Background: an optimization exercise with open tools, aiming at small area and a short achievable clock period. Do not read the settings as production practice.
RTL that was checked went through simulation tests only; none was proved equivalent to the original.
The series may have gaps, and a smaller design here may also do less where the tests do not look.
No functional check of the RTL was part of runs 11 to 13.

## flow/config.mk

```make
export PLATFORM = sky130hd
export DESIGN_NAME = CS
export DESIGN_NICKNAME = CS
export VERILOG_FILES = /design/flow/design.v
export SDC_FILE = /design/flow/constraint.sdc
export NUM_CORES = 4
export LEC_CHECK = 0
export CAP_MARGIN = 20
export CORE_MARGIN = 2
export CORE_UTILIZATION = 40
export SLEW_MARGIN = 20
```

## flow/constraint.sdc

```tcl
create_clock -name core_clock -period 70.0 [get_ports {clk}]
set_input_delay 14.0000 -clock core_clock [delete_from_list [all_inputs] [get_ports {clk}]]
set_output_delay 14.0000 -clock core_clock [all_outputs]
set_load 0.01 [all_outputs]
```

## flow/design.v

```verilog
module CS(clk, reset, X, Y);
	input clk, reset;
	input [7:0] X;
	output [9:0] Y;
	reg [7:0] X9;                    
	reg rq;                          
	reg [7:0] P1, P2, P3, P4, P5, P6, P7, P8;
	reg [10:0] T;                    
	reg [3:0] cnt;                   
	reg [9:0] Y;
	always @(negedge clk) begin
		X9 <= X;
		rq <= reset;
	end
	wire [7:0] sub = (cnt[3] ? P1 : 8'd0);
	wire [10:0] Tn;
	wire [11:0] S;
	wire [10:0] Ta;
	radd #(11) u_s(T, {3'b000, X9}, 1'b0, S[10:0], S[11]);
	wire tc;
	radd #(11) u_t(S[10:0], {3'b111, ~sub}, 1'b1, Tn, tc);
	always @(posedge clk) begin
		P1 <= P2; P2 <= P3; P3 <= P4; P4 <= P5;
		P5 <= P6; P6 <= P7; P7 <= P8; P8 <= X9;
		if (rq) begin
			T <= 11'd0;
			cnt <= 4'd0;
		end else begin
			T <= Tn;
			if (cnt != 4'd9)
				cnt <= cnt + 4'd1;
		end
		Y <= Yn;
	end
	wire [5:0] s1 = S[11:6];
	wire [6:0] v;
	radd #(6) u_v(s1, S[5:0], 1'b0, v[5:0], v[6]);
	reg [3:0] q2;
	always @(*) begin
		if (v >= 7'd90) q2 = 4'd10;
		else if (v >= 7'd81) q2 = 4'd9;
		else if (v >= 7'd72) q2 = 4'd8;
		else if (v >= 7'd63) q2 = 4'd7;
		else if (v >= 7'd54) q2 = 4'd6;
		else if (v >= 7'd45) q2 = 4'd5;
		else if (v >= 7'd36) q2 = 4'd4;
		else if (v >= 7'd27) q2 = 4'd3;
		else if (v >= 7'd18) q2 = 4'd2;
		else if (v >= 7'd9) q2 = 4'd1;
		else q2 = 4'd0;
	end
	wire [6:0] dq;                   
	wire dqc;
	radd #(6) u_dq({2'b00, q2}, ~s1, 1'b1, dq[5:0], dqc);
	assign dq[6] = ~dqc;
	wire [7:0] avg;
	wire ac;
	assign avg[2:0] = dq[2:0];
	radd #(5) u_avg(s1[4:0], {dq[6], dq[6:3]}, 1'b0, avg[7:3], ac);
	wire [8:0] le;
	cmple u_c1(P1, avg, le[0]);
	cmple u_c2(P2, avg, le[1]);
	cmple u_c3(P3, avg, le[2]);
	cmple u_c4(P4, avg, le[3]);
	cmple u_c5(P5, avg, le[4]);
	cmple u_c6(P6, avg, le[5]);
	cmple u_c7(P7, avg, le[6]);
	cmple u_c8(P8, avg, le[7]);
	cmple u_c9(X9, avg, le[8]);
	wire [8:0] b7 = {X9[7], P8[7], P7[7], P6[7], P5[7], P4[7], P3[7], P2[7], P1[7]};
	wire [8:0] b6 = {X9[6], P8[6], P7[6], P6[6], P5[6], P4[6], P3[6], P2[6], P1[6]};
	wire [8:0] b5 = {X9[5], P8[5], P7[5], P6[5], P5[5], P4[5], P3[5], P2[5], P1[5]};
	wire [8:0] b4 = {X9[4], P8[4], P7[4], P6[4], P5[4], P4[4], P3[4], P2[4], P1[4]};
	wire [8:0] b3 = {X9[3], P8[3], P7[3], P6[3], P5[3], P4[3], P3[3], P2[3], P1[3]};
	wire [8:0] b2 = {X9[2], P8[2], P7[2], P6[2], P5[2], P4[2], P3[2], P2[2], P1[2]};
	wire [8:0] b1 = {X9[1], P8[1], P7[1], P6[1], P5[1], P4[1], P3[1], P2[1], P1[1]};
	wire [8:0] b0 = {X9[0], P8[0], P7[0], P6[0], P5[0], P4[0], P3[0], P2[0], P1[0]};
	wire [8:0] c7 = le;
	wire a7 = |(c7 & b7); wire [8:0] c6 = c7 & (b7 | {9{~a7}});
	wire a6 = |(c6 & b6); wire [8:0] c5 = c6 & (b6 | {9{~a6}});
	wire a5 = |(c5 & b5); wire [8:0] c4 = c5 & (b5 | {9{~a5}});
	wire a4 = |(c4 & b4); wire [8:0] c3 = c4 & (b4 | {9{~a4}});
	wire a3 = |(c3 & b3); wire [8:0] c2 = c3 & (b3 | {9{~a3}});
	wire a2 = |(c2 & b2); wire [8:0] c1 = c2 & (b2 | {9{~a2}});
	wire a1 = |(c1 & b1); wire [8:0] c0 = c1 & (b1 | {9{~a1}});
	wire a0 = |(c0 & b0);
	wire [7:0] appr = {a7, a6, a5, a4, a3, a2, a1, a0};
	wire [11:0] Sa;
	wire sac;
	radd #(12) u_sa(S, {4'b0000, appr}, 1'b0, Sa, sac);
	wire [9:0] Yn;
	wire yc;
	radd #(10) u_y({1'b0, Sa[11:3]}, {2'b00, appr}, 1'b0, Yn, yc);
endmodule
module radd #(parameter W = 8) (a, b, ci, s, co);
	input [W-1:0] a, b;
	input ci;
	output [W-1:0] s;
	output co;
	wire [W:0] c;
	assign c[0] = ci;
	genvar i;
	generate for (i = 0; i < W; i = i + 1) begin : f
		assign s[i] = a[i] ^ b[i] ^ c[i];
		assign c[i+1] = (a[i] & b[i]) | (a[i] & c[i]) | (b[i] & c[i]);
	end endgenerate
	assign co = c[W];
endmodule
module cmple(x, y, le);
	input [7:0] x, y;
	output le;
	wire [8:0] br;
	assign br[0] = 1'b0;
	genvar k;
	generate for (k = 0; k < 8; k = k + 1) begin : h
		assign br[k+1] = (~y[k] & x[k]) | (~y[k] & br[k]) | (x[k] & br[k]);
	end endgenerate
	assign le = ~br[8];
endmodule
```

## flow/flow/run.sh

```bash
#!/bin/bash
# Own flow: the standard layout (standard.sh), except that synthesis maps
# the logic with an area-oriented ABC script and does not extract full/half
# adder cells. Registers are mapped exactly as in the standard synthesis.
set -euo pipefail
here=$(pwd)
export OWN_ABC_SCRIPT=$here/flow/area.abc
bash standard.sh SYNTH_SCRIPT=$here/flow/synth.tcl ADDER_MAP_FILE= finish > $here/flow_make.log 2>&1
```

## flow/flow/area.abc

```
strash
dch -f
amap
topo
```

## flow/flow/synth.tcl

```tcl
# Standard synthesis (synth_recipe.tcl) with one change: ABC maps with an
# area-oriented script (flow/area.abc) instead of ORFS's own.
proc synth {args} { yosys synth -nofsm -noshare {*}$args }
proc abc {args} {
  set i [lsearch -exact $args -script]
  if {$i >= 0} { lset args [expr {$i + 1}] $::env(OWN_ABC_SCRIPT) }
  yosys abc {*}$args
}
source $::env(SCRIPTS_DIR)/synth.tcl
# left out here: clear keep_hierarchy, flatten, clean up, hide names made inside functions, write 1_2_yosys.v
```

## flow/standard.sh

```bash
#!/bin/bash
# synth_recipe.tcl (not shown) runs the flow's synth.tcl, then flattens the netlist and writes it again
# the make line also repeats each setting of config.mk as NAME=value (left out here)
make -C /OpenROAD-flow-scripts/flow DESIGN_CONFIG=/design/flow/config.mk WORK_HOME=/design/flow/orfs CLKGATE_MAP_FILE= SYNTH_SCRIPT=/design/flow/synth_recipe.tcl "${@:-finish}"
```

Run 1, signal wires by layer:
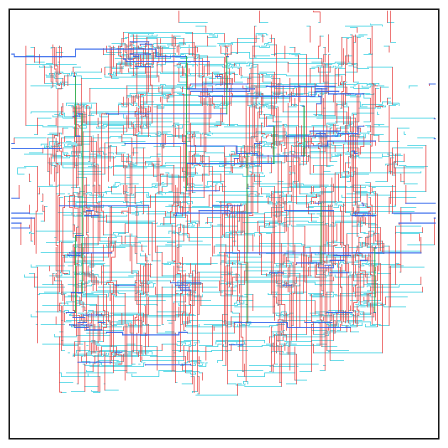
legend:
  metal 1:
    color: cyan
    wire_length: 6700 um
  metal 2:
    color: red
    wire_length: 6410 um
  metal 4:
    color: green
    wire_length: 243 um
  metal 3:
    color: blue
    wire_length: 827 um

Run 1, wires at chosen ports, followed through buffers:
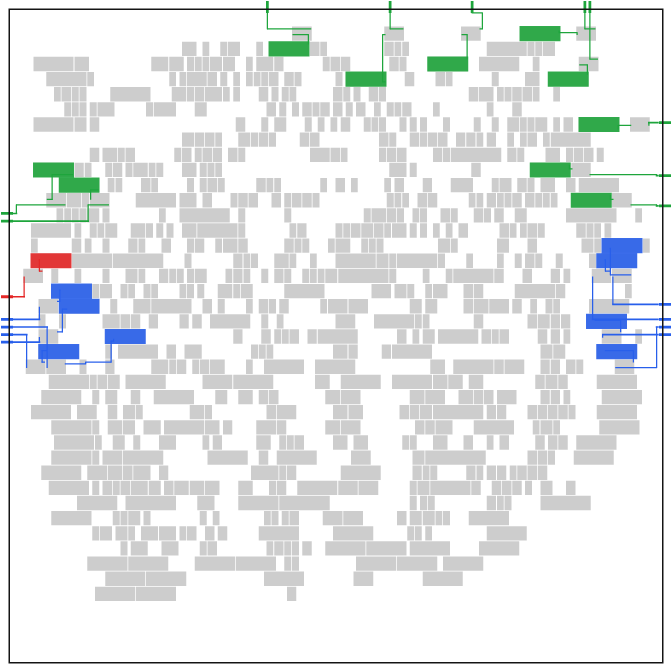
legend:
  X:
    color: blue
    direction: input
    end_cells: 8
    buffers: 8
    wire: 143 um
  reset:
    color: red
    direction: input
    end_cells: 1
    buffers: 1
    wire: 8.20 um
  Y:
    color: green
    direction: output
    end_cells: 10
    buffers: 10
    wire: 131 um

==> results_dict.tcl, run 1 <==
set metrics [dict create \
    status "complete, no violations" \
    holdCritStartpoint "P8[0]" \
    tapCellCount 172 \
    whs_ns 0.357 \
    grt_antenna_before_repair 0 \
    regArea_um2 1960 \
    tightest_slew_ns 0.951 \
    yosysWarningCount 1 \
    grt_max_degree 19 \
    synth_cell_types 34 \
    multi_input_area_share 0.474 \
    die_y_um 117 \
    synth_enable_flop_cells 0 \
    synth_top_area_frac 0.383 \
    critical_path.endpoint "Y[8]" \
    seq_area_frac 0.331 \
    hpwl_um 11100 \
    path_depth 102 \
    syn_area_um2 5120 \
    final_cell_mix "145 x nor2_1, 105 x clkinv_1, 98 x dfxtp_1, 98 x o21ai_0, 88 x a21oi_1" \
    crit_arrival_ns 55.01 \
    clockBufferDepth 2 \
    cts_setup_buffers 0 \
    routed_wl_um 14200 \
    rsz0062_at_grt "no" \
    final_core_util 0.471 \
    post-place-ws_ns 15.00 \
    first_pass_iters 13 \
    drc 0 \
    hold_buffers 0 \
    vias 5230 \
    nMultiInputCombCells 538 \
    place_congestion 0.918 \
    buffer_area_frac 0.0410 \
    hold_violations 0 \
    die_w_um 117 \
    place_area_um2 5590 \
    multi_input_area_um2 2810 \
    grt_pass1_vias 4845 \
    setup_violations 0 \
    layout_commonest_cell "nor2_1" \
    max_stage_delay_ns 0.77 \
    portBuffers 19 \
    ys_seq_elements 98 \
    h-tree-depth 3 \
    ios 20 \
    path_buf_inv 10 \
    buffers_excl_clock 26 \
    num-fill-cells 1262 \
    cts.sinks 98 \
    netlist_top_cells_count "145 x nor2_1, 102 x o21ai_0, 98 x dfxtp_1" \
    wl_per_cell_um 14.8 \
    fp-row-count 41 \
    areaGrowthSynthToFinish_pct 15.7 \
    crit_family "compound AO/OA/AOI/OAI gates" \
    nFlopsAndLatches 98 \
    critPathLaunch "X9[0]" \
]
Run 1, final layout:
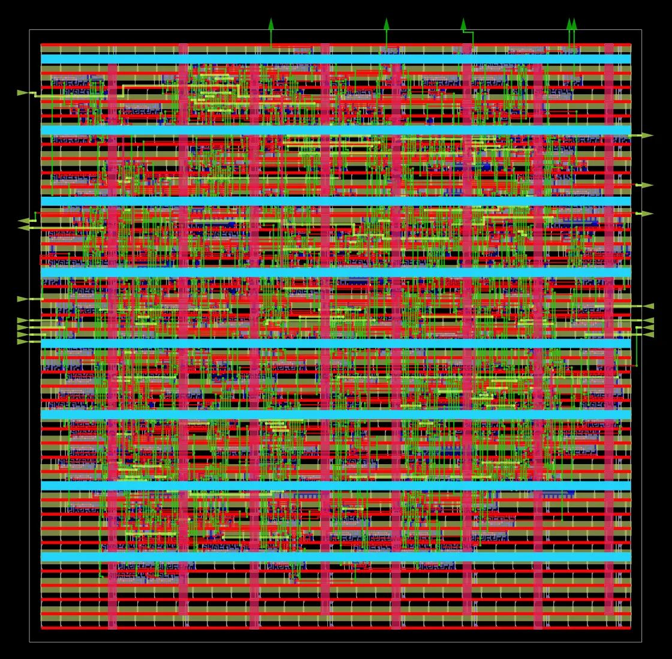
Die ar.: 13700 um2
Post-Layout Cell Count: 955

run 1: flip-flops by register name, indices dropped and copies added (netlist names), 4 cells and up:
| name | count |
|---|---|
| P8 | 8 |
| T | 11 |
| P4 | 8 |
| cnt | 4 |
| P3 | 8 |
| X9 | 8 |
| Y | 10 |
| P1 | 8 |
| P2 | 8 |
| P6 | 8 |
| P5 | 8 |
| P7 | 8 |
run 1: kinds of logic after synthesis:
kind of cell           share of synthesized area
buffers and inverters                     0.0711
AOI/OAI and AO/OA                          0.368
and+or+nand+nor                            0.178
DFF                                        0.383
run 1: metal layers:
| layer | global-route usage | wire length (um) |
|---|---|---|
| met5 | 0 | 0 |
| met4 | 0.0729 | 242 |
| met3 | 0.0597 | 826 |
| met2 | 0.351 | 6410 |
| met1 | 0.279 | 6700 |
Run 1, sequential cells colored by netlist name:
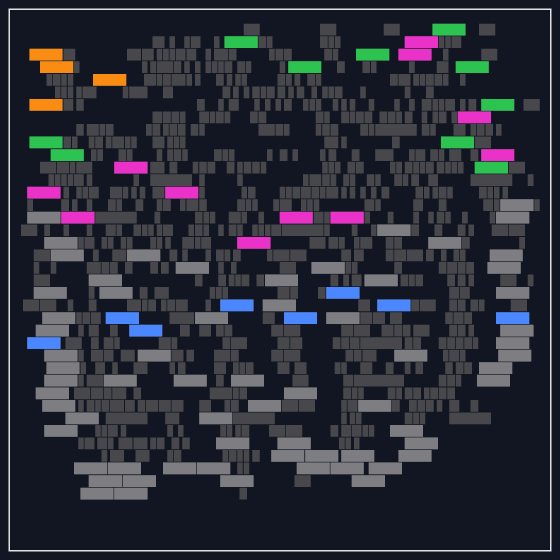

==> run 1 -> run 2 <==
--- a/flow/flow/run.sh
+++ b/flow/flow/run.sh
@@ -7,2 +7,2 @@
 export OWN_ABC_SCRIPT=$here/flow/area.abc
-bash standard.sh SYNTH_SCRIPT=$here/flow/synth.tcl ADDER_MAP_FILE= finish > $here/flow_make.log 2>&1
+bash standard.sh SYNTH_SCRIPT=$here/flow/synth.tcl ADDER_MAP_FILE= BUFFER_PORTS_ARGS="-buffer_cell sky130_fd_sc_hd__buf_1" CTS_BUF_LIST="sky130_fd_sc_hd__clkbuf_4 sky130_fd_sc_hd__clkbuf_8" finish > $here/flow_make.log 2>&1
Run 2, sequential cells colored by netlist name:
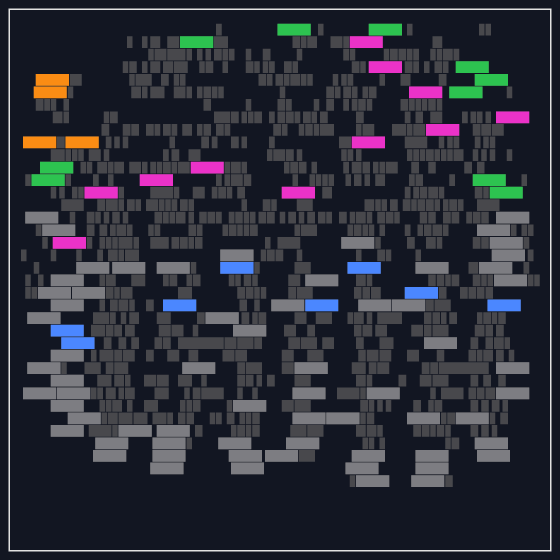
legend:
  Y:
    color: green
    sequential_cells: 10
  cnt:
    color: orange
    sequential_cells: 4
    where: upper left
  P2:
    color: blue
    sequential_cells: 8
  T:
    color: magenta
    sequential_cells: 11
not colored: 65

Run 2, clock routing:
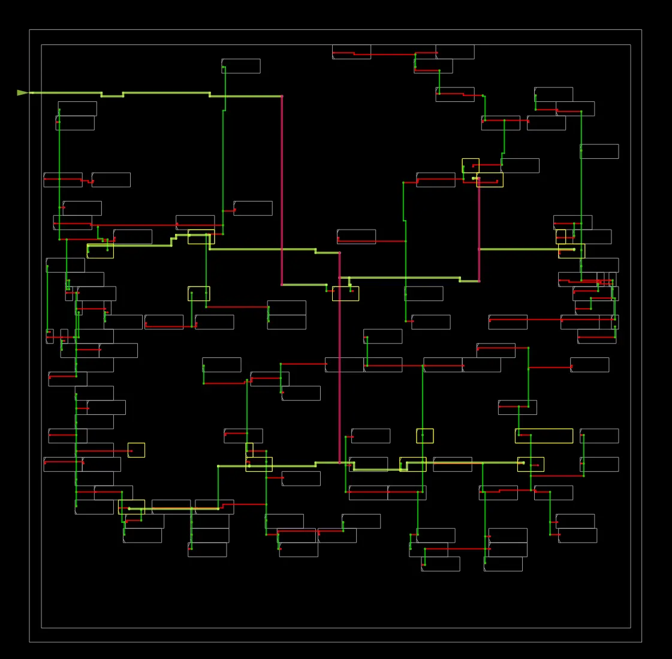
Clock Buffer Count: 9
Clk Latency, worst-skew pair: 0.41 ns

Run 2, signal wires by layer:
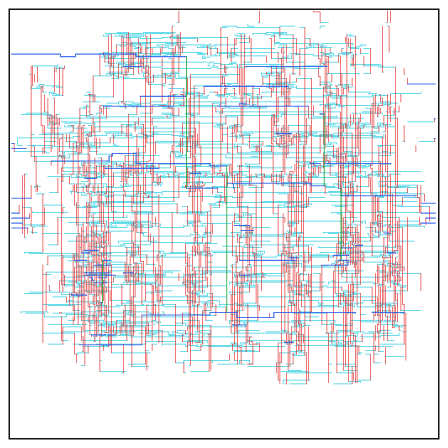
legend:
  metal 2:
    color: red
    wire_length: 6040 um
  metal 4:
    color: green
    wire_length: 127 um
  metal 3:
    color: blue
    wire_length: 558 um
  metal 1:
    color: cyan
    wire_length: 6730 um

==> run 2 against run 1 <==
Against the previous run:
- still clean
- global-route usage is 1.2 points lower
- die area is the same
- non-clock buffer count shrank 3
- highest routed layer unchanged
==> results_dict.tcl, run 2 <==
set metrics [dict create \
    synth_compound_area_frac 0.368 \
    hold_path_class "reg -> reg" \
    place_area_um2 5440 \
    synth.avg_cell_area_um2 6.98 \
    largest_reg_flops 11 \
    synthSimpleGateAreaFrac 0.178 \
    grt_antenna_before_repair 0 \
    tightest_slew_ns 1.06 \
    regArea_um2 1960 \
    track_usage 0.204 \
    clock_skew_ns 0.0319 \
    via_per_inst 5.33 \
    final_cells 952 \
    rsz0062_at_grt "no" \
    synth_fp_nets 743 \
    yosysMostFrequentCell "nor2_1" \
    synth_ff_type "dfxtp_1" \
    syn_inst 733 \
    critPathMaxFanout 14 \
    post-place-ws_ns 13.98 \
    ios 20 \
    first_pass_iters 8 \
    ys_seq_area_frac 0.383 \
    areaGrowthSynthToFinish_pct 11.2 \
    wl_per_cell_um 14.1 \
    worst_setup_path_end_kind "register" \
    wl_met2_um 6040 \
    grtUsageMet2 0.339 \
    status "complete, no violations" \
    relSlewSlack 0.273 \
    num-fill-cells 1324 \
    routed_wl_um 13500 \
    setup_violations 0 \
    top_layer_used "met4" \
    setup_tns_ns 0 \
    ant_nets 0 \
    dieArea_um2 13700 \
    portBuffers 19 \
    critical_path_class "reg -> reg" \
    cts_setup_buffers 0 \
    netlist_top_cells_count "145 x nor2_1, 102 x o21ai_0, 98 x dfxtp_1" \
    fin_area_um2 5700 \
    cts_buffers 9 \
    fin_ws_ns 14.58 \
    grt.overflow.total 0 \
    drt_iter0_markers 498 \
    die_w_um 117 \
    drc 0 \
    h-tree-depth 3 \
    coreArea_um2 12600 \
    synth_area_leaders "dfxtp_1 38%, nor2_1 11%, o21ai_0 10%" \
    max_stage_delay_ns 0.84 \
    cts_tree "done" \
    grt_use_met3 0.0515 \
    layout.nets 785 \
    drv_slew 0 \
    hold_violations 0 \
    crit_arrival_ns 55.76 \
    grt_max_degree 19 \
    cp_common_cell "nor2_1" \
    fp-row-count 41 \
    critPathSlowestCell "a2111oi_0" \
    synth_cell_types 34 \
    post-synth-top-area-cell "dfxtp_1" \
    hold_buffers 0 \
    layout-drive-gt1-share 0.0282 \
    whs_ns 0.356 \
    met1_usage 0.269 \
    post-place-cells 928 \
    cts_resized 0 \
    clockBufferDepth 2 \
    syn_area_um2 5120 \
    regMostFlops "T" \
    layout_commonest_cell "nor2_1" \
    grt_pass1_vias 4554 \
    final_cell_mix "145 x nor2_1, 106 x clkinv_1, 99 x o21ai_0, 98 x dfxtp_1, 88 x a21oi_1" \
    cts.sinks 98 \
    clkTransAtPathRegs_ns 0.10 \
    vias 5078 \
    drv_cap 0 \
    synthArstFlopShare 0 \
    multi_input_area_um2 2820 \
    synth_top_family_by_area "compound AO/OA/AOI/OAI gates" \
    cts-root-buf "clkbuf_8" \
    hpwl_um 10700 \
    ys_seq_elements 98 \
    yosysWarningCount 1 \
    grt_pass1_wl_um 21800 \
    grt_busiest_layer "met2" \
    num_antenna_cells 0 \
    synth_xor_xnor_area_share 0 \
    place_congestion 0.831 \
    routed-wl-met3_um 558 \
    synth_top_area_frac 0.383 \
    wl_met1_um 6730 \
    start_util 0.407 \
    synth_enable_flop_cells 0 \
    cp.required_ns 70.34 \
    final_core_util 0.453 \
    top_regs "T (11), Y (10)" \
    synthMuxAreaShare 0 \
    die_y_um 117 \
    synth_adder_area_share 0 \
    critPathLaunchType "register" \
]
-- run 2: cell counts after synthesis --
No cell type changed its count.
-- run 2: critical path, delay by kind of cell (launching register included) --
kind | cells | cell delay, ns
AOI/OAI and AO/OA | 48 | 13.87
DFF | 1 | 0.35
buffers and inverters | 8 | 2.02
and+or+nand+nor | 34 | 4.07
-- run 2: kinds of logic (layout without fill, tap and decap cells) --
| kind of cell | Yosys count | count (layout) |
|---|---|---|
| AOI/OAI and AO/OA | 309 | 309 |
| and+or+nand+nor | 229 | 229 |
| DFF | 98 | 98 |
| buffers and inverters | 97 | 144 |
-- run 2: path summary, 6_finish.rpt --
kind | endpoint | start | depth (start not counted) | slack [ns]
worst max-delay path | Y[8] | X9[0] | 90 | 14.58
worst min-delay path | P7[0] | P8[0] | 0 | 0.36
worst max register to register | Y[8] | X9[0] | 90 | 14.58
worst min register to register | P7[0] | P8[0] | 0 | 0.36
-- run 2: layout make-up --
cell class,count,area share
clock buffer,9,0.0217
clock inverter,16,0.0193
inverter,96,0.0633
multi-input combinational,538,0.496
sequential,98,0.344
tap,172,0.0378
timing repair buffer,23,0.0178
Run 2, wires at chosen ports, followed through buffers:
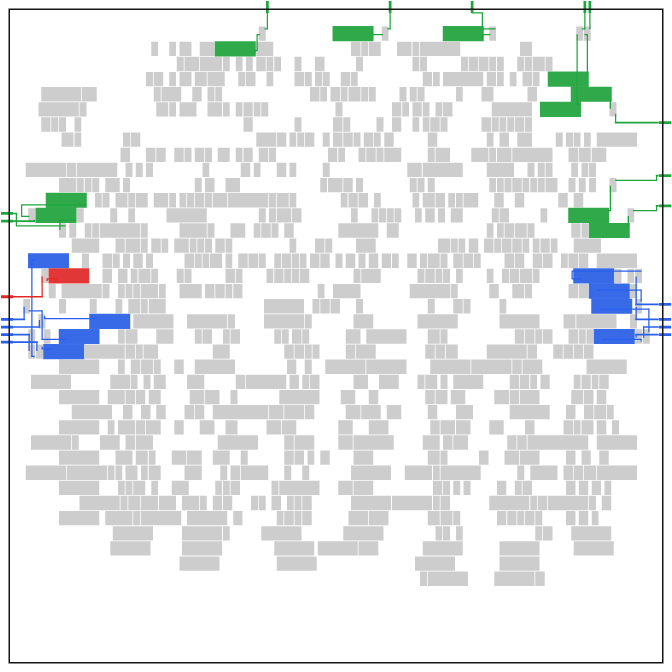

==> run 2 -> run 3 <==
==> flow/flow/area.abc (replaced) <==
strash
ifraig
resub -K 8 -N 2
refactor -z
rewrite -z
&get -n
&deepsyn -T 60
&put
dch -f
amap
topo
Run 3, wires at chosen ports, followed through buffers:
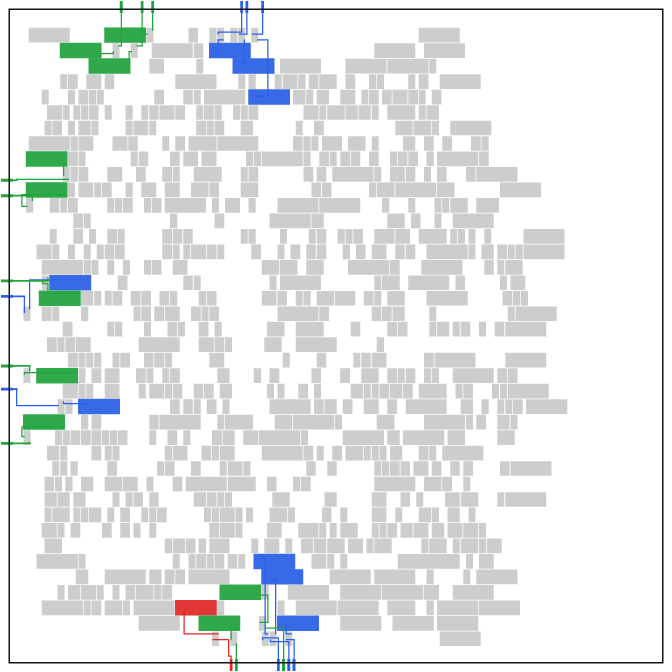
legend:
  Y:
    color: green
    direction: output
    end_cells: 10
    buffers: 10
    wire: 115 um
  X:
    color: blue
    direction: input
    end_cells: 8
    buffers: 8
    wire: 117 um
  reset:
    color: red
    direction: input
    end_cells: 1
    buffers: 1
    wire: 16.9 um

Run 3, signal wires by layer:
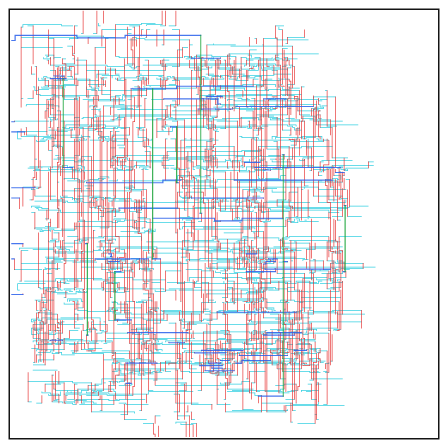
legend:
  metal 1:
    color: cyan
    wire_length: 6150 um
  metal 2:
    color: red
    wire_length: 5920 um
  metal 4:
    color: green
    wire_length: 252 um
  metal 3:
    color: blue
    wire_length: 545 um

Run 3, clock routing:
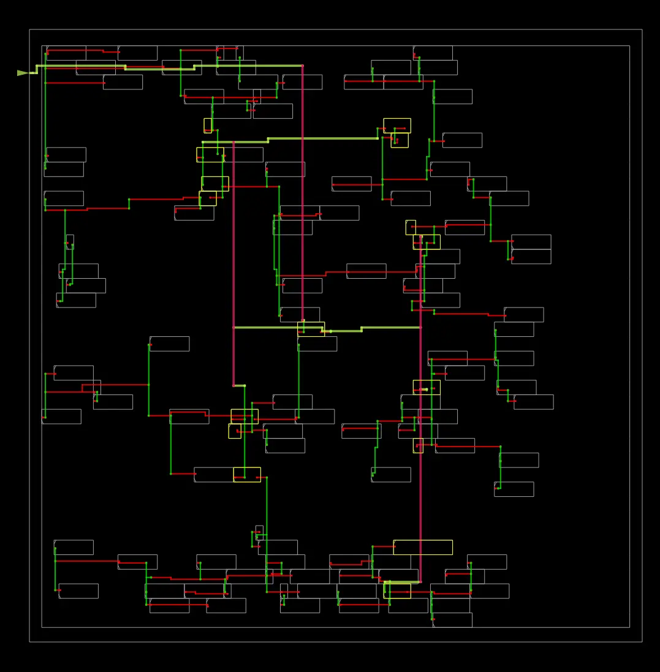
Num CTS Buffers: 9
CTS sink cnt: 98
Clk Latency, worst-skew pair: 0.40 ns

==> run 3 against run 2 <==
Against the previous run:
- cell count down 8.0%
- via count decreased by 2.9%
- synthesized area is 4.5% lower
- design area shrank 4.6%
- clock-buffer cell count is the same
- clock skew fell by 0.0026 ns
- critical endpoint unchanged
- routed wire length is 4.4% lower
- synthesized cell count down 7.6%
- critical path depth rose by 29
- highest routed layer unchanged
- die area is 4.3% lower
- utilization is 0.12 points higher
- critical path type unchanged
==> results_dict.tcl, run 3 <==
set metrics [dict create \
    hold_path_end "P4[0]" \
    drv_slew 0 \
    regArea_um2 1960 \
    tightest_slew_ns 0.987 \
    crit_arrival_ns 57.96 \
    post-place-ws_ns 12.46 \
    critPathSlowestCell "a21oi_1" \
    multi_input_area_share 0.484 \
    whs_ns 0.360 \
    r2r-start "X9[1]" \
    synth_enable_flop_cells 0 \
    place_congestion 0.871 \
    nFlopsAndLatches 98 \
    critPathMaxFanout 12 \
    coreArea_um2 12000 \
    h-tree-depth 3 \
    yosysWarningCount 1 \
    ant_nets 0 \
    grt_pass1_vias 4664 \
    layout-drive-gt1-share 0.0329 \
    critical_path_class "reg -> reg" \
    cts_setup_buffers 0 \
    wl_per_cell_um 14.7 \
    grt_max_degree 16 \
    ios 20 \
    grt.overflow.total 0 \
    post-synth-top-area-cell "dfxtp_1" \
    cts_tree "done" \
    num_antenna_cells 0 \
    fin_ws_ns 12.28 \
    top_regs "T (11), Y (10)" \
    rsz0062_at_grt "no" \
    inv_count 79 \
    cts_resized 0 \
    clock_skew_ns 0.0294 \
    synthArstFlopShare 0 \
    areaGrowthSynthToFinish_pct 11.1 \
    routed_wl_um 12900 \
    yosysMostFrequentCell "dfxtp_1" \
    rrSetupSlack_ns 12.28 \
    final_cell_mix "98 x dfxtp_1, 92 x o21ai_0, 91 x nor2_1, 89 x clkinv_1, 83 x nand2_1" \
    hold_path_class "reg -> reg" \
    critPathLaunchType "register" \
    drt_iter0_markers 314 \
    regMostFlops "T" \
    seq_area_frac 0.361 \
    ys_seq_elements 98 \
    drv_cap 0 \
    syn_area_um2 4890 \
    largest_reg_flops 11 \
    hpwl_um 10200 \
    hold_depth 0 \
    path_depth 119 \
    status "complete, no violations" \
    synth_fp_nets 687 \
    clkTransAtPathRegs_ns 0.09 \
    nMultiInputCombCells 499 \
    cp.required_ns 70.24 \
    hold_buffers 0 \
    synth_ff_type "dfxtp_1" \
    critPathLaunch "X9[1]" \
    rr_endpoint "Y[8]" \
    crit_family "compound AO/OA/AOI/OAI gates" \
    layout.nets 734 \
    setup_violations 0 \
    nClkBuffers 9 \
    syn_inst 677 \
    vias 4931 \
    track_usage 0.206 \
    setup_tns_ns 0 \
    die_w_um 115 \
    num-fill-cells 1225 \
    cp_common_cell "o21ai_0" \
    buffers_excl_clock 28 \
    relSlewSlack 0.342 \
    fp-row-count 40 \
    netlist_top_cells_count "98 x dfxtp_1, 93 x o21ai_0, 91 x nor2_1" \
    die_y_um 115 \
    synth_cell_types 35 \
    hold_violations 0 \
    max_stage_delay_ns 0.80 \
    path_buf_inv 13 \
    multi_input_area_um2 2630 \
    ys_seq_area_frac 0.401 \
    clockBufferDepth 2 \
    via_per_inst 5.63 \
    holdCritStartpoint "P5[0]" \
    synth.avg_cell_area_um2 7.22 \
    drc 0 \
    worst_r2r_path_depth 119 \
    largest_class "multi-input combinational cells" \
    start_util 0.409 \
    tapCellCount 147 \
    critical_path.endpoint "Y[8]" \
    cts-root-buf "clkbuf_8" \
    synth_area_leaders "dfxtp_1 40%, o21ai_0 9.5%, a21oi_1 8.3%" \
    final-clk-cell-share 0.0414 \
    synth_top_area_frac 0.401 \
    grt_pass1_wl_um 21400 \
    layout_commonest_cell "dfxtp_1" \
    portBuffers 19 \
    first_pass_iters 5 \
    grt_antenna_before_repair 0 \
    worst_setup_path_end_kind "register" \
    buffer_area_frac 0.0256 \
    dieArea_um2 13100 \
]
==> run 3: stage by stage <==
step / cells / util / instance area (um2)
2_1_floorplan: 677 / - / 4890
3_3_place_gp: 852 / 0.436 / 5210
3_5_place_dp: 852 / 0.436 / 5210
4_1_cts: 876 / 0.454 / 5440
5_1_grt: 876 / 0.454 / 5440
6_report: 876 / 0.454 / 5440
==> run 3: kinds of logic (layout without fill, tap and decap cells) <==
family / Yosys count / in the layout / synth area share
AO/OA/AOI/OAI: 289 / 289 / 0.361
XOR/XNOR: 1 / 1 / 0.00179
buffers and inverters: 80 / 132 / 0.0614
flip-flops: 98 / 98 / 0.401
AND/OR/NAND/NOR: 209 / 209 / 0.175
==> run 3: routing by layer <==
layer / part of all wire / GRT usage / vias to the layer above
li1: - / - / 2548
met1: 0.48 / 0.269 / 2250
met2: 0.46 / 0.340 / 114
met3: 0.042 / 0.0360 / 19
met4: 0.020 / 0.0813 / 0
met5: 0 / 0 / -
==> run 3: worst reg2reg max path: cells and delay by family (launching register included) <==
kind            cells  cell delay, ns
compound gates     64           12.94
simple gates       42            6.21
buf+inv            13            2.92
flops               1            0.41
Run 3, selected gate families:
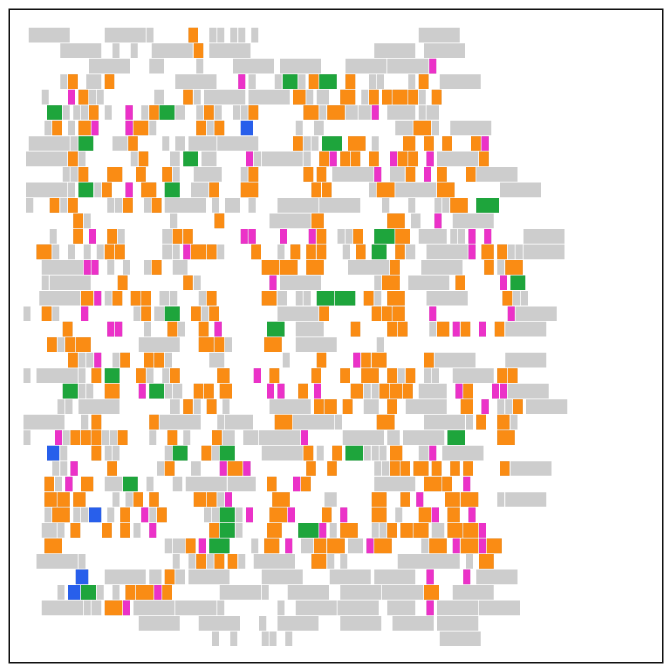

==> run 3 -> run 4 <==
==> flow/flow/run.sh (replaced) <==
#!/bin/bash
# Own flow: the standard layout (standard.sh), except that synthesis maps
# the logic with an area-oriented ABC script and does not extract full/half
# adder cells. Registers are mapped exactly as in the standard synthesis.
set -euo pipefail
here=$(pwd)
export OWN_ABC_SCRIPT=$here/flow/area.abc
bash standard.sh SYNTH_SCRIPT=$here/flow/synth.tcl ADDER_MAP_FILE= BUFFER_PORTS_ARGS="-buffer_cell sky130_fd_sc_hd__buf_1" CTS_BUF_LIST="sky130_fd_sc_hd__clkbuf_4 sky130_fd_sc_hd__clkbuf_8" SETUP_SLACK_MARGIN=20 finish > $here/flow_make.log 2>&1
==> flow/flow/area.abc (replaced) <==
strash
dch -f
amap
topo
Run 4, selected gate families:
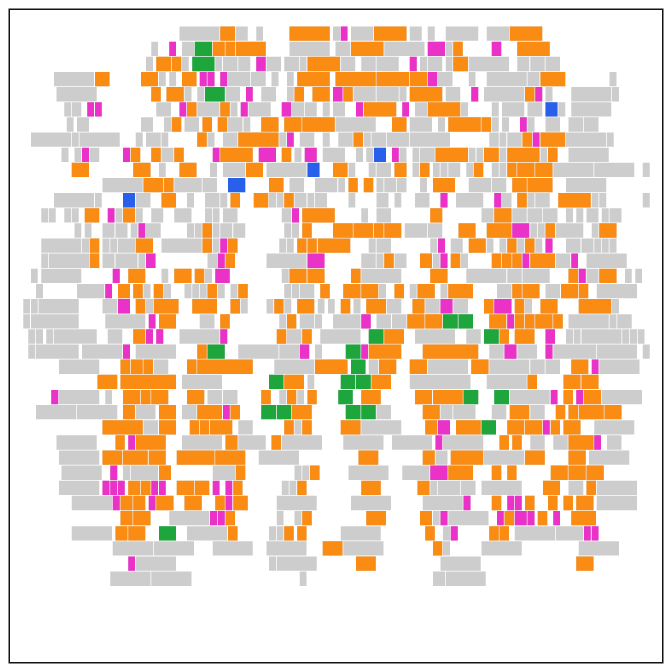
legend:
  and/or cells:
    color: blue
    cells: 5
  inv cells:
    color: magenta
    cells: 100
    where: widely spread
  aoi and oai cells:
    color: orange
    cells: 293
    where: widely spread
  non-inverting ao/oa cells:
    color: green
    cells: 22

Run 4, signal wires by layer:
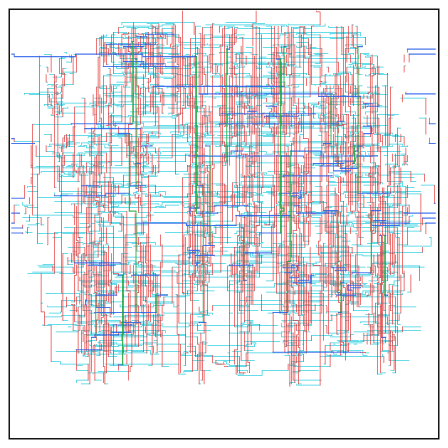
routed wire length per instance: 16.8 um
Routed WL: 17500 um
DR vias: 5875
Tot GR Track Use: 0.241

Run 4, final layout:
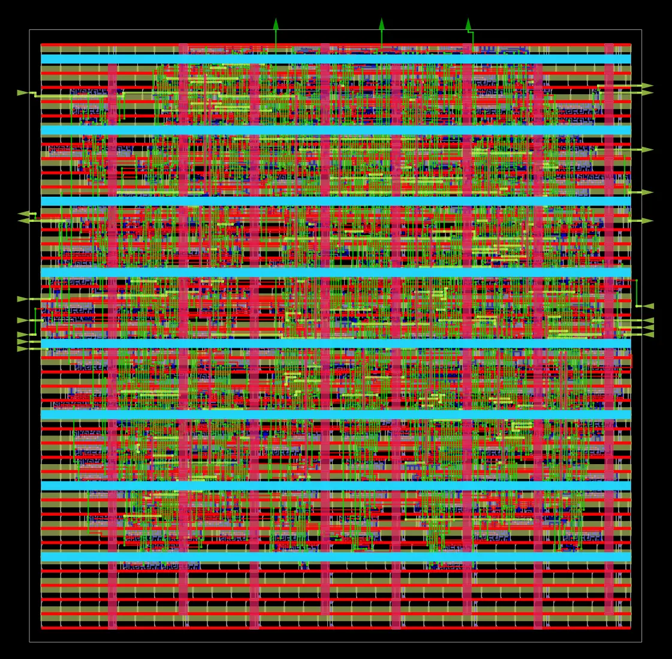
chip height: 117 um
post-layout util: 0.581
Post-Layout Cell Count: 1040
die width: 117 um
Final Cell Area: 7310 um2

==> run 4 against run 3 <==
Against the previous run:
- sequential share of layout area shrank 9.2 points
- worst hold slack gained 0.0014 ns
- largest cell class unchanged
- utilization grew 13 points
- first-iteration DRC count grew 53%
- highest routed layer unchanged
- clock skew shrank 0.0018 ns
- die area grew 4.5%
- still clean
==> results_dict.tcl, run 4 <==
set metrics [dict create \
    status "complete, no violations" \
    cts_setup_buffers 38 \
    largest_reg_flops 11 \
    synth_enable_flop_cells 0 \
    synthArstFlopShare 0 \
    synth_cell_types 34 \
    num_antenna_cells 0 \
    drv_slew 0 \
    grt_use_met3 0.0489 \
    grt_pass1_wl_um 25500 \
    relSlewSlack 0.486 \
    place_congestion 0.852 \
    netlist_top_cells_count "145 x nor2_1, 102 x o21ai_0, 98 x dfxtp_1" \
    cp.required_ns 70.33 \
    drv_cap 0 \
    areaGrowthSynthToFinish_pct 42.7 \
    hold_violations 0 \
    final_cell_mix "114 x nor2_1, 95 x dfxtp_1, 88 x clkinv_1, 78 x buf_4, 46 x nand2_1" \
    grt.overflow.total 0 \
    crit_arrival_ns 50.60 \
    post-synth-top-area-cell "dfxtp_1" \
    layout-drive-gt1-share 0.321 \
    post-place-cells 926 \
    path_depth 103 \
    crit_family "compound AO/OA/AOI/OAI gates" \
    worst_setup_path_end_kind "register" \
    setup_tns_ns 0 \
    ys_seq_elements 98 \
    r2r-start "X9[1]" \
    synth_xor_xnor_area_share 0 \
    grt_pass1_vias 5183 \
    critPathMaxFanout 8 \
    hold_buffers 0 \
    top_layer_used "met4" \
    clkTransAtPathRegs_ns 0.10 \
    hold_path_end "P2[0]" \
    cp_common_cell "nor2_1" \
    clockBufferDepth 2 \
    portBuffers 19 \
    cts-root-buf "clkbuf_8" \
    holdCritStartpoint "P3[0]" \
    synthSimpleGateAreaFrac 0.178 \
    wl_met2_um 8680 \
    routed-wl-met3_um 851 \
    h-tree-depth 3 \
    path_buf_inv 13 \
    synth_top_family_by_area "compound AO/OA/AOI/OAI gates" \
    cts.sinks 98 \
    grt_antenna_before_repair 0 \
    first_pass_iters 8 \
    synth_area_leaders "dfxtp_1 38%, nor2_1 11%, o21ai_0 10%" \
    place_area_um2 5500 \
    cts_buffers 9 \
    layout.nets 873 \
    cts_resized 152 \
    max_stage_delay_ns 0.45 \
    hold_depth 0 \
    coreArea_um2 12600 \
    grt_busiest_layer "met2" \
    fp-row-count 41 \
    start_util 0.407 \
    tightest_slew_ns 0.763 \
    yosysMostFrequentCell "nor2_1" \
    drc 0 \
    grt_max_degree 18 \
    synth_top_area_frac 0.383 \
    rsz0062_at_grt "yes" \
    via_per_inst 5.65 \
    hpwl_um 10800 \
    synth_ff_type "dfxtp_1" \
    critPathSlowestCell "a222oi_1" \
    synth_compound_area_frac 0.368 \
    synthMuxAreaShare 0 \
    yosysWarningCount 1 \
    met1_usage 0.291 \
    wl_met1_um 7400 \
    setup_violations 0 \
    insertion_delay_ns 0.41 \
    synth.avg_cell_area_um2 6.98 \
    layout_commonest_cell "nor2_1" \
    synth_adder_area_share 0 \
]
## run 4: cell count changes in the layout (fill, tap and decap cells not counted), moves of 10 or more
cell / change
a21oi_2: +40
nor2_2: +20
nor2_4: +11
o21ai_4: +13
o21ai_1: +39
a222oi_1: +20
buf_4: +69
nor2_1: +23
nand2_1: -37
o22ai_2: +10
a21oi_1: -37
o21ai_2: +16
o21ai_0: -57
## run 4: layout make-up
cell class | instances | area [um2]
Clock inverter | 15 | 98.8
Multi-Input combinational cell | 544 | 3760
Fill cell | 1111 | 5260
Inverter | 96 | 414
Timing Repair Buffer | 101 | 702
Tap cell | 172 | 215
Sequential cell | 98 | 1970
Timing Repair inverter | 4 | 21.3
Clock buffer | 10 | 131
## run 4: per-stage QoR
step	hold WS (ns)	setup slack (ns)
after floorplan	0.338	20.02
final	0.362	19.73
after global routing	0.365	18.87
after global placement	0.347	16.74
after detailed placement	0.349	16.35
after CTS	0.362	20.01
## run 4: logic make-up after synthesis
kind of cell	Yosys count
buffers and inverters	97
AOI/OAI and AO/OA	309
and+or+nand+nor	229
DFF	98
Run 4, clock routing:
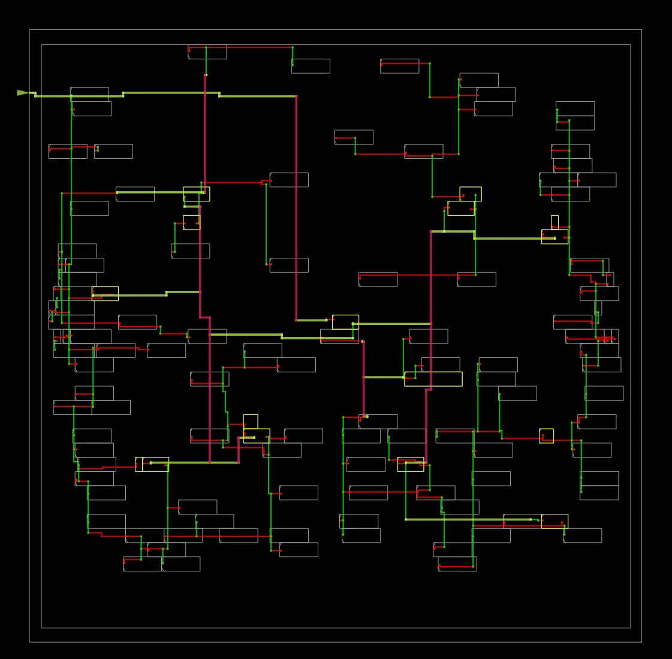

==> run 4 -> run 5 <==
==> flow/run.sh (new file) <==
#!/bin/bash
# synth_recipe.tcl (not shown) runs the flow's synth.tcl, then flattens the netlist and writes it again
# the make line also repeats each setting of config.mk as NAME=value (left out here)
make -C /OpenROAD-flow-scripts/flow DESIGN_CONFIG=/design/flow/config.mk WORK_HOME=/design/flow/orfs CLKGATE_MAP_FILE= SYNTH_SCRIPT=/design/flow/synth_recipe.tcl finish
--- a/flow/config.mk
+++ b/flow/config.mk
@@ -7,2 +7,3 @@
 export LEC_CHECK = 0
+export ABC_AREA = 1
 export CAP_MARGIN = 20
removed: flow/flow/run.sh
removed: flow/flow/area.abc
removed: flow/flow/synth.tcl
removed: flow/standard.sh
Run 5, clock routing:
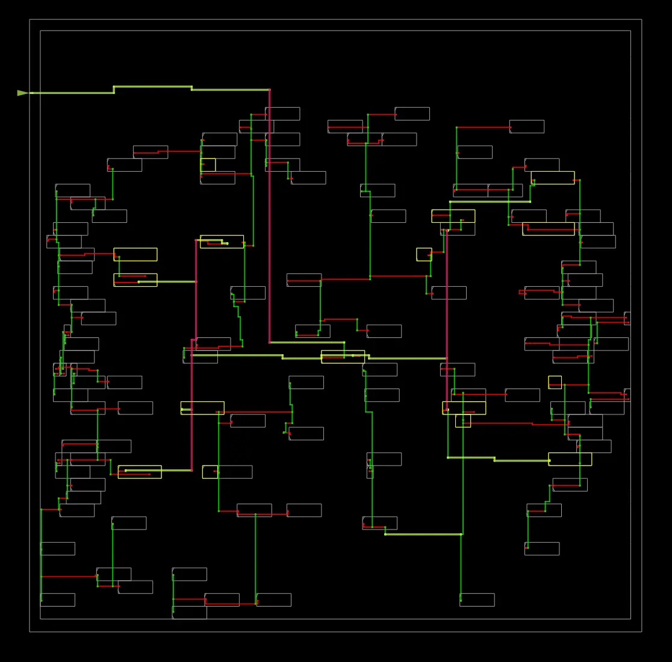
FFs & Latches: 98
Clock Buffer Count: 10
Clk Latency, worst-skew pair: 0.41 ns

Run 5, final layout:
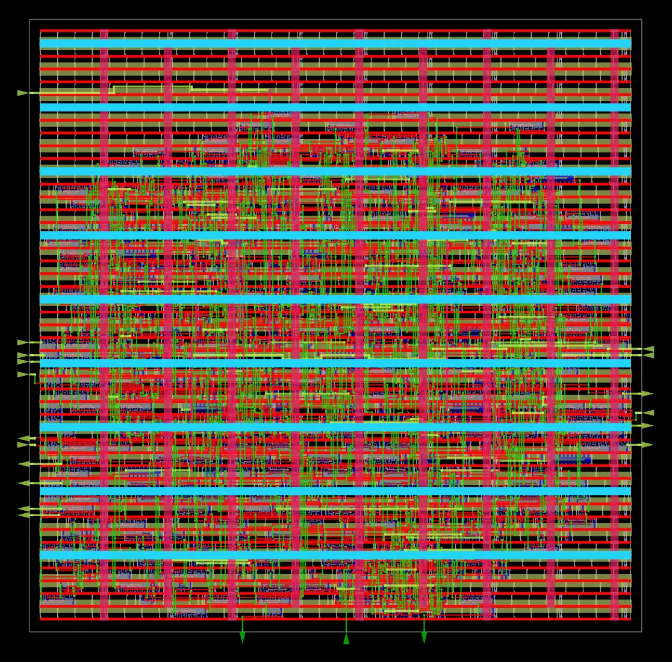
Final Cell Area: 7100 um2
Ports: 20
Post-Layout Cell Count: 1111
Die ar.: 17000 um2
num rows: 46

==> run 5 against run 4 <==
Against the previous run:
- setup slack worse by 4.5 ns
- synthesized area up 25%
- cell count up 6.8%
- design area down 2.8%
- clock-buffer cell count unchanged
- highest routed layer unchanged
- sequential share of layout area up 0.69 points
- non-clock buffer count down 82
- sequential cell count unchanged
- synthesized cell count up 18%
- largest cell class unchanged
- global-route usage down 4.4 points
==> results_dict.tcl, run 5 <==
set metrics [dict create \
    routed-wl-met3_um 738 \
    ant_nets 0 \
    synth_cell_types 40 \
    synth_area_leaders "dfxtp_1 31%, nand2_1 13%, fa_1 10%" \
    synth.avg_cell_area_um2 7.37 \
    num-fill-cells 1611 \
    post-place-cells 1087 \
    drv_slew 0 \
    cts-root-buf "clkbuf_16" \
    synthMuxAreaShare 0 \
    rsz0062_at_grt "no" \
    crit_arrival_ns 55.02 \
    cp.required_ns 70.25 \
    wl_met2_um 6880 \
    final_core_util 0.452 \
    synth_xor_xnor_area_share 0.00942 \
    place_congestion 0.873 \
    ys_seq_area_frac 0.308 \
    drc 0 \
    synth_ff_type "dfxtp_1" \
    hpwl_um 12600 \
    syn_area_um2 6370 \
    cts_setup_buffers 0 \
    worst_r2r_path_depth 101 \
    final_cell_mix "226 x nand2_1, 167 x inv_1, 98 x dfxtp_1, 58 x nand3_1, 38 x nor2_1" \
    die_w_um 130 \
    layout.nets 954 \
    grt_pass1_wl_um 26000 \
    syn_inst 865 \
    yosysWarningCount 1 \
    top_layer_used "met4" \
    wl_met1_um 7880 \
    relSlewSlack 0.526 \
    fin_ws_ns 15.23 \
    hold_depth 0 \
    start_util 0.406 \
    cts_tree "done" \
    crit_family "adder cells" \
    ys_seq_elements 98 \
    cp_common_cell "nand2_1" \
    critPathLaunchType "register" \
    cts_resized 0 \
    grt_pass1_vias 5084 \
    hold_buffers 0 \
    areaGrowthSynthToFinish_pct 11.4 \
    hold_violations 0 \
    cts.sinks 98 \
    setup_tns_ns 0 \
    met1_usage 0.279 \
    largest_reg_flops 11 \
    die_y_um 130 \
    grt.overflow.total 0 \
    regMostFlops "T" \
    synth_top_family_by_area "simple AND/OR/NAND/NOR gates" \
    cts_buffers 9 \
    critPathMaxFanout 15 \
    via_per_inst 4.84 \
    drv_cap 0 \
    clkTransAtPathRegs_ns 0.07 \
    first_pass_iters 5 \
    grtUsageMet2 0.307 \
    post-place-ws_ns 15.29 \
    tightest_slew_ns 0.710 \
    clock_skew_ns 0.0589 \
    vias 5372 \
    synthArstFlopShare 0 \
    worst_setup_path_end_kind "register" \
    grt_use_met3 0.0381 \
    synth_adder_area_share 0.146 \
    portBuffers 19 \
    setup_violations 0 \
    coreArea_um2 15700 \
    grt_max_degree 19 \
    synth_fp_nets 929 \
    place_area_um2 6750 \
    critical_path_class "reg -> reg" \
    path_depth 101 \
    critPathSlowestCell "fa_1" \
    drt_iter0_markers 319 \
    synth_enable_flop_cells 0 \
    grt_busiest_layer "met2" \
    clockBufferDepth 2 \
    h-tree-depth 3 \
    num_antenna_cells 0 \
    yosysMostFrequentCell "nand2_1" \
    synth_compound_area_frac 0.106 \
    layout-drive-gt1-share 0.114 \
    post-synth-top-area-cell "dfxtp_1" \
    grt_antenna_before_repair 0 \
    synthSimpleGateAreaFrac 0.317 \
    path_buf_inv 13 \
    netlist_top_cells_count "226 x nand2_1, 159 x inv_1, 98 x dfxtp_1" \
    synth_top_area_frac 0.308 \
    status "complete, no violations" \
    max_stage_delay_ns 0.76 \
    layout_commonest_cell "nand2_1" \
    top_regs "T (11), Y (10)" \
    whs_ns 0.359 \
    hold_path_class "reg -> reg" \
]
Run 5, signal wires by layer:
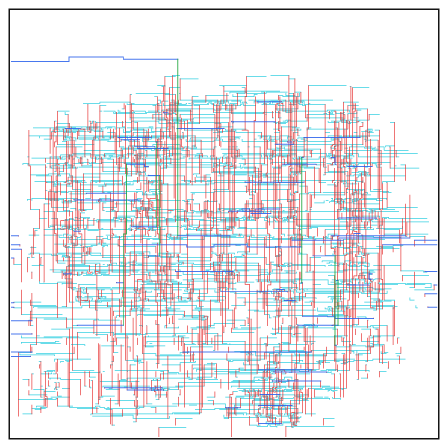
Tot GR Track Use: 0.197
routed wire length per instance: 14.2 um
Routed WL: 15700 um

==> run 5: changes by cell type in the layout (fill, tap and decap cells not counted), sizes merged, moves of 78 or more <==
cell / delta
nand2: +207
inv: +168
buf: -101
clkinv: -98
nor2: -94
o21ai: -85
nand3: +78
==> run 5: cell type report <==
class	count	area, um2	area share
inverter	169	634	0.0893
clock inverter	15	106	0.0150
clock buffer	10	250	0.0352
timing repair buffer	19	190	0.0268
tap	216	270	0.0381
multi-input combinational	584	3690	0.519
sequential	98	1960	0.276
==> run 5: final timing paths <==
| path | start | slack (ns) | to |
|---|---|---|---|
| hold reg to reg | P4[1] | 0.36 | P3[1] |
| setup / recovery | X9[0] | 15.23 | Y[8] |
| hold / removal | P4[1] | 0.36 | P3[1] |
| setup reg to reg | X9[0] | 15.23 | Y[8] |
Run 5, sequential cells colored by netlist name:
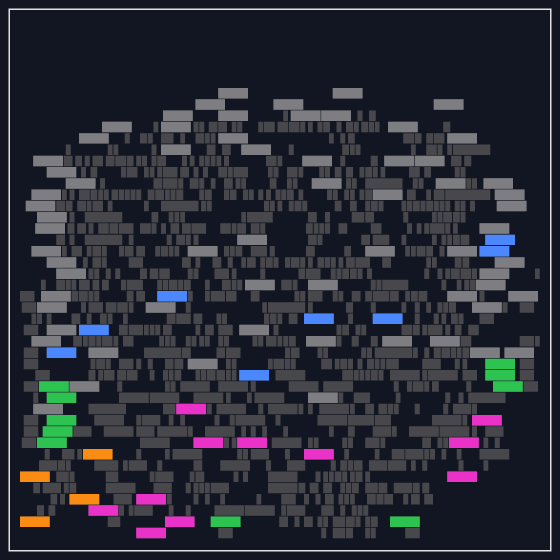

==> run 5 -> run 6 <==
--- a/flow/config.mk
+++ b/flow/config.mk
@@ -7,3 +7,2 @@
 export LEC_CHECK = 0
-export ABC_AREA = 1
 export CAP_MARGIN = 20
Run 6, sequential cells colored by netlist name:
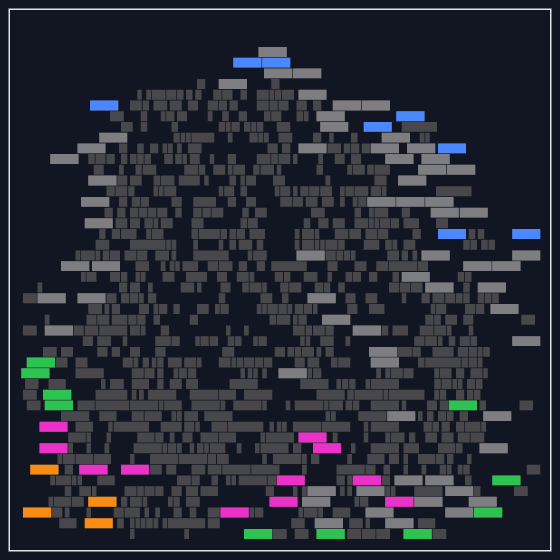
Seq area share: 0.253
Register Area: 1960 um2

Run 6, signal wires by layer:
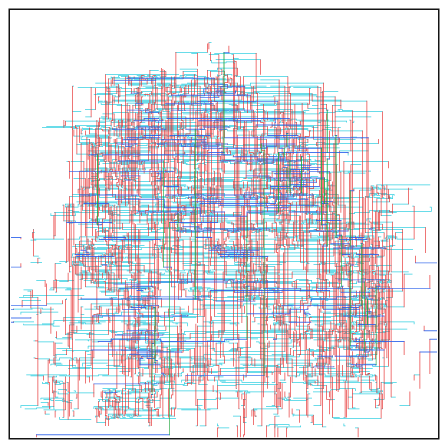
legend:
  metal 4:
    color: green
    wire_length: 664 um
  metal 2:
    color: red
    wire_length: 10700 um
  metal 3:
    color: blue
    wire_length: 2150 um
  metal 1:
    color: cyan
    wire_length: 10600 um

==> run 6 against run 5 <==
Against the previous run:
- via count increased by 29%
- die area rose by 11%
- clock-buffer cell count decreased by 1
==> results_dict.tcl, run 6 <==
set metrics [dict create \
    ant_nets 0 \
    track_usage 0.266 \
    synth_ff_type "dfxtp_1" \
    layout-drive-gt1-share 0.0710 \
    whs_ns 0.374 \
    tapCellCount 225 \
    h-tree-depth 3 \
    holdCritStartpoint "P8[7]" \
    post-place-ws_ns 13.87 \
    hold_buffers 0 \
    top_layer_used "met4" \
    buffer_area_frac 0.0303 \
    relSlewSlack 0.426 \
    post-place-cells 1046 \
    grt.overflow.total 0 \
    critPathMaxFanout 25 \
    netlist_top_cells_count "98 x dfxtp_1, 77 x inv_1, 59 x nand2_1" \
    drc 0 \
    setup_violations 0 \
    fp-row-count 48 \
    die_w_um 137 \
    grt_pass1_vias 6411 \
    largest_reg_flops 11 \
    areaGrowthSynthToFinish_pct 9.55 \
    cts_buffers 9 \
    synth_area_leaders "dfxtp_1 28%, fa_1 9.3%, inv_1 4.1%" \
    nFlopsAndLatches 98 \
    routed-wl-met3_um 2150 \
    clockBufferDepth 2 \
    grtUsageMet2 0.410 \
    drt_iter0_markers 851 \
    final_core_util 0.449 \
    grt_max_degree 26 \
    largest_class "multi-input combinational cells" \
    cts-root-buf "clkbuf_16" \
    fin_ws_ns 13.60 \
    cts_resized 0 \
    grt_busiest_layer "met2" \
    inv_count 79 \
    critPathLaunchType "register" \
    met1_usage 0.368 \
    top_regs "T (11), Y (10)" \
    fin_area_um2 7770 \
    place_area_um2 7440 \
    routed_wl_um 24200 \
    num_antenna_cells 0 \
    clkTransAtPathRegs_ns 0.07 \
    status "complete, no violations" \
    yosysWarningCount 1 \
    coreArea_um2 17300 \
    drv_cap 0 \
    r2r-start "X9[0]" \
    worst_setup_path_end_kind "register" \
    buffers_excl_clock 25 \
    synth_enable_flop_cells 0 \
    synth_fp_nets 898 \
    vias 6923 \
    critPathLaunch "X9[0]" \
    cp_common_cell "fa_1" \
    grt_antenna_before_repair 0 \
    regMostFlops "T" \
    yosysMostFrequentCell "dfxtp_1" \
    final-clk-cell-share 0.0429 \
    hold_violations 0 \
    first_pass_iters 6 \
    dieArea_um2 18800 \
    ys_seq_elements 98 \
    hold_path_class "reg -> reg" \
    num-fill-cells 1716 \
    crit_arrival_ns 56.66 \
    critPathSlowestCell "or4_1" \
    place_congestion 1.01 \
    via_per_inst 6.47 \
    synth_top_area_frac 0.277 \
    critical_path_class "reg -> reg" \
    synth.avg_cell_area_um2 8.50 \
    cts_setup_buffers 0 \
    grt_use_met3 0.0548 \
    nMultiInputCombCells 618 \
    syn_area_um2 7090 \
    synthArstFlopShare 0 \
    drv_slew 0 \
    tightest_slew_ns 0.850 \
    cts_tree "done" \
    cp.required_ns 70.26 \
    portBuffers 19 \
    final_cells 1070 \
    die_y_um 137 \
    wl_met2_um 10700 \
    layout_commonest_cell "dfxtp_1" \
    wl_per_cell_um 22.6 \
    wl_met1_um 10600 \
    synth_cell_types 95 \
    grt_pass1_wl_um 37400 \
    multi_input_area_share 0.600 \
    hpwl_um 18700 \
    start_util 0.410 \
    syn_inst 834 \
    layout.nets 904 \
    cts.sinks 98 \
    ios 20 \
    nClkBuffers 9 \
    post-synth-top-area-cell "dfxtp_1" \
    multi_input_area_um2 4660 \
    max_stage_delay_ns 0.72 \
    ys_seq_area_frac 0.277 \
    final_cell_mix "98 x dfxtp_1, 85 x inv_1, 59 x nand2_1, 54 x nor2_1, 44 x a21oi_1" \
    setup_tns_ns 0 \
    rsz0062_at_grt "no" \
]
Run 6, clock routing:
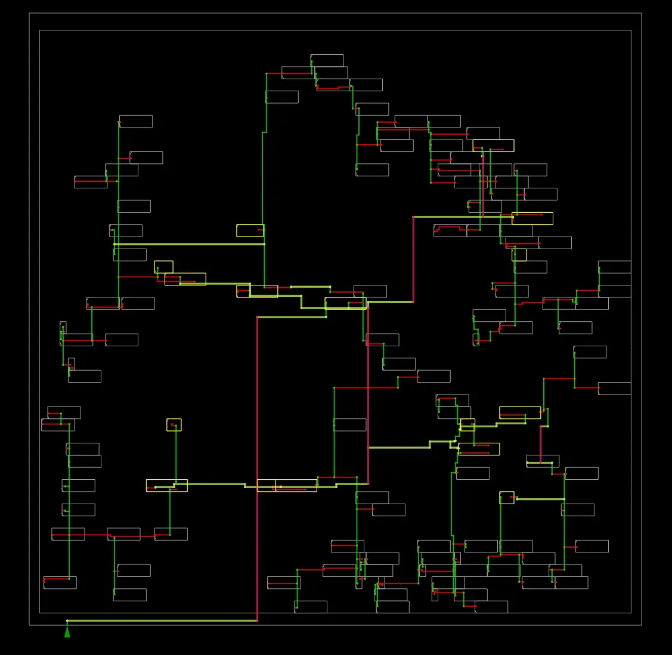
Clk Latency, worst-skew pair: 0.42 ns
Final Skew: 0.0560 ns

## run 6: cell types whose count changed in the layout (fill, tap and decap cells not counted), moves of 16 or more
| cell | delta |
|---|---|
| nor2_1 | +16 |
| nand3_2 | -19 |
| nand3_1 | -34 |
| o21ai_0 | +24 |
| nor2b_1 | +16 |
| and2_1 | +16 |
| nand2_1 | -167 |
| a21oi_1 | +27 |
| inv_1 | -82 |
| nand2_2 | -36 |
## run 6: cells by family after synthesis
kind of cell | Yosys count | synth area share
mux | 9 | 0.0139
flops | 98 | 0.277
compound gates | 274 | 0.284
simple gates | 253 | 0.187
xor+xnor | 12 | 0.0189
fa+ha+maj | 70 | 0.153
buf+inv | 118 | 0.0662
## run 6: critical path, delay by kind of cell (launching register included)
family | cells | cell delay [ns]
AO/OA/AOI/OAI | 24 | 5.67
buffers and inverters | 10 | 1.47
adder cells (fa/ha/maj) | 29 | 11.39
AND/OR/NAND/NOR | 9 | 2.32
flip-flops | 1 | 0.40
## run 6: final timing paths
kind	slack [ns]	cells past startpoint	endpoint
worst max-delay path	13.60	72	Y[8]
worst min-delay path	0.37	0	P7[7]
worst max register to register	13.60	72	Y[8]
worst min register to register	0.37	0	P7[7]
Run 6, selected gate families:
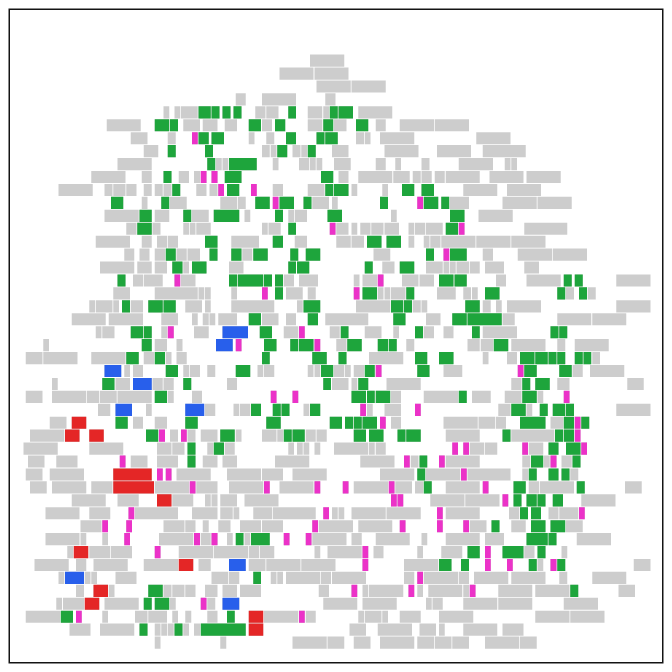

==> run 6 -> run 7 <==
--- a/flow/design.v
+++ b/flow/design.v
@@ -10,2 +10,3 @@
 	reg [9:0] Y;
+	wire [9:0] Yn;                   
 	always @(negedge clk) begin
@@ -87,8 +88,19 @@
 	wire [7:0] appr = {a7, a6, a5, a4, a3, a2, a1, a0};
-	wire [11:0] Sa;
-	wire sac;
-	radd #(12) u_sa(S, {4'b0000, appr}, 1'b0, Sa, sac);
-	wire [9:0] Yn;
-	wire yc;
-	radd #(10) u_y({1'b0, Sa[11:3]}, {2'b00, appr}, 1'b0, Yn, yc);
+	wire [4:0] ah = appr[7:3];
+	wire [2:0] al = appr[2:0];
+	wire [9:0] W;
+	wire [9:0] W1;                    
+	wire w1c, wc;
+	radd #(9) u_w1(S[11:3], {4'b0000, ah}, 1'b0, W1[8:0], w1c);
+	assign W1[9] = w1c;
+	radd #(7) u_w(W1[9:3], {2'b00, ah}, 1'b0, W[9:3], wc);
+	assign W[2:0] = W1[2:0];
+	wire [2:0] cbs;
+	wire cb;
+	radd #(3) u_cb(S[2:0], al, 1'b0, cbs, cb);
+	wire [2:0] L;
+	wire lc;
+	radd #(3) u_l(W[2:0], al, cb, L, lc);
+	wire [6:0] Winc = W[9:3] + 7'd1;
+	assign Yn = {lc ? Winc : W[9:3], L};
 endmodule
==> flow/flow/run.sh (new file) <==
#!/bin/bash
# Own flow: the standard layout (standard.sh), except that synthesis maps
# the logic with an area-oriented ABC script and does not extract full/half
# adder cells. Registers are mapped exactly as in the standard synthesis.
set -euo pipefail
here=$(pwd)
export OWN_ABC_SCRIPT=$here/flow/area.abc
bash standard.sh SYNTH_SCRIPT=$here/flow/synth.tcl ADDER_MAP_FILE= BUFFER_PORTS_ARGS="-buffer_cell sky130_fd_sc_hd__buf_1" CTS_BUF_LIST="sky130_fd_sc_hd__clkbuf_4 sky130_fd_sc_hd__clkbuf_8" finish > $here/flow_make.log 2>&1
==> flow/flow/area.abc (new file) <==
strash
ifraig
resub -K 8 -N 2
refactor -z
rewrite -z
&get -n
&deepsyn -T 60
&put
dch -f
amap
topo
==> flow/flow/synth.tcl (new file) <==
# Standard synthesis (synth_recipe.tcl) with one change: ABC maps with an
# area-oriented script (flow/area.abc) instead of ORFS's own.
proc synth {args} { yosys synth -nofsm -noshare {*}$args }
proc abc {args} {
  set i [lsearch -exact $args -script]
  if {$i >= 0} { lset args [expr {$i + 1}] $::env(OWN_ABC_SCRIPT) }
  yosys abc {*}$args
}
source $::env(SCRIPTS_DIR)/synth.tcl
# left out here: clear keep_hierarchy, flatten, clean up, hide names made inside functions, write 1_2_yosys.v
==> flow/standard.sh (new file) <==
#!/bin/bash
# synth_recipe.tcl (not shown) runs the flow's synth.tcl, then flattens the netlist and writes it again
# the make line also repeats each setting of config.mk as NAME=value (left out here)
make -C /OpenROAD-flow-scripts/flow DESIGN_CONFIG=/design/flow/config.mk WORK_HOME=/design/flow/orfs CLKGATE_MAP_FILE= SYNTH_SCRIPT=/design/flow/synth_recipe.tcl "${@:-finish}"
removed: flow/run.sh
Run 7, selected gate families:
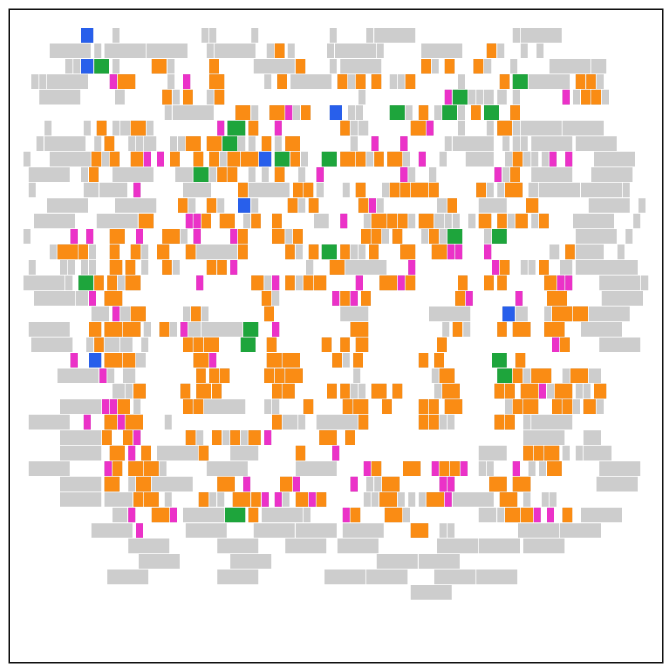
legend:
  and/or cells:
    color: blue
    cells: 7
  non-inverting ao/oa cells:
    color: green
    cells: 20
  inv cells:
    color: magenta
    cells: 81
  aoi and oai cells:
    color: orange
    cells: 270

Run 7, sequential cells colored by netlist name:
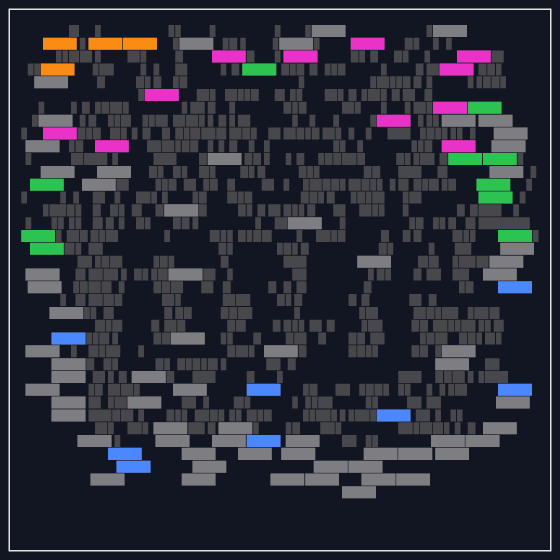
post-layout util: 0.452
Seq area share: 0.363

==> run 7 against run 6 <==
Against the previous run:
- clock skew is 0.018 ns lower
- setup slack worse by 0.83 ns
- via count is 28% lower
==> results_dict.tcl, run 7 <==
set metrics [dict create \
    die_w_um 115 \
    rsz0062_at_grt "no" \
    regArea_um2 1960 \
    cts_buffers 9 \
    hold_buffers 0 \
    drc 0 \
    drv_slew 0 \
    coreArea_um2 12000 \
    drv_cap 0 \
    worst_setup_path_end_kind "register" \
    synth_fp_nets 687 \
    post-synth-top-area-cell "dfxtp_1" \
    post-place-ws_ns 13.50 \
    status "complete, no violations" \
    cp_common_cell "o21ai_0" \
    num-fill-cells 1186 \
    h-tree-depth 3 \
    place_congestion 0.937 \
    critical_path_class "reg -> reg" \
    syn_inst 677 \
    track_usage 0.226 \
    post-place-cells 846 \
    setup_tns_ns 0 \
    rrSetupSlack_ns 12.77 \
    critPathLaunch "X9[1]" \
    hold_path_class "reg -> reg" \
    layout-drive-gt1-share 0.0263 \
    nFlopsAndLatches 98 \
    routed_wl_um 14200 \
    inv_count 81 \
    place_area_um2 5170 \
    cts_setup_buffers 0 \
    via_per_inst 5.73 \
    critPathLaunchType "register" \
    regMostFlops "T" \
    fp-row-count 40 \
    ys_seq_elements 98 \
    crit_arrival_ns 57.53 \
    crit_family "compound AO/OA/AOI/OAI gates" \
    critPathSlowestCell "o21ai_0" \
    clkTransAtPathRegs_ns 0.09 \
    grt_max_degree 18 \
    grt_antenna_before_repair 0 \
    nMultiInputCombCells 497 \
    worst_r2r_path_depth 109 \
    clock_skew_ns 0.0383 \
    start_util 0.409 \
    cp.required_ns 70.30 \
    grt_pass1_wl_um 23200 \
    ys_seq_area_frac 0.401 \
    yosysMostFrequentCell "nor2_1" \
    path_depth 109 \
    insertion_delay_ns 0.41 \
    max_stage_delay_ns 0.82 \
    tapCellCount 147 \
]
Run 7, signal wires by layer:
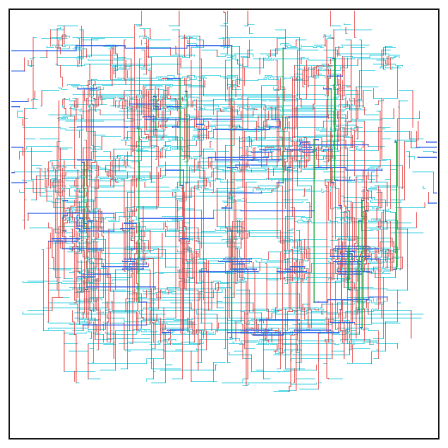
legend:
  metal 2:
    color: red
    wire_length: 6290 um
  metal 1:
    color: cyan
    wire_length: 6530 um
  metal 3:
    color: blue
    wire_length: 789 um
  metal 4:
    color: green
    wire_length: 578 um

## run 7: cell types whose count changed after synthesis, sizes merged, moves of 11 or more
cell	previous run	this run
inv	79	0
ha	21	0
clkbuf	30	0
nand3	25	0
a211oi	15	3
nor2b	16	5
clkinv	1	82
and2	16	2
a22oi	7	23
a21oi	45	66
o21ai	50	102
maj3	16	0
nor2	54	109
fa	33	0
## run 7: metal layers
metal | GRT usage | share of wire | vias to the layer above | wire [um]
li1 | - | - | 2526 | -
met1 | 0.294 | 0.46 | 2203 | 6530
met2 | 0.359 | 0.44 | 213 | 6290
met3 | 0.0461 | 0.056 | 47 | 789
met4 | 0.110 | 0.041 | 0 | 578
met5 | 0 | 0 | - | 0
## run 7: how the worst min path moves through the flow
stage          start    end  depth (start not counted)
6_report       P7[0]  P6[0]                          0
5_1_grt        P7[0]  P6[0]                          0
4_1_cts        P7[0]  P6[0]                          0
3_5_place_dp   P7[0]  P6[0]                          0
3_3_place_gp   P7[0]  P6[0]                          0
2_1_floorplan  P7[0]  P6[0]                          0
## run 7: cell families after synthesis
| family | synth area share |
|---|---|
| AOI/OAI and AO/OA | 0.365 |
| and+or+nand+nor | 0.172 |
| DFF | 0.401 |
| buffers and inverters | 0.0629 |
Run 7, final layout:
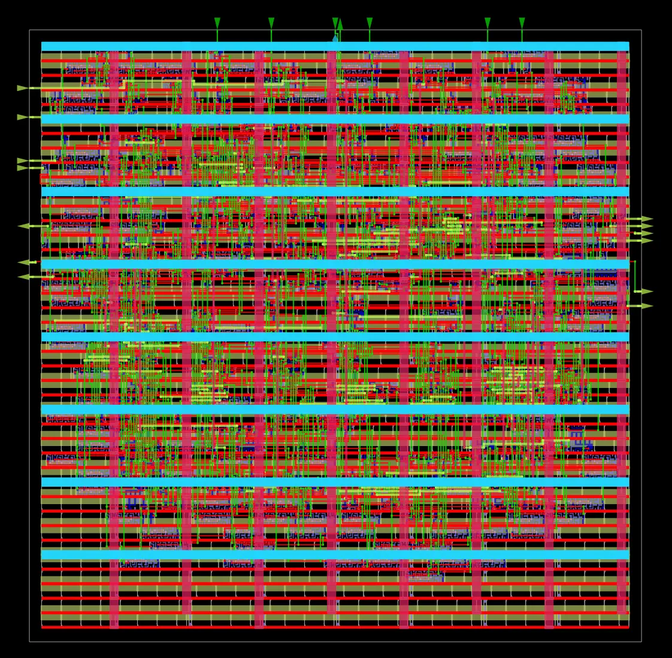

==> run 7 -> run 8 <==
==> flow/flow/run.sh (replaced) <==
#!/bin/bash
# Own flow: the standard layout (standard.sh) with these changes:
# - synthesis maps the logic with an area-oriented ABC script (flow/area.abc)
#   and does not extract full/half adder cells; registers are mapped exactly
#   as in the standard synthesis (flow/synth.tcl);
# - ports are buffered with buf_1 and the clock tree uses clkbuf_4/clkbuf_8.
set -euo pipefail
here=$(pwd)
export OWN_ABC_SCRIPT=$here/flow/area.abc
bash standard.sh SYNTH_SCRIPT=$here/flow/synth.tcl ADDER_MAP_FILE= BUFFER_PORTS_ARGS="-buffer_cell sky130_fd_sc_hd__buf_1" CTS_BUF_LIST="sky130_fd_sc_hd__clkbuf_4 sky130_fd_sc_hd__clkbuf_8"  finish > $here/flow_make.log 2>&1
==> flow/flow/area.abc (replaced) <==
strash
dch -f
amap
topo
Run 8, final layout:
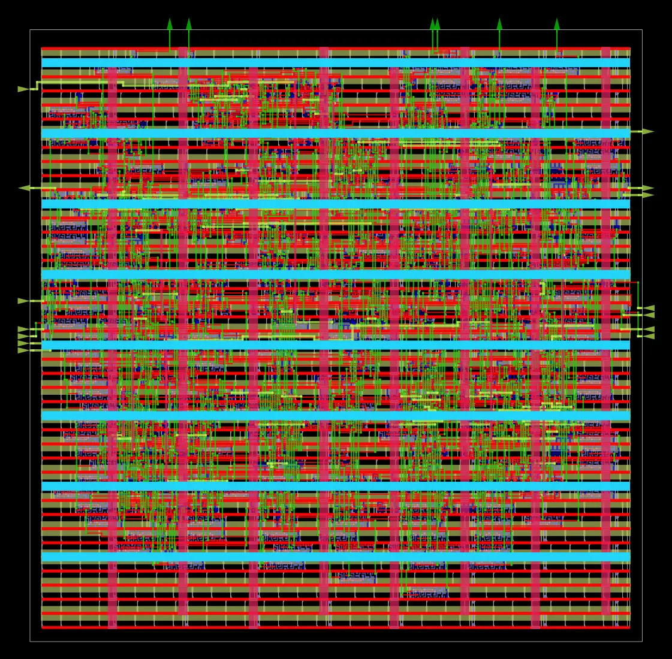
num rows: 41
post-layout util: 0.455

Run 8, sequential cells colored by netlist name:
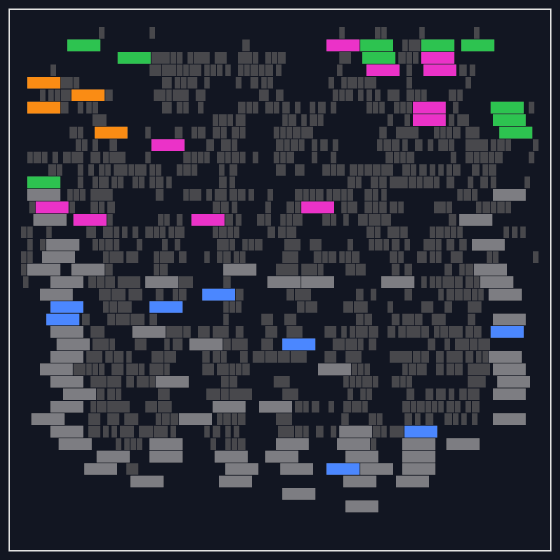
legend:
  Y:
    color: green
    sequential_cells: 10
  P2:
    color: blue
    sequential_cells: 8
  T:
    color: magenta
    sequential_cells: 11
  cnt:
    color: orange
    sequential_cells: 4
    where: upper left

==> run 8 against run 7 <==
Against the previous run:
- sequential cell count is the same
- setup slack gained 2.8 ns
- critical endpoint is now Y[8]
- worst hold slack gained 0.014 ns
- critical path depth shrank 13
- cell count grew 11%
- routed wire length grew 0.94%
==> results_dict.tcl, run 8 <==
set metrics [dict create \
    status "complete, no violations" \
    met1_usage 0.278 \
    drv_cap 0 \
    num-fill-cells 1301 \
    clock_skew_ns 0.0392 \
    top_regs "T (11), Y (10)" \
    post-synth-top-area-cell "dfxtp_1" \
    place_area_um2 5520 \
    critPathLaunchType "register" \
    fin_ws_ns 15.54 \
    synth_ff_type "dfxtp_1" \
    start_util 0.411 \
    wl_met2_um 6550 \
    grt_antenna_before_repair 0 \
    grt_use_met3 0.0378 \
    netlist_top_cells_count "168 x nor2_1, 98 x dfxtp_1, 94 x o21ai_0" \
    regMostFlops "T" \
    grt_max_degree 18 \
    grt_pass1_wl_um 23800 \
    h-tree-depth 3 \
    tightest_slew_ns 1.04 \
    syn_area_um2 5190 \
    synth_top_area_frac 0.378 \
    dieArea_um2 13900 \
    cts_setup_buffers 0 \
    via_per_inst 5.44 \
    track_usage 0.211 \
    critPathMaxFanout 13 \
    rsz0062_at_grt "no" \
    crit_arrival_ns 54.79 \
    critical_path_class "reg -> reg" \
    cts-root-buf "clkbuf_8" \
    drc 0 \
    die_y_um 118 \
    coreArea_um2 12600 \
    final_cell_mix "168 x nor2_1, 98 x dfxtp_1, 94 x o21ai_0, 90 x clkinv_1, 88 x a21oi_1" \
    final_cells 967 \
    first_pass_iters 7 \
    clockBufferDepth 2 \
    synth.avg_cell_area_um2 6.95 \
    layout.nets 800 \
    yosysMostFrequentCell "nor2_1" \
    yosysWarningCount 1 \
    insertion_delay_ns 0.41 \
    crit_family "compound AO/OA/AOI/OAI gates" \
    cts_buffers 9 \
    place_congestion 0.903 \
    synthArstFlopShare 0 \
    whs_ns 0.372 \
    worst_setup_path_end_kind "register" \
    synth_fp_nets 756 \
    layout-drive-gt1-share 0.0277 \
    relSlewSlack 0.297 \
    routed-wl-met3_um 598 \
    top_layer_used "met4" \
    synth_cell_types 35 \
    post-place-cells 943 \
    grt.overflow.total 0 \
    critPathSlowestCell "o21ai_0" \
    cp_common_cell "o21ai_0" \
    cp.required_ns 70.33 \
    syn_inst 746 \
    path_buf_inv 14 \
    wl_per_cell_um 14.8 \
    cts.sinks 98 \
    grt_busiest_layer "met2" \
    max_stage_delay_ns 0.83 \
    wl_met1_um 6920 \
    grt_pass1_vias 4895 \
    setup_violations 0 \
    largest_reg_flops 11 \
    synth_area_leaders "dfxtp_1 38%, nor2_1 12%, o21ai_0 9.1%" \
    post-place-ws_ns 16.03 \
    layout_commonest_cell "nor2_1" \
    hold_buffers 0 \
    hpwl_um 11300 \
    drt_iter0_markers 523 \
    num_antenna_cells 0 \
    hold_violations 0 \
    cts_tree "done" \
    die_w_um 118 \
    hold_path_class "reg -> reg" \
    ios 20 \
    ys_seq_elements 98 \
    drv_slew 0 \
    ys_seq_area_frac 0.378 \
]
Run 8, wires at chosen ports, followed through buffers:
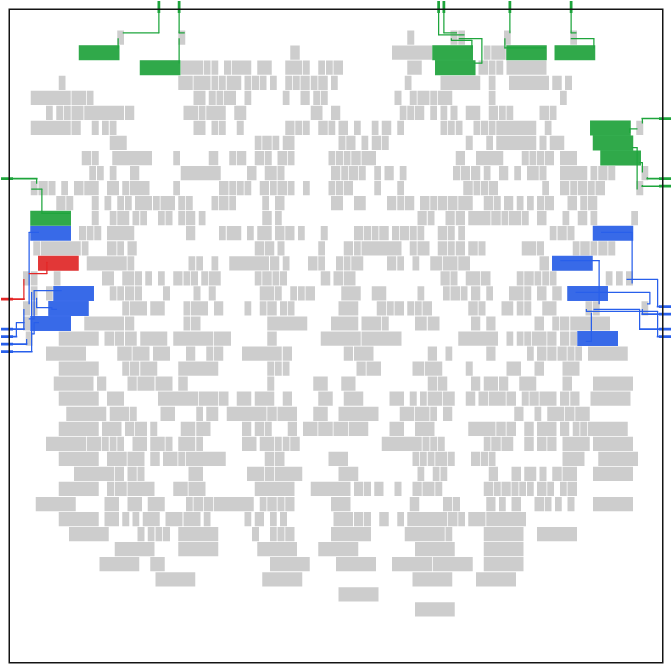
I/O Buffers: 19

-- run 8: cell count changes in the layout (fill, tap and decap cells not counted), sizes merged, moves of 8 or more --
cell / change
a221oi: -9
a22oi: -15
o211ai: -9
nor2: +59
o21ai: -8
a222oi: +11
a21oi: +22
-- run 8: cell type report --
cell class	instances	area (um2)	area share
Clock inverter	16	100	0.0174
Tap cell	172	215	0.0375
Clock buffer	9	124	0.0216
Multi-Input combinational cell	566	2920	0.509
Inverter	81	304	0.0530
Sequential cell	98	1960	0.342
Timing Repair Buffer	25	116	0.0203
-- run 8: cells by family after synthesis --
kind of cell	share of synthesized area
simple gates	0.202
flops	0.378
buf+inv	0.0593
compound gates	0.361
-- run 8: final timing paths --
path | from | end | slack (ns) | depth (start not counted)
max | X9[0] | Y[8] | 15.54 | 96
min | P7[6] | P6[6] | 0.37 | 0
max reg2reg | X9[0] | Y[8] | 15.54 | 96
min reg2reg | P7[6] | P6[6] | 0.37 | 0
Run 8, signal wires by layer:
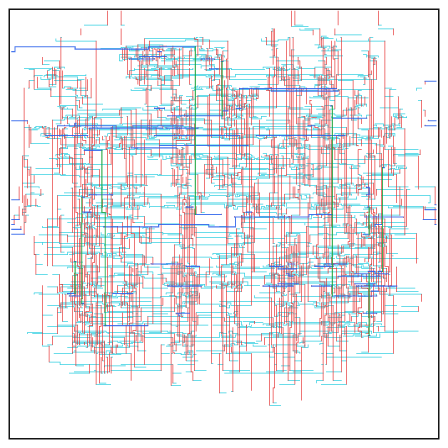

==> run 8 -> run 9 <==
==> flow/flow/area.abc (replaced) <==
strash
dch
amap
topo
Run 9, signal wires by layer:
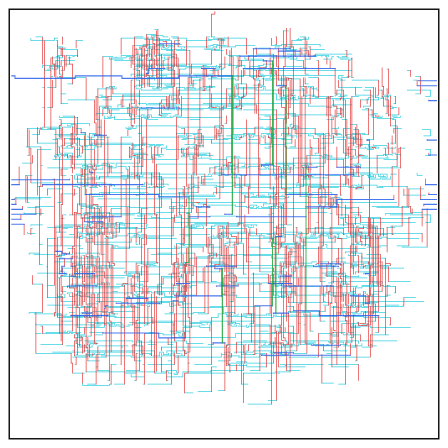
legend:
  metal 2:
    color: red
    wire_length: 6200 um
  metal 1:
    color: cyan
    wire_length: 6580 um
  metal 4:
    color: green
    wire_length: 300 um
  metal 3:
    color: blue
    wire_length: 659 um

Run 9, clock routing:
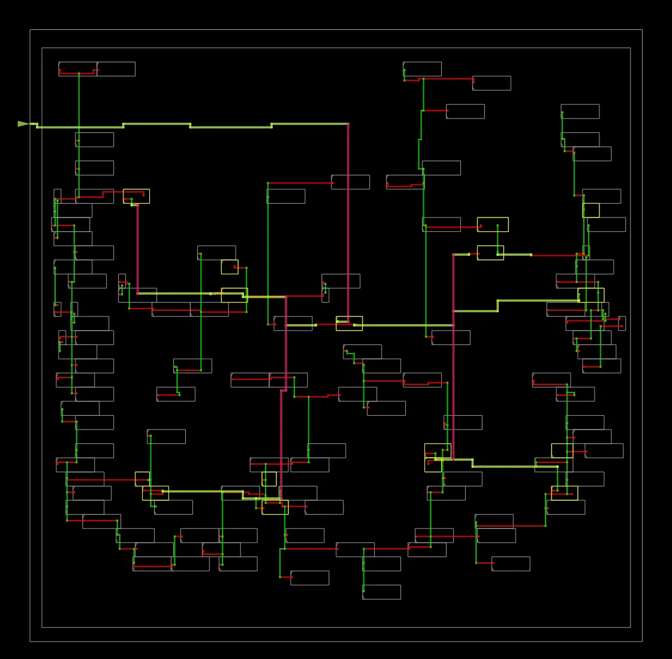
Clock Buffer Count: 9
Final Skew: 0.0302 ns

==> run 9 against run 8 <==
Against the previous run:
- still clean on timing, DRC and antenna
- setup slack worse by 1.5 ns
- sequential cell count did not move
- sequential share of layout area unchanged
==> results_dict.tcl, run 9 <==
set metrics [dict create \
    fp-row-count 41 \
    final_core_util 0.455 \
    layout-drive-gt1-share 0.0279 \
    grt_pass1_wl_um 23100 \
    rrSetupSlack_ns 14.03 \
    synth_area_leaders "dfxtp_1 38%, o21ai_0 11%, nor2_1 10%" \
    met1_usage 0.265 \
    path_buf_inv 16 \
    synth_top_area_frac 0.379 \
    cts_buffers 9 \
    worst_r2r_path_depth 98 \
    drc 0 \
    crit_family "compound AO/OA/AOI/OAI gates" \
    path_depth 98 \
    ys_seq_area_frac 0.379 \
    whs_ns 0.364 \
    start_util 0.410 \
    synth_fp_nets 749 \
    grt_max_degree 19 \
    grt.overflow.total 0 \
    syn_inst 739 \
    drv_slew 0 \
    hpwl_um 10900 \
    top_layer_used "met4" \
    clockBufferDepth 2 \
    wl_met1_um 6580 \
    critical_path_class "reg -> reg" \
    cts_tree "done" \
    fin_area_um2 5740 \
    top_regs "T (11), Y (10)" \
    grt_busiest_layer "met2" \
    insertion_delay_ns 0.42 \
    synth_xor_xnor_area_share 0 \
    post-synth-top-area-cell "dfxtp_1" \
    yosysMostFrequentCell "nor2_1" \
    wl_met2_um 6200 \
    rsz0062_at_grt "no" \
    drv_cap 0 \
    die_y_um 118 \
    fin_ws_ns 14.03 \
    relSlewSlack 0.300 \
    cts-root-buf "clkbuf_8" \
    synth_cell_types 32 \
    hold_violations 0 \
    cp_common_cell "o21ai_0" \
    critPathSlowestCell "o21ai_0" \
    cp.required_ns 70.33 \
    crit_arrival_ns 56.30 \
    post-place-ws_ns 13.95 \
    die_w_um 118 \
    cts_resized 0 \
    ys_seq_elements 98 \
    setup_violations 0 \
    drt_iter0_markers 443 \
    synth_enable_flop_cells 0 \
    wl_per_cell_um 14.3 \
    setup_tns_ns 0 \
    post-place-cells 935 \
    critPathMaxFanout 12 \
    status "complete, no violations" \
    synth_compound_area_frac 0.376 \
    largest_reg_flops 11 \
    final_cell_mix "142 x nor2_1, 111 x o21ai_0, 110 x clkinv_1, 98 x dfxtp_1, 80 x a21oi_1" \
    synthMuxAreaShare 0 \
    grt_pass1_vias 4857 \
    synth_adder_area_share 0 \
    coreArea_um2 12600 \
    netlist_top_cells_count "142 x nor2_1, 113 x o21ai_0, 102 x clkinv_1" \
    synth.avg_cell_area_um2 7.00 \
    syn_area_um2 5170 \
    hold_buffers 0 \
    synth_ff_type "dfxtp_1" \
    critPathLaunchType "register" \
    track_usage 0.203 \
    cts.sinks 98 \
    dieArea_um2 13900 \
    worst_setup_path_end_kind "register" \
    grtUsageMet2 0.331 \
    final_cells 960 \
    cts_setup_buffers 0 \
    layout.nets 793 \
    synth_top_family_by_area "compound AO/OA/AOI/OAI gates" \
    ant_nets 0 \
    vias 5170 \
    grt_use_met3 0.0426 \
    yosysWarningCount 1 \
    hold_path_class "reg -> reg" \
    grt_antenna_before_repair 0 \
    hold_depth 0 \
    routed_wl_um 13700 \
    ios 20 \
    first_pass_iters 7 \
    tightest_slew_ns 1.04 \
    via_per_inst 5.39 \
    layout_commonest_cell "nor2_1" \
    h-tree-depth 3 \
    place_area_um2 5510 \
    max_stage_delay_ns 0.85 \
    areaGrowthSynthToFinish_pct 10.9 \
    synthSimpleGateAreaFrac 0.171 \
    clkTransAtPathRegs_ns 0.11 \
    portBuffers 19 \
    routed-wl-met3_um 659 \
    synthArstFlopShare 0 \
    regMostFlops "T" \
    num_antenna_cells 0 \
    place_congestion 0.841 \
]
Run 9, wires at chosen ports, followed through buffers:
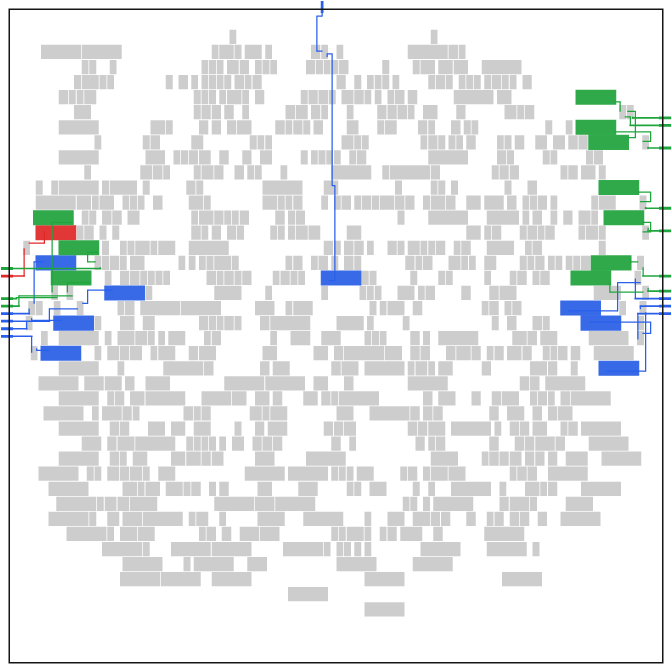

[run 9: cell types whose count changed in the layout (fill, tap and decap cells not counted), sizes merged, moves of 8 or more]
cell | previous run | this run
nor2 | 168 | 142
clkinv | 92 | 111
o21ai | 94 | 113
o221ai | 7 | 17
o21a | 21 | 12
a21oi | 88 | 80
a221oi | 3 | 11
[run 9: final cells by class]
class / count / area, um2
multi-input cells: 539 / 2840
well taps: 172 / 215
fillers: 1331 / 6880
clock inverters: 16 / 103
repair buffers: 25 / 121
clock buffers: 9 / 124
flip-flops and latches: 98 / 1960
inverters: 101 / 379
[run 9: worst paths after layout]
check              from    end
setup / recovery  X9[0]   Y[8]
hold / removal    P5[4]  P4[4]
setup reg to reg  X9[0]   Y[8]
hold reg to reg   P5[4]  P4[4]
Run 9, selected gate families:
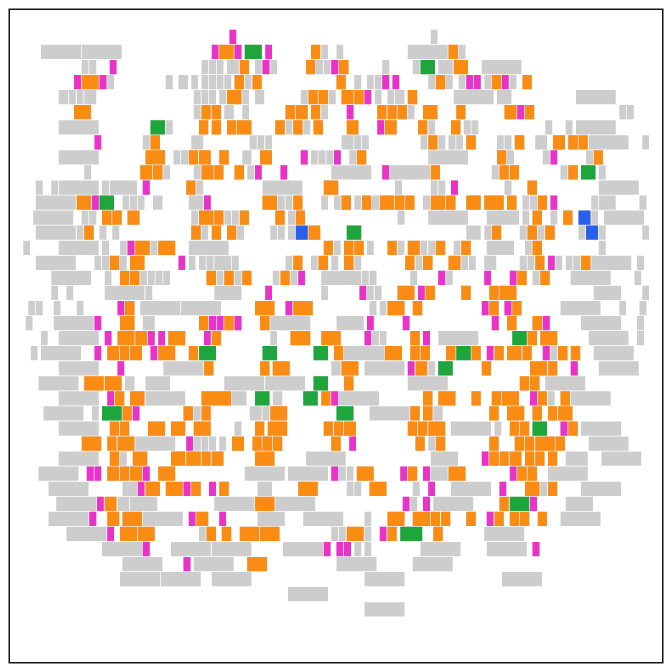

==> run 9 -> run 10 <==
==> flow/flow/area.abc (replaced) <==
strash
ifraig
resub -K 8 -N 2
refactor -z
rewrite -z
dch -f
amap
topo
Run 10, selected gate families:
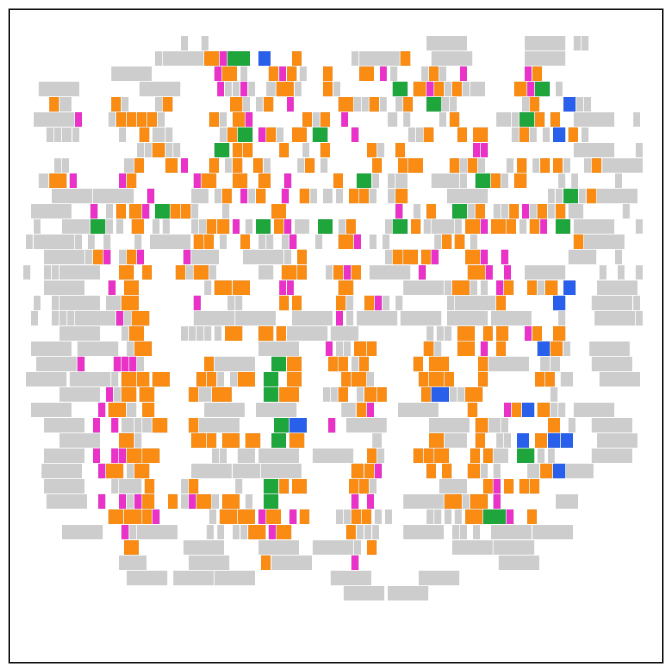
legend:
  aoi and oai cells:
    color: orange
    cells: 257
  non-inverting ao/oa cells:
    color: green
    cells: 27
  and/or cells:
    color: blue
    cells: 13
  inv cells:
    color: magenta
    cells: 88
    where: widely spread

Run 10, final layout:
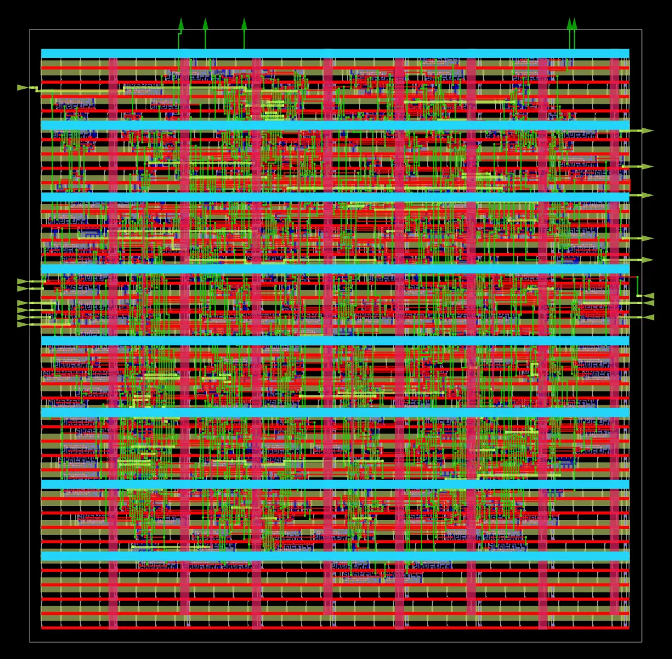
num rows: 40
Final Cell Area: 5580 um2

==> run 10 against run 9 <==
Against the previous run:
- global-route usage is 0.30 points higher
- clock-buffer cell count unchanged
- design area down 2.8%
- first-iteration DRC count fell by 18%
- via count shrank 3.2%
- critical path depth decreased by 2
- clock skew down 0.00052 ns
- worst hold slack lost 0.0029 ns
- utilization is 0.60 points higher
- highest routed layer unchanged
- synthesized area fell by 2.9%
- routed wire length decreased by 3.5%
- sequential share of layout area up 0.97 points
==> results_dict.tcl, run 10 <==
set metrics [dict create \
    top_regs "T (11), Y (10)" \
    yosysWarningCount 1 \
    grt_max_degree 19 \
    synth.avg_cell_area_um2 7.08 \
    cts_buffers 9 \
    syn_area_um2 5020 \
    syn_inst 710 \
    grt_pass1_wl_um 21800 \
    synthSimpleGateAreaFrac 0.193 \
    final_cell_mix "122 x nor2_1, 98 x dfxtp_1, 97 x clkinv_1, 85 x nand2_1, 80 x o21ai_0" \
    portBuffers 19 \
    cts-root-buf "clkbuf_8" \
    grt_use_met3 0.0523 \
    clockBufferDepth 2 \
    hold_path_class "reg -> reg" \
    cp_common_cell "o21ai_0" \
    vias 5003 \
    layout.nets 765 \
    synth_top_family_by_area "compound AO/OA/AOI/OAI gates" \
    grt.overflow.total 0 \
    hold_violations 0 \
    critPathSlowestCell "a21oi_1" \
    worst_setup_path_end_kind "register" \
    cts_setup_buffers 0 \
    die_y_um 116 \
    tightest_slew_ns 0.878 \
    post-place-cells 902 \
    routed_wl_um 13300 \
    ys_seq_area_frac 0.391 \
    h-tree-depth 3 \
    synth_compound_area_frac 0.350 \
    max_stage_delay_ns 0.67 \
    synth_top_area_frac 0.391 \
    synth_enable_flop_cells 0 \
    yosysMostFrequentCell "nor2_1" \
    worst_r2r_path_depth 96 \
    critPathLaunch "X9[1]" \
    cts_tree "done" \
    track_usage 0.206 \
    synth_xor_xnor_area_share 0 \
    synth_adder_area_share 0 \
    synth_area_leaders "dfxtp_1 39%, nor2_1 9.1%, o21ai_0 8.1%" \
    drt_iter0_markers 365 \
    routed-wl-met3_um 647 \
    num-fill-cells 1271 \
    synth_ff_type "dfxtp_1" \
    layout_commonest_cell "nor2_1" \
    synth_cell_types 29 \
    drv_slew 0 \
    crit_family "compound AO/OA/AOI/OAI gates" \
    setup_tns_ns 0 \
    synthMuxAreaShare 0 \
    hold_buffers 0 \
    grt_busiest_layer "met2" \
    hpwl_um 10400 \
    critical_path_class "reg -> reg" \
    cp.required_ns 70.29 \
    ios 20 \
    rsz0062_at_grt "no" \
    ys_seq_elements 98 \
    critical_path.endpoint "Y[9]" \
    top_layer_used "met4" \
    post-synth-top-area-cell "dfxtp_1" \
    r2r-start "X9[1]" \
    ant_nets 0 \
    wl_per_cell_um 14.3 \
    path_buf_inv 10 \
    drc 0 \
    drv_cap 0 \
    dieArea_um2 13500 \
    start_util 0.415 \
    path_depth 96 \
    setup_violations 0 \
    grt_pass1_vias 4596 \
    grt_antenna_before_repair 0 \
    die_w_um 116 \
    first_pass_iters 5 \
    met1_usage 0.271 \
    holdCritStartpoint "P3[0]" \
    regMostFlops "T" \
    status "complete, no violations" \
    critPathLaunchType "register" \
    areaGrowthSynthToFinish_pct 11.1 \
    final_cells 928 \
    synth_fp_nets 720 \
    netlist_top_cells_count "122 x nor2_1, 98 x dfxtp_1, 89 x clkinv_1" \
    cts.sinks 98 \
    rrSetupSlack_ns 16.57 \
    final_core_util 0.461 \
    layout-drive-gt1-share 0.0303 \
    via_per_inst 5.39 \
    place_congestion 0.875 \
    relSlewSlack 0.415 \
    rr_endpoint "Y[9]" \
    critPathMaxFanout 14 \
    clkTransAtPathRegs_ns 0.10 \
    coreArea_um2 12100 \
    synthArstFlopShare 0 \
    cts_resized 0 \
    num_antenna_cells 0 \
]
Run 10, clock routing:
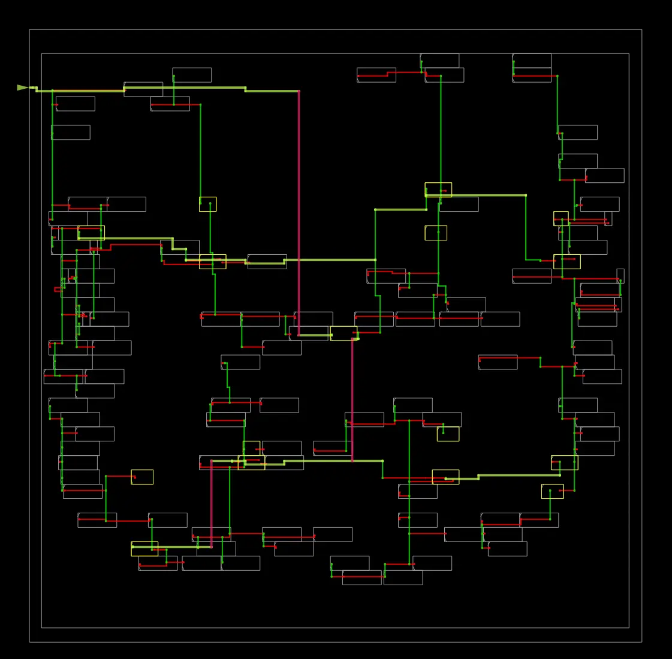
Final Skew: 0.0296 ns

[run 10: final cells by class]
cell class | count | area, um2 | area share
multi-input combinational | 523 | 2730 | 0.489
sequential | 98 | 1960 | 0.351
inverter | 88 | 330 | 0.0592
tap | 168 | 210 | 0.0377
clock buffer | 9 | 124 | 0.0222
timing repair buffer | 26 | 124 | 0.0222
clock inverter | 16 | 104 | 0.0186
[run 10: stage by stage]
stage               hold WS [ns]  setup WS (ns)
finish                     0.361          16.57
floorplan                  0.338          19.87
detailed placement         0.346          16.59
global placement           0.346          17.03
global route               0.364          14.28
CTS                        0.362          16.53
[run 10: worst min path at each step]
stage / end / cells past startpoint
2_1_floorplan: P1[0] / 0
3_3_place_gp: P5[4] / 0
3_5_place_dp: P2[0] / 0
4_1_cts: P5[4] / 0
5_1_grt: P5[4] / 0
6_report: P2[0] / 0
Run 10, sequential cells colored by netlist name:
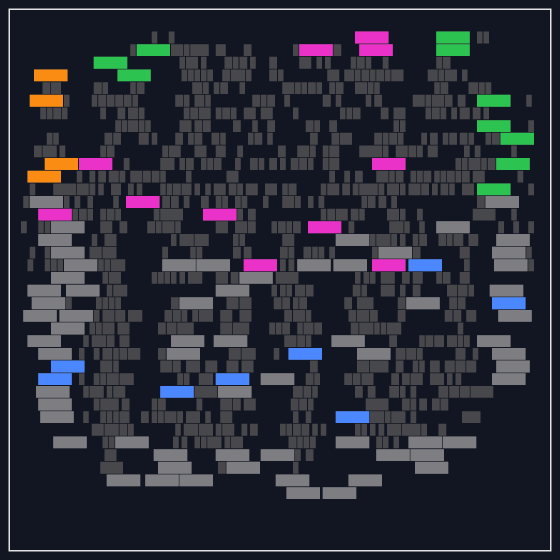

==> run 10 -> run 11 <==
--- a/flow/design.v
+++ b/flow/design.v
@@ -52,10 +52,8 @@
 	end
-	wire [6:0] dq;                   
-	wire dqc;
-	radd #(6) u_dq({2'b00, q2}, ~s1, 1'b1, dq[5:0], dqc);
-	assign dq[6] = ~dqc;
+	wire [7:0] s7;                   
+	wire s7c;
+	radd #(8) u_s7({s1[4:0], 3'b000}, {2'b11, ~s1}, 1'b1, s7, s7c);
 	wire [7:0] avg;
 	wire ac;
-	assign avg[2:0] = dq[2:0];
-	radd #(5) u_avg(s1[4:0], {dq[6], dq[6:3]}, 1'b0, avg[7:3], ac);
+	radd #(8) u_avg(s7, {4'b0000, q2}, 1'b0, avg, ac);
 	wire [8:0] le;
Run 11, sequential cells colored by netlist name:
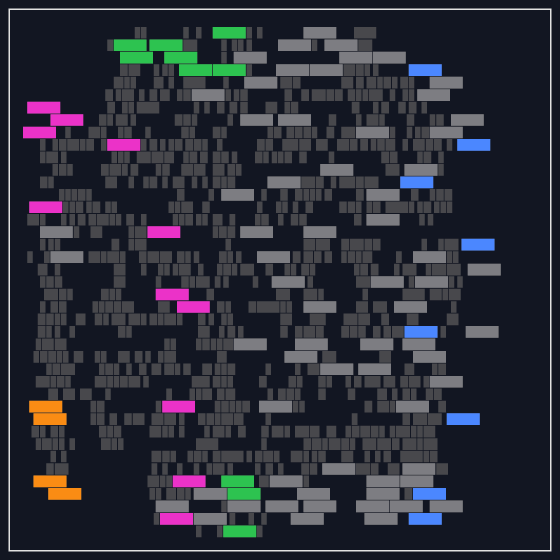
legend:
  cnt:
    color: orange
    sequential_cells: 4
    where: lower left
  P2:
    color: blue
    sequential_cells: 8
  T:
    color: magenta
    sequential_cells: 11
  Y:
    color: green
    sequential_cells: 10
not colored: 65

Run 11, signal wires by layer:
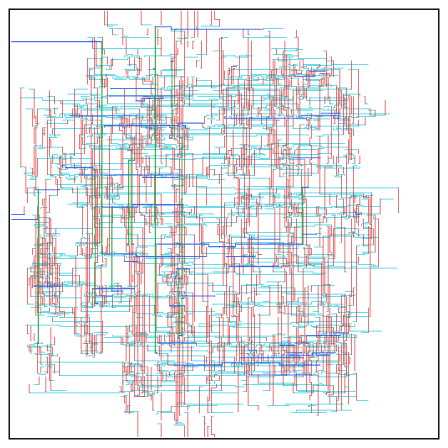
DR vias: 5329
Routed WL: 13700 um
Tot GR Track Use: 0.204
routed wire length per instance: 14.1 um

Run 11, clock routing:
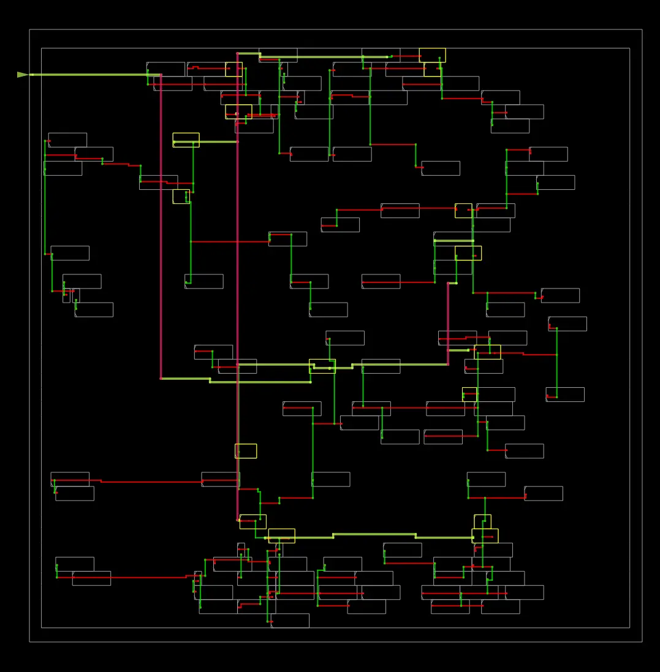
Clk Latency, worst-skew pair: 0.41 ns
Final Skew: 0.0348 ns

==> run 11 against run 10 <==
Against the previous run:
- synthesized cell count up 5.4%
- global-route usage down 0.21 points
- cell count up 4.6%
- clock-buffer cell count unchanged
- setup slack worse by 2.5 ns
- highest routed layer unchanged
==> results_dict.tcl, run 11 <==
set metrics [dict create \
    wl_met2_um 6280 \
    grt_pass1_wl_um 23000 \
    crit_arrival_ns 56.16 \
    layout_commonest_cell "nor2_1" \
    clockBufferDepth 2 \
    ys_seq_elements 98 \
    fp-row-count 41 \
    crit_family "compound AO/OA/AOI/OAI gates" \
    synthArstFlopShare 0 \
    coreArea_um2 12600 \
    final_core_util 0.456 \
    whs_ns 0.358 \
    h-tree-depth 3 \
    die_y_um 118 \
    relSlewSlack 0.427 \
    drc 0 \
    setup_tns_ns 0 \
    num_antenna_cells 0 \
    syn_area_um2 5180 \
    synth_area_leaders "dfxtp_1 38%, o21ai_0 11%, nor2_1 9.2%" \
    portBuffers 19 \
    place_congestion 0.877 \
    grt_use_met3 0.0417 \
    cts_buffers 9 \
    final_cell_mix "127 x nor2_1, 111 x o21ai_0, 108 x clkinv_1, 98 x dfxtp_1, 80 x a21oi_1" \
    synth_top_area_frac 0.378 \
    grt_max_degree 19 \
    cts_resized 0 \
    drt_iter0_markers 296 \
    post-place-cells 947 \
    drv_slew 0 \
    netlist_top_cells_count "127 x nor2_1, 113 x o21ai_0, 100 x clkinv_1" \
    rrSetupSlack_ns 14.12 \
    ys_seq_area_frac 0.378 \
    first_pass_iters 5 \
    dieArea_um2 13900 \
    synth_cell_types 35 \
    critPathLaunchType "register" \
    yosysMostFrequentCell "nor2_1" \
    cts_tree "done" \
    post-synth-top-area-cell "dfxtp_1" \
    post-place-ws_ns 14.51 \
    synth.avg_cell_area_um2 6.93 \
    critical_path_class "reg -> reg" \
    status "complete, no violations" \
    cp_common_cell "o21ai_0" \
    hold_buffers 0 \
    grt_busiest_layer "met2" \
    hpwl_um 10900 \
    top_regs "T (11), Y (10)" \
    via_per_inst 5.49 \
    place_area_um2 5530 \
    clkTransAtPathRegs_ns 0.10 \
    setup_violations 0 \
    fin_ws_ns 14.12 \
    cts_setup_buffers 0 \
    die_w_um 118 \
    hold_violations 0 \
    met1_usage 0.261 \
    grtUsageMet2 0.333 \
    start_util 0.411 \
    max_stage_delay_ns 0.69 \
    drv_cap 0 \
    worst_setup_path_end_kind "register" \
    grt_antenna_before_repair 0 \
    ios 20 \
    critPathSlowestCell "a211oi_1" \
    synth_ff_type "dfxtp_1" \
    grt.overflow.total 0 \
    cp.required_ns 70.27 \
    fin_area_um2 5750 \
    yosysWarningCount 1 \
    routed-wl-met3_um 587 \
    areaGrowthSynthToFinish_pct 10.9 \
    layout-drive-gt1-share 0.0313 \
]
## run 11: worst paths after layout
check	from	endpoint	cells after the start
setup / recovery	X9[1]	Y[9]	103
hold / removal	P8[6]	P7[6]	0
setup reg to reg	X9[1]	Y[9]	103
hold reg to reg	P8[6]	P7[6]	0
## run 11: logic make-up after synthesis
logic type	Yosys count	share of synthesized area
AOI/OAI and AO/OA	321	0.375
and+or+nand+nor	229	0.174
buffers and inverters	100	0.0724
DFF	98	0.378
## run 11: worst register-to-register path: cells and delay by family, from the launching register on
kind	cells	cell delay, ns
buf+inv	17	4.39
flops	1	0.37
compound gates	58	12.18
simple gates	28	3.78
## run 11: area by class of cell
| class | instances | area (um2) | area share |
|---|---|---|---|
| multi-input combinational | 550 | 2850 | 0.496 |
| clock inverter | 16 | 96.3 | 0.0168 |
| tap | 172 | 215 | 0.0374 |
| inverter | 99 | 372 | 0.0646 |
| clock buffer | 9 | 124 | 0.0215 |
| timing repair buffer | 27 | 129 | 0.0224 |
| sequential | 98 | 1960 | 0.341 |
Run 11, wires at chosen ports, followed through buffers:
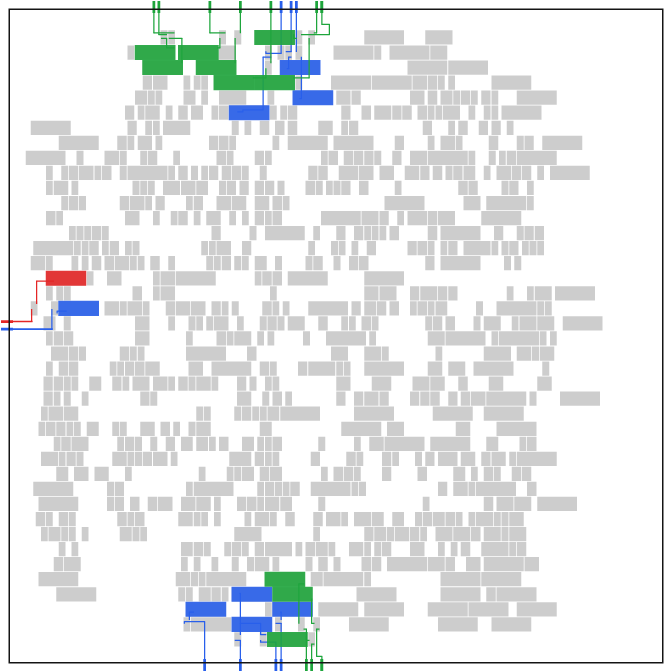

==> run 11 -> run 12 <==
==> flow/flow/area.abc (replaced) <==
strash
ifraig
resub -K 8 -N 2
refactor -z
rewrite -z
&get -n
&deepsyn -T 60
&put
dch -f
amap
topo
Run 12, wires at chosen ports, followed through buffers:
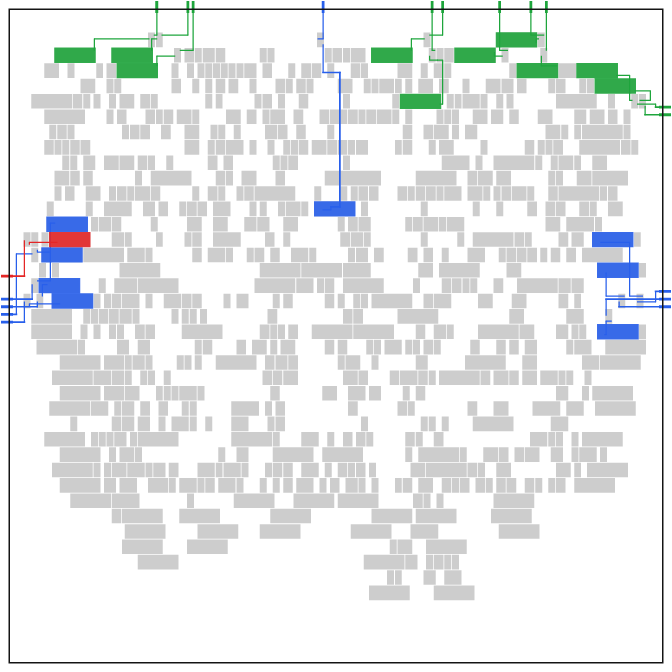

Run 12, clock routing:
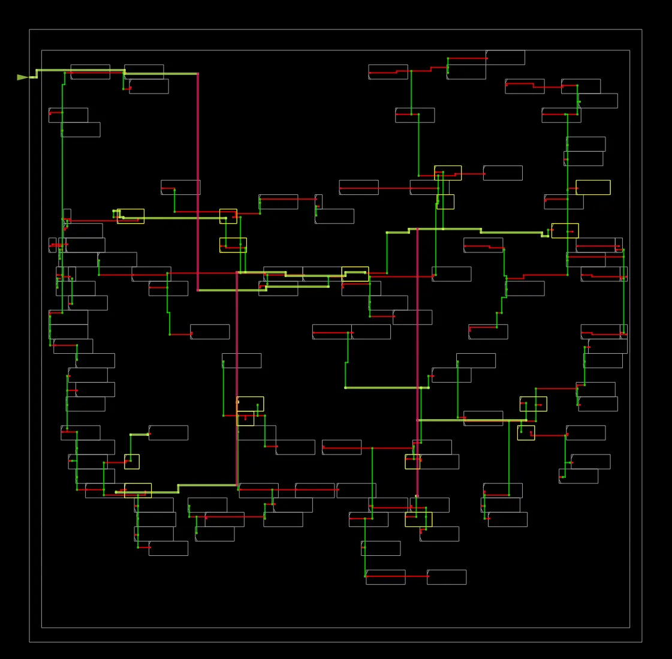
Clk Latency, worst-skew pair: 0.42 ns
Final Skew: 0.0313 ns

Run 12, sequential cells colored by netlist name:
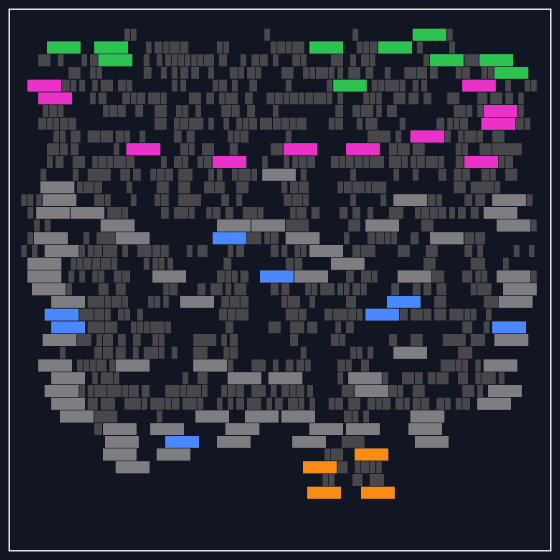
legend:
  Y:
    color: green
    sequential_cells: 10
  cnt:
    color: orange
    sequential_cells: 4
  T:
    color: magenta
    sequential_cells: 11
  P2:
    color: blue
    sequential_cells: 8
not colored: 65

==> run 12 against run 11 <==
Against the previous run:
- via count down 6.3%
- routed wire length down 0.96%
- still clean on timing, DRC and antenna
- design area down 4.1%
- sequential cell count unchanged
- global-route usage up 0.89 points
- utilization up 0.15 points
- sequential share of layout area up 1.5 points
- critical path type unchanged
- cell count down 6.1%
==> results_dict.tcl, run 12 <==
set metrics [dict create \
    ys_seq_elements 98 \
    routed_wl_um 13600 \
    post-synth-top-area-cell "dfxtp_1" \
    cts_resized 0 \
    fp-row-count 40 \
    fin_area_um2 5510 \
    hpwl_um 10800 \
    hold_buffers 0 \
    path_buf_inv 13 \
    top_layer_used "met4" \
    cp_common_cell "nand2_1" \
    cts-root-buf "clkbuf_8" \
    wl_per_cell_um 14.9 \
    yosysMostFrequentCell "nor2_1" \
    crit_family "compound AO/OA/AOI/OAI gates" \
    setup_violations 0 \
    drt_iter0_markers 410 \
    status "complete, no violations" \
    cts_setup_buffers 0 \
    track_usage 0.213 \
    top_regs "T (11), Y (10)" \
    cp.required_ns 70.33 \
    max_stage_delay_ns 0.56 \
    regMostFlops "T" \
    die_y_um 115 \
    vias 4995 \
    layout_commonest_cell "nor2_1" \
    drv_slew 0 \
    grt_pass1_wl_um 22200 \
    coreArea_um2 12100 \
    layout-drive-gt1-share 0.0296 \
    hold_depth 0 \
    worst_r2r_path_depth 111 \
    grt.overflow.total 0 \
    synth.avg_cell_area_um2 7.15 \
    post-place-ws_ns 14.51 \
    start_util 0.412 \
    place_congestion 0.939 \
    critPathSlowestCell "nor2_1" \
    syn_inst 695 \
    crit_arrival_ns 56.37 \
    critPathMaxFanout 13 \
    synth_cell_types 32 \
    final_core_util 0.457 \
    cts_tree "done" \
    num_antenna_cells 0 \
    drc 0 \
    largest_reg_flops 11 \
    via_per_inst 5.48 \
    regArea_um2 1960 \
    cts.sinks 98 \
    worst_setup_path_end_kind "register" \
    cts_buffers 9 \
    post-place-cells 887 \
    hold_path_class "reg -> reg" \
    setup_tns_ns 0 \
    grt_pass1_vias 4577 \
    areaGrowthSynthToFinish_pct 11.0 \
    hold_violations 0 \
    final_cells 912 \
    grt_max_degree 17 \
    met1_usage 0.283 \
    clockBufferDepth 2 \
    tightest_slew_ns 0.921 \
    synth_ff_type "dfxtp_1" \
    yosysWarningCount 1 \
    ios 20 \
    h-tree-depth 3 \
    ant_nets 0 \
    netlist_top_cells_count "112 x nor2_1, 98 x dfxtp_1, 98 x o21ai_0" \
    synth_fp_nets 705 \
    syn_area_um2 4970 \
    whs_ns 0.359 \
    final_cell_mix "112 x nor2_1, 103 x clkinv_1, 98 x dfxtp_1, 97 x o21ai_0, 71 x nand2_1" \
    die_w_um 115 \
    grtUsageMet2 0.336 \
]
## run 12: layout make-up
| class | instances | area share |
|---|---|---|
| multi-input combinational | 502 | 0.481 |
| sequential | 98 | 0.356 |
| inverter | 94 | 0.0640 |
| tap | 168 | 0.0381 |
| clock buffer | 9 | 0.0225 |
| timing repair buffer | 25 | 0.0206 |
| clock inverter | 16 | 0.0184 |
## run 12: kinds of logic after synthesis
group,after synthesis,share of synthesized area
buffers and inverters,95,0.0718
flip-flops,98,0.395
AO/OA/AOI/OAI,286,0.357
AND/OR/NAND/NOR,216,0.176
## run 12: worst reg2reg max path, delay by kind of cell, from the launching register on
family	cells	cell delay, ns
AO/OA/AOI/OAI	53	10.86
buffers and inverters	13	2.77
flip-flops	1	0.42
AND/OR/NAND/NOR	45	6.89
## run 12: path summary, 6_finish.rpt
check	to	start	slack, ns
worst max register to register	Y[7]	X9[1]	13.96
worst min register to register	P6[0]	P7[0]	0.36
worst max-delay path	Y[7]	X9[1]	13.96
worst min-delay path	P6[0]	P7[0]	0.36
Run 12, selected gate families:
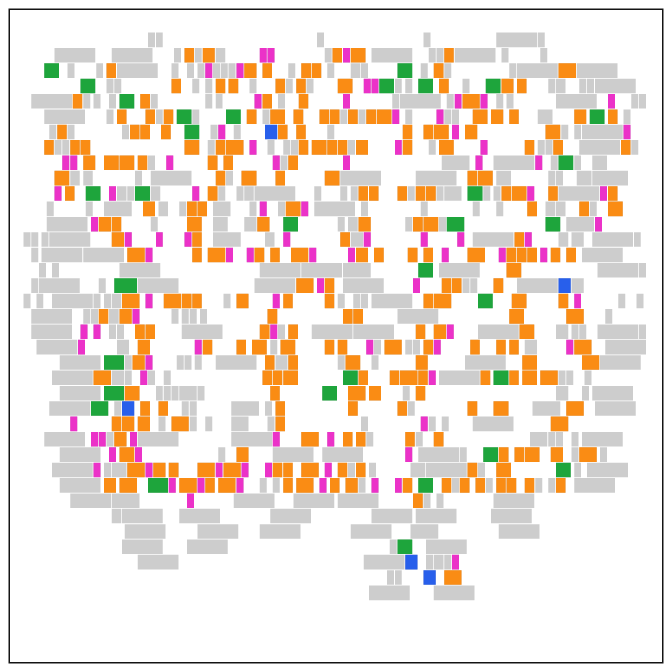

==> run 12 -> run 13 <==
==> flow/flow/area.abc (replaced) <==
strash
ifraig
resub -K 8 -N 2
refactor -z
rewrite -z
amap
topo
Run 13, selected gate families:
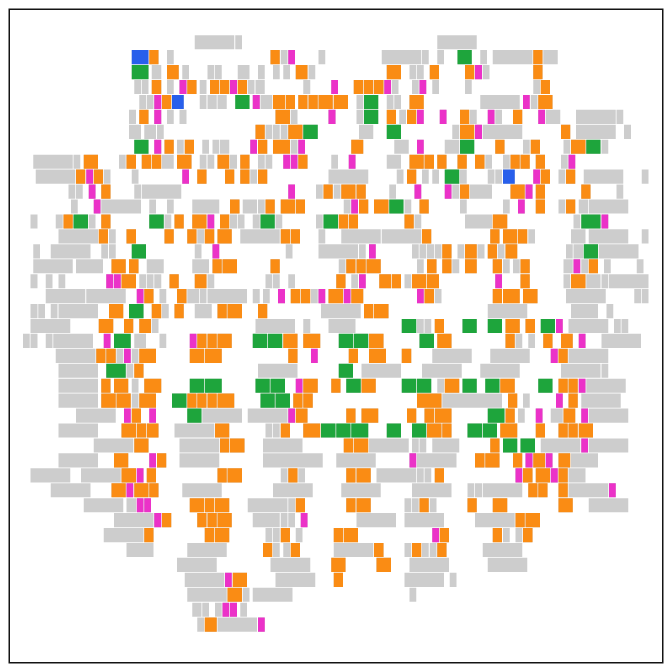
legend:
  inv cells:
    color: magenta
    cells: 84
    where: widely spread
  non-inverting ao/oa cells:
    color: green
    cells: 56
  and/or cells:
    color: blue
    cells: 3
  aoi and oai cells:
    color: orange
    cells: 291

Run 13, signal wires by layer:
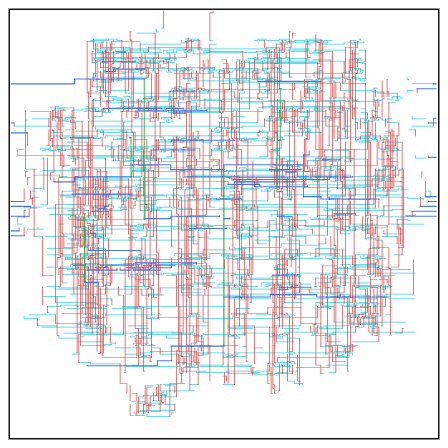
legend:
  metal 3:
    color: blue
    wire_length: 721 um
  metal 4:
    color: green
    wire_length: 160 um
  metal 1:
    color: cyan
    wire_length: 6640 um
  metal 2:
    color: red
    wire_length: 6380 um

Run 13, final layout:
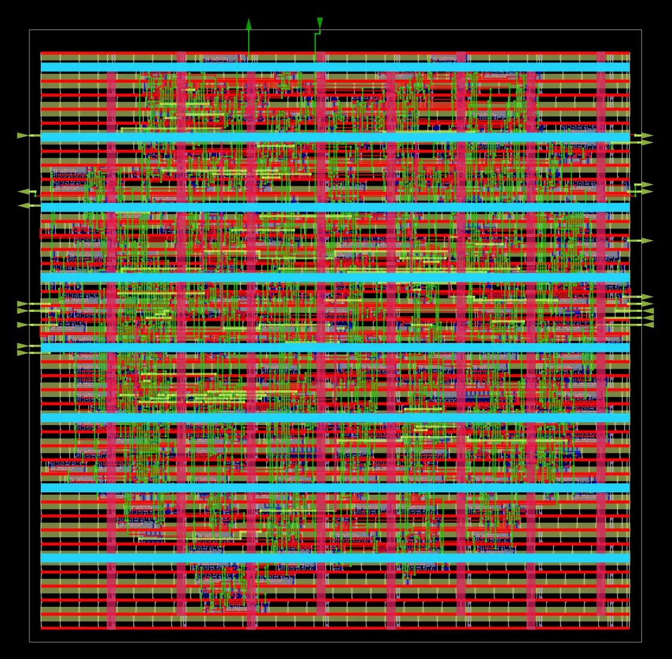
die width: 119 um
chip height: 119 um
Die ar.: 14100 um2
post-layout util: 0.461
Routed WL: 13900 um

==> run 13 against run 12 <==
Against the previous run:
- register-to-register slack improved by 1.1 ns
- highest routed layer unchanged
- still clean
- critical endpoint is now Y[4]
- sequential share of layout area shrank 2.2 points
- utilization increased by 0.43 points
- critical path depth shrank 9
- setup slack better by 1.1 ns
==> results_dict.tcl, run 13 <==
set metrics [dict create \
    clkTransAtPathRegs_ns 0.11 \
    vias 5168 \
    layout-drive-gt1-share 0.0316 \
    netlist_top_cells_count "141 x o21ai_0, 107 x nand2_1, 98 x dfxtp_1" \
    fin_area_um2 5870 \
    post-synth-top-area-cell "dfxtp_1" \
    final_cell_mix "141 x o21ai_0, 107 x nand2_1, 98 x dfxtp_1, 93 x clkinv_1, 80 x nor2_1" \
    num_antenna_cells 0 \
    seq_area_frac 0.334 \
    post-place-cells 938 \
    status "complete, no violations" \
    tapCellCount 172 \
    wl_met2_um 6380 \
    grt_max_degree 19 \
    hpwl_um 11100 \
    max_stage_delay_ns 0.56 \
    cts_setup_buffers 0 \
    drv_slew 0 \
    grtUsageMet2 0.344 \
    hold_violations 0 \
    portBuffers 19 \
    buffer_area_frac 0.0211 \
    tightest_slew_ns 0.952 \
    ys_seq_elements 98 \
    first_pass_iters 5 \
    multi_input_area_share 0.510 \
    start_util 0.414 \
    post-place-ws_ns 15.27 \
    whs_ns 0.355 \
    grt_antenna_before_repair 0 \
    cts_tree "done" \
    cp_common_cell "o21ai_0" \
    coreArea_um2 12700 \
    final_cells 962 \
    synth_area_leaders "dfxtp_1 37%, o21ai_0 13%, nand2_1 7.6%" \
    largest_reg_flops 11 \
    yosysWarningCount 1 \
    buffers_excl_clock 26 \
    wl_per_cell_um 14.4 \
    grt_pass1_vias 4837 \
    synth.avg_cell_area_um2 7.12 \
    ios 20 \
    worst_setup_path_end_kind "register" \
    num-fill-cells 1343 \
    h-tree-depth 3 \
    critPathSlowestCell "a21oi_1" \
    relSlewSlack 0.359 \
    critPathLaunchType "register" \
    place_area_um2 5610 \
    largest_class "multi-input combinational cells" \
    nMultiInputCombCells 557 \
    syn_inst 740 \
    layout.nets 795 \
    regMostFlops "T" \
    ys_seq_area_frac 0.372 \
    clockBufferDepth 2 \
    areaGrowthSynthToFinish_pct 11.4 \
    met1_usage 0.272 \
    setup_tns_ns 0 \
    grt_pass1_wl_um 23600 \
    wl_met1_um 6640 \
    yosysMostFrequentCell "o21ai_0" \
    grt_busiest_layer "met2" \
    fp-row-count 41 \
    insertion_delay_ns 0.42 \
    crit_arrival_ns 55.27 \
    synthArstFlopShare 0 \
    nFlopsAndLatches 98 \
    synth_top_area_frac 0.372 \
    routed-wl-met3_um 720 \
    final-clk-cell-share 0.0441 \
    critical_path_class "reg -> reg" \
    top_layer_used "met4" \
    drt_iter0_markers 359 \
    hold_path_class "reg -> reg" \
    critPathMaxFanout 12 \
    grt_use_met3 0.0468 \
    top_regs "T (11), Y (10)" \
    track_usage 0.208 \
    regArea_um2 1960 \
    hold_buffers 0 \
    drc 0 \
    fin_ws_ns 15.01 \
    cp.required_ns 70.28 \
    place_congestion 0.882 \
    via_per_inst 5.37 \
    nClkBuffers 9 \
    synth_ff_type "dfxtp_1" \
    cts.sinks 98 \
    cts-root-buf "clkbuf_8" \
    synth_fp_nets 750 \
    ant_nets 0 \
    grt.overflow.total 0 \
    inv_count 84 \
    synth_enable_flop_cells 0 \
    rsz0062_at_grt "no" \
    cts_resized 0 \
    layout_commonest_cell "o21ai_0" \
    drv_cap 0 \
    multi_input_area_um2 3000 \
    clock_skew_ns 0.0413 \
    synth_cell_types 34 \
    cts_buffers 9 \
    syn_area_um2 5270 \
    setup_violations 0 \
]
## run 13: changes by cell type after synthesis, sizes merged, moves of 8 or more
cell    before  now
o21ai       98  141
nand2       71  107
nor2       112   80
a21boi       3   26
o21a        22   45
a21oi       58   44
nor3        17    3
o221ai      15    1
o211ai       1   14
clkinv      95   85
o22ai       26   18
## run 13: cell families (layout without fill, tap and decap cells)
group,Yosys count,count (layout),share of synthesized area
AOI/OAI and AO/OA,347,347,0.407
xor gates and xnor gates,2,2,0.00333
buffers and inverters,85,135,0.0606
DFF,98,98,0.372
and+or+nand+nor,208,208,0.157
## run 13: worst max-delay path, delay by kind of cell, from the launching register on
family / cells / cell delay [ns]
AOI/OAI and AO/OA: 61 / 12.50
buffers and inverters: 13 / 3.30
DFF: 1 / 0.40
and+or+nand+nor: 28 / 3.64
## run 13: worst paths after layout
kind | startpoint | to | slack [ns] | cells past startpoint
min | P2[0] | P1[0] | 0.36 | 0
max | X9[1] | Y[4] | 15.01 | 102
max reg2reg | X9[1] | Y[4] | 15.01 | 102
min reg2reg | P2[0] | P1[0] | 0.36 | 0
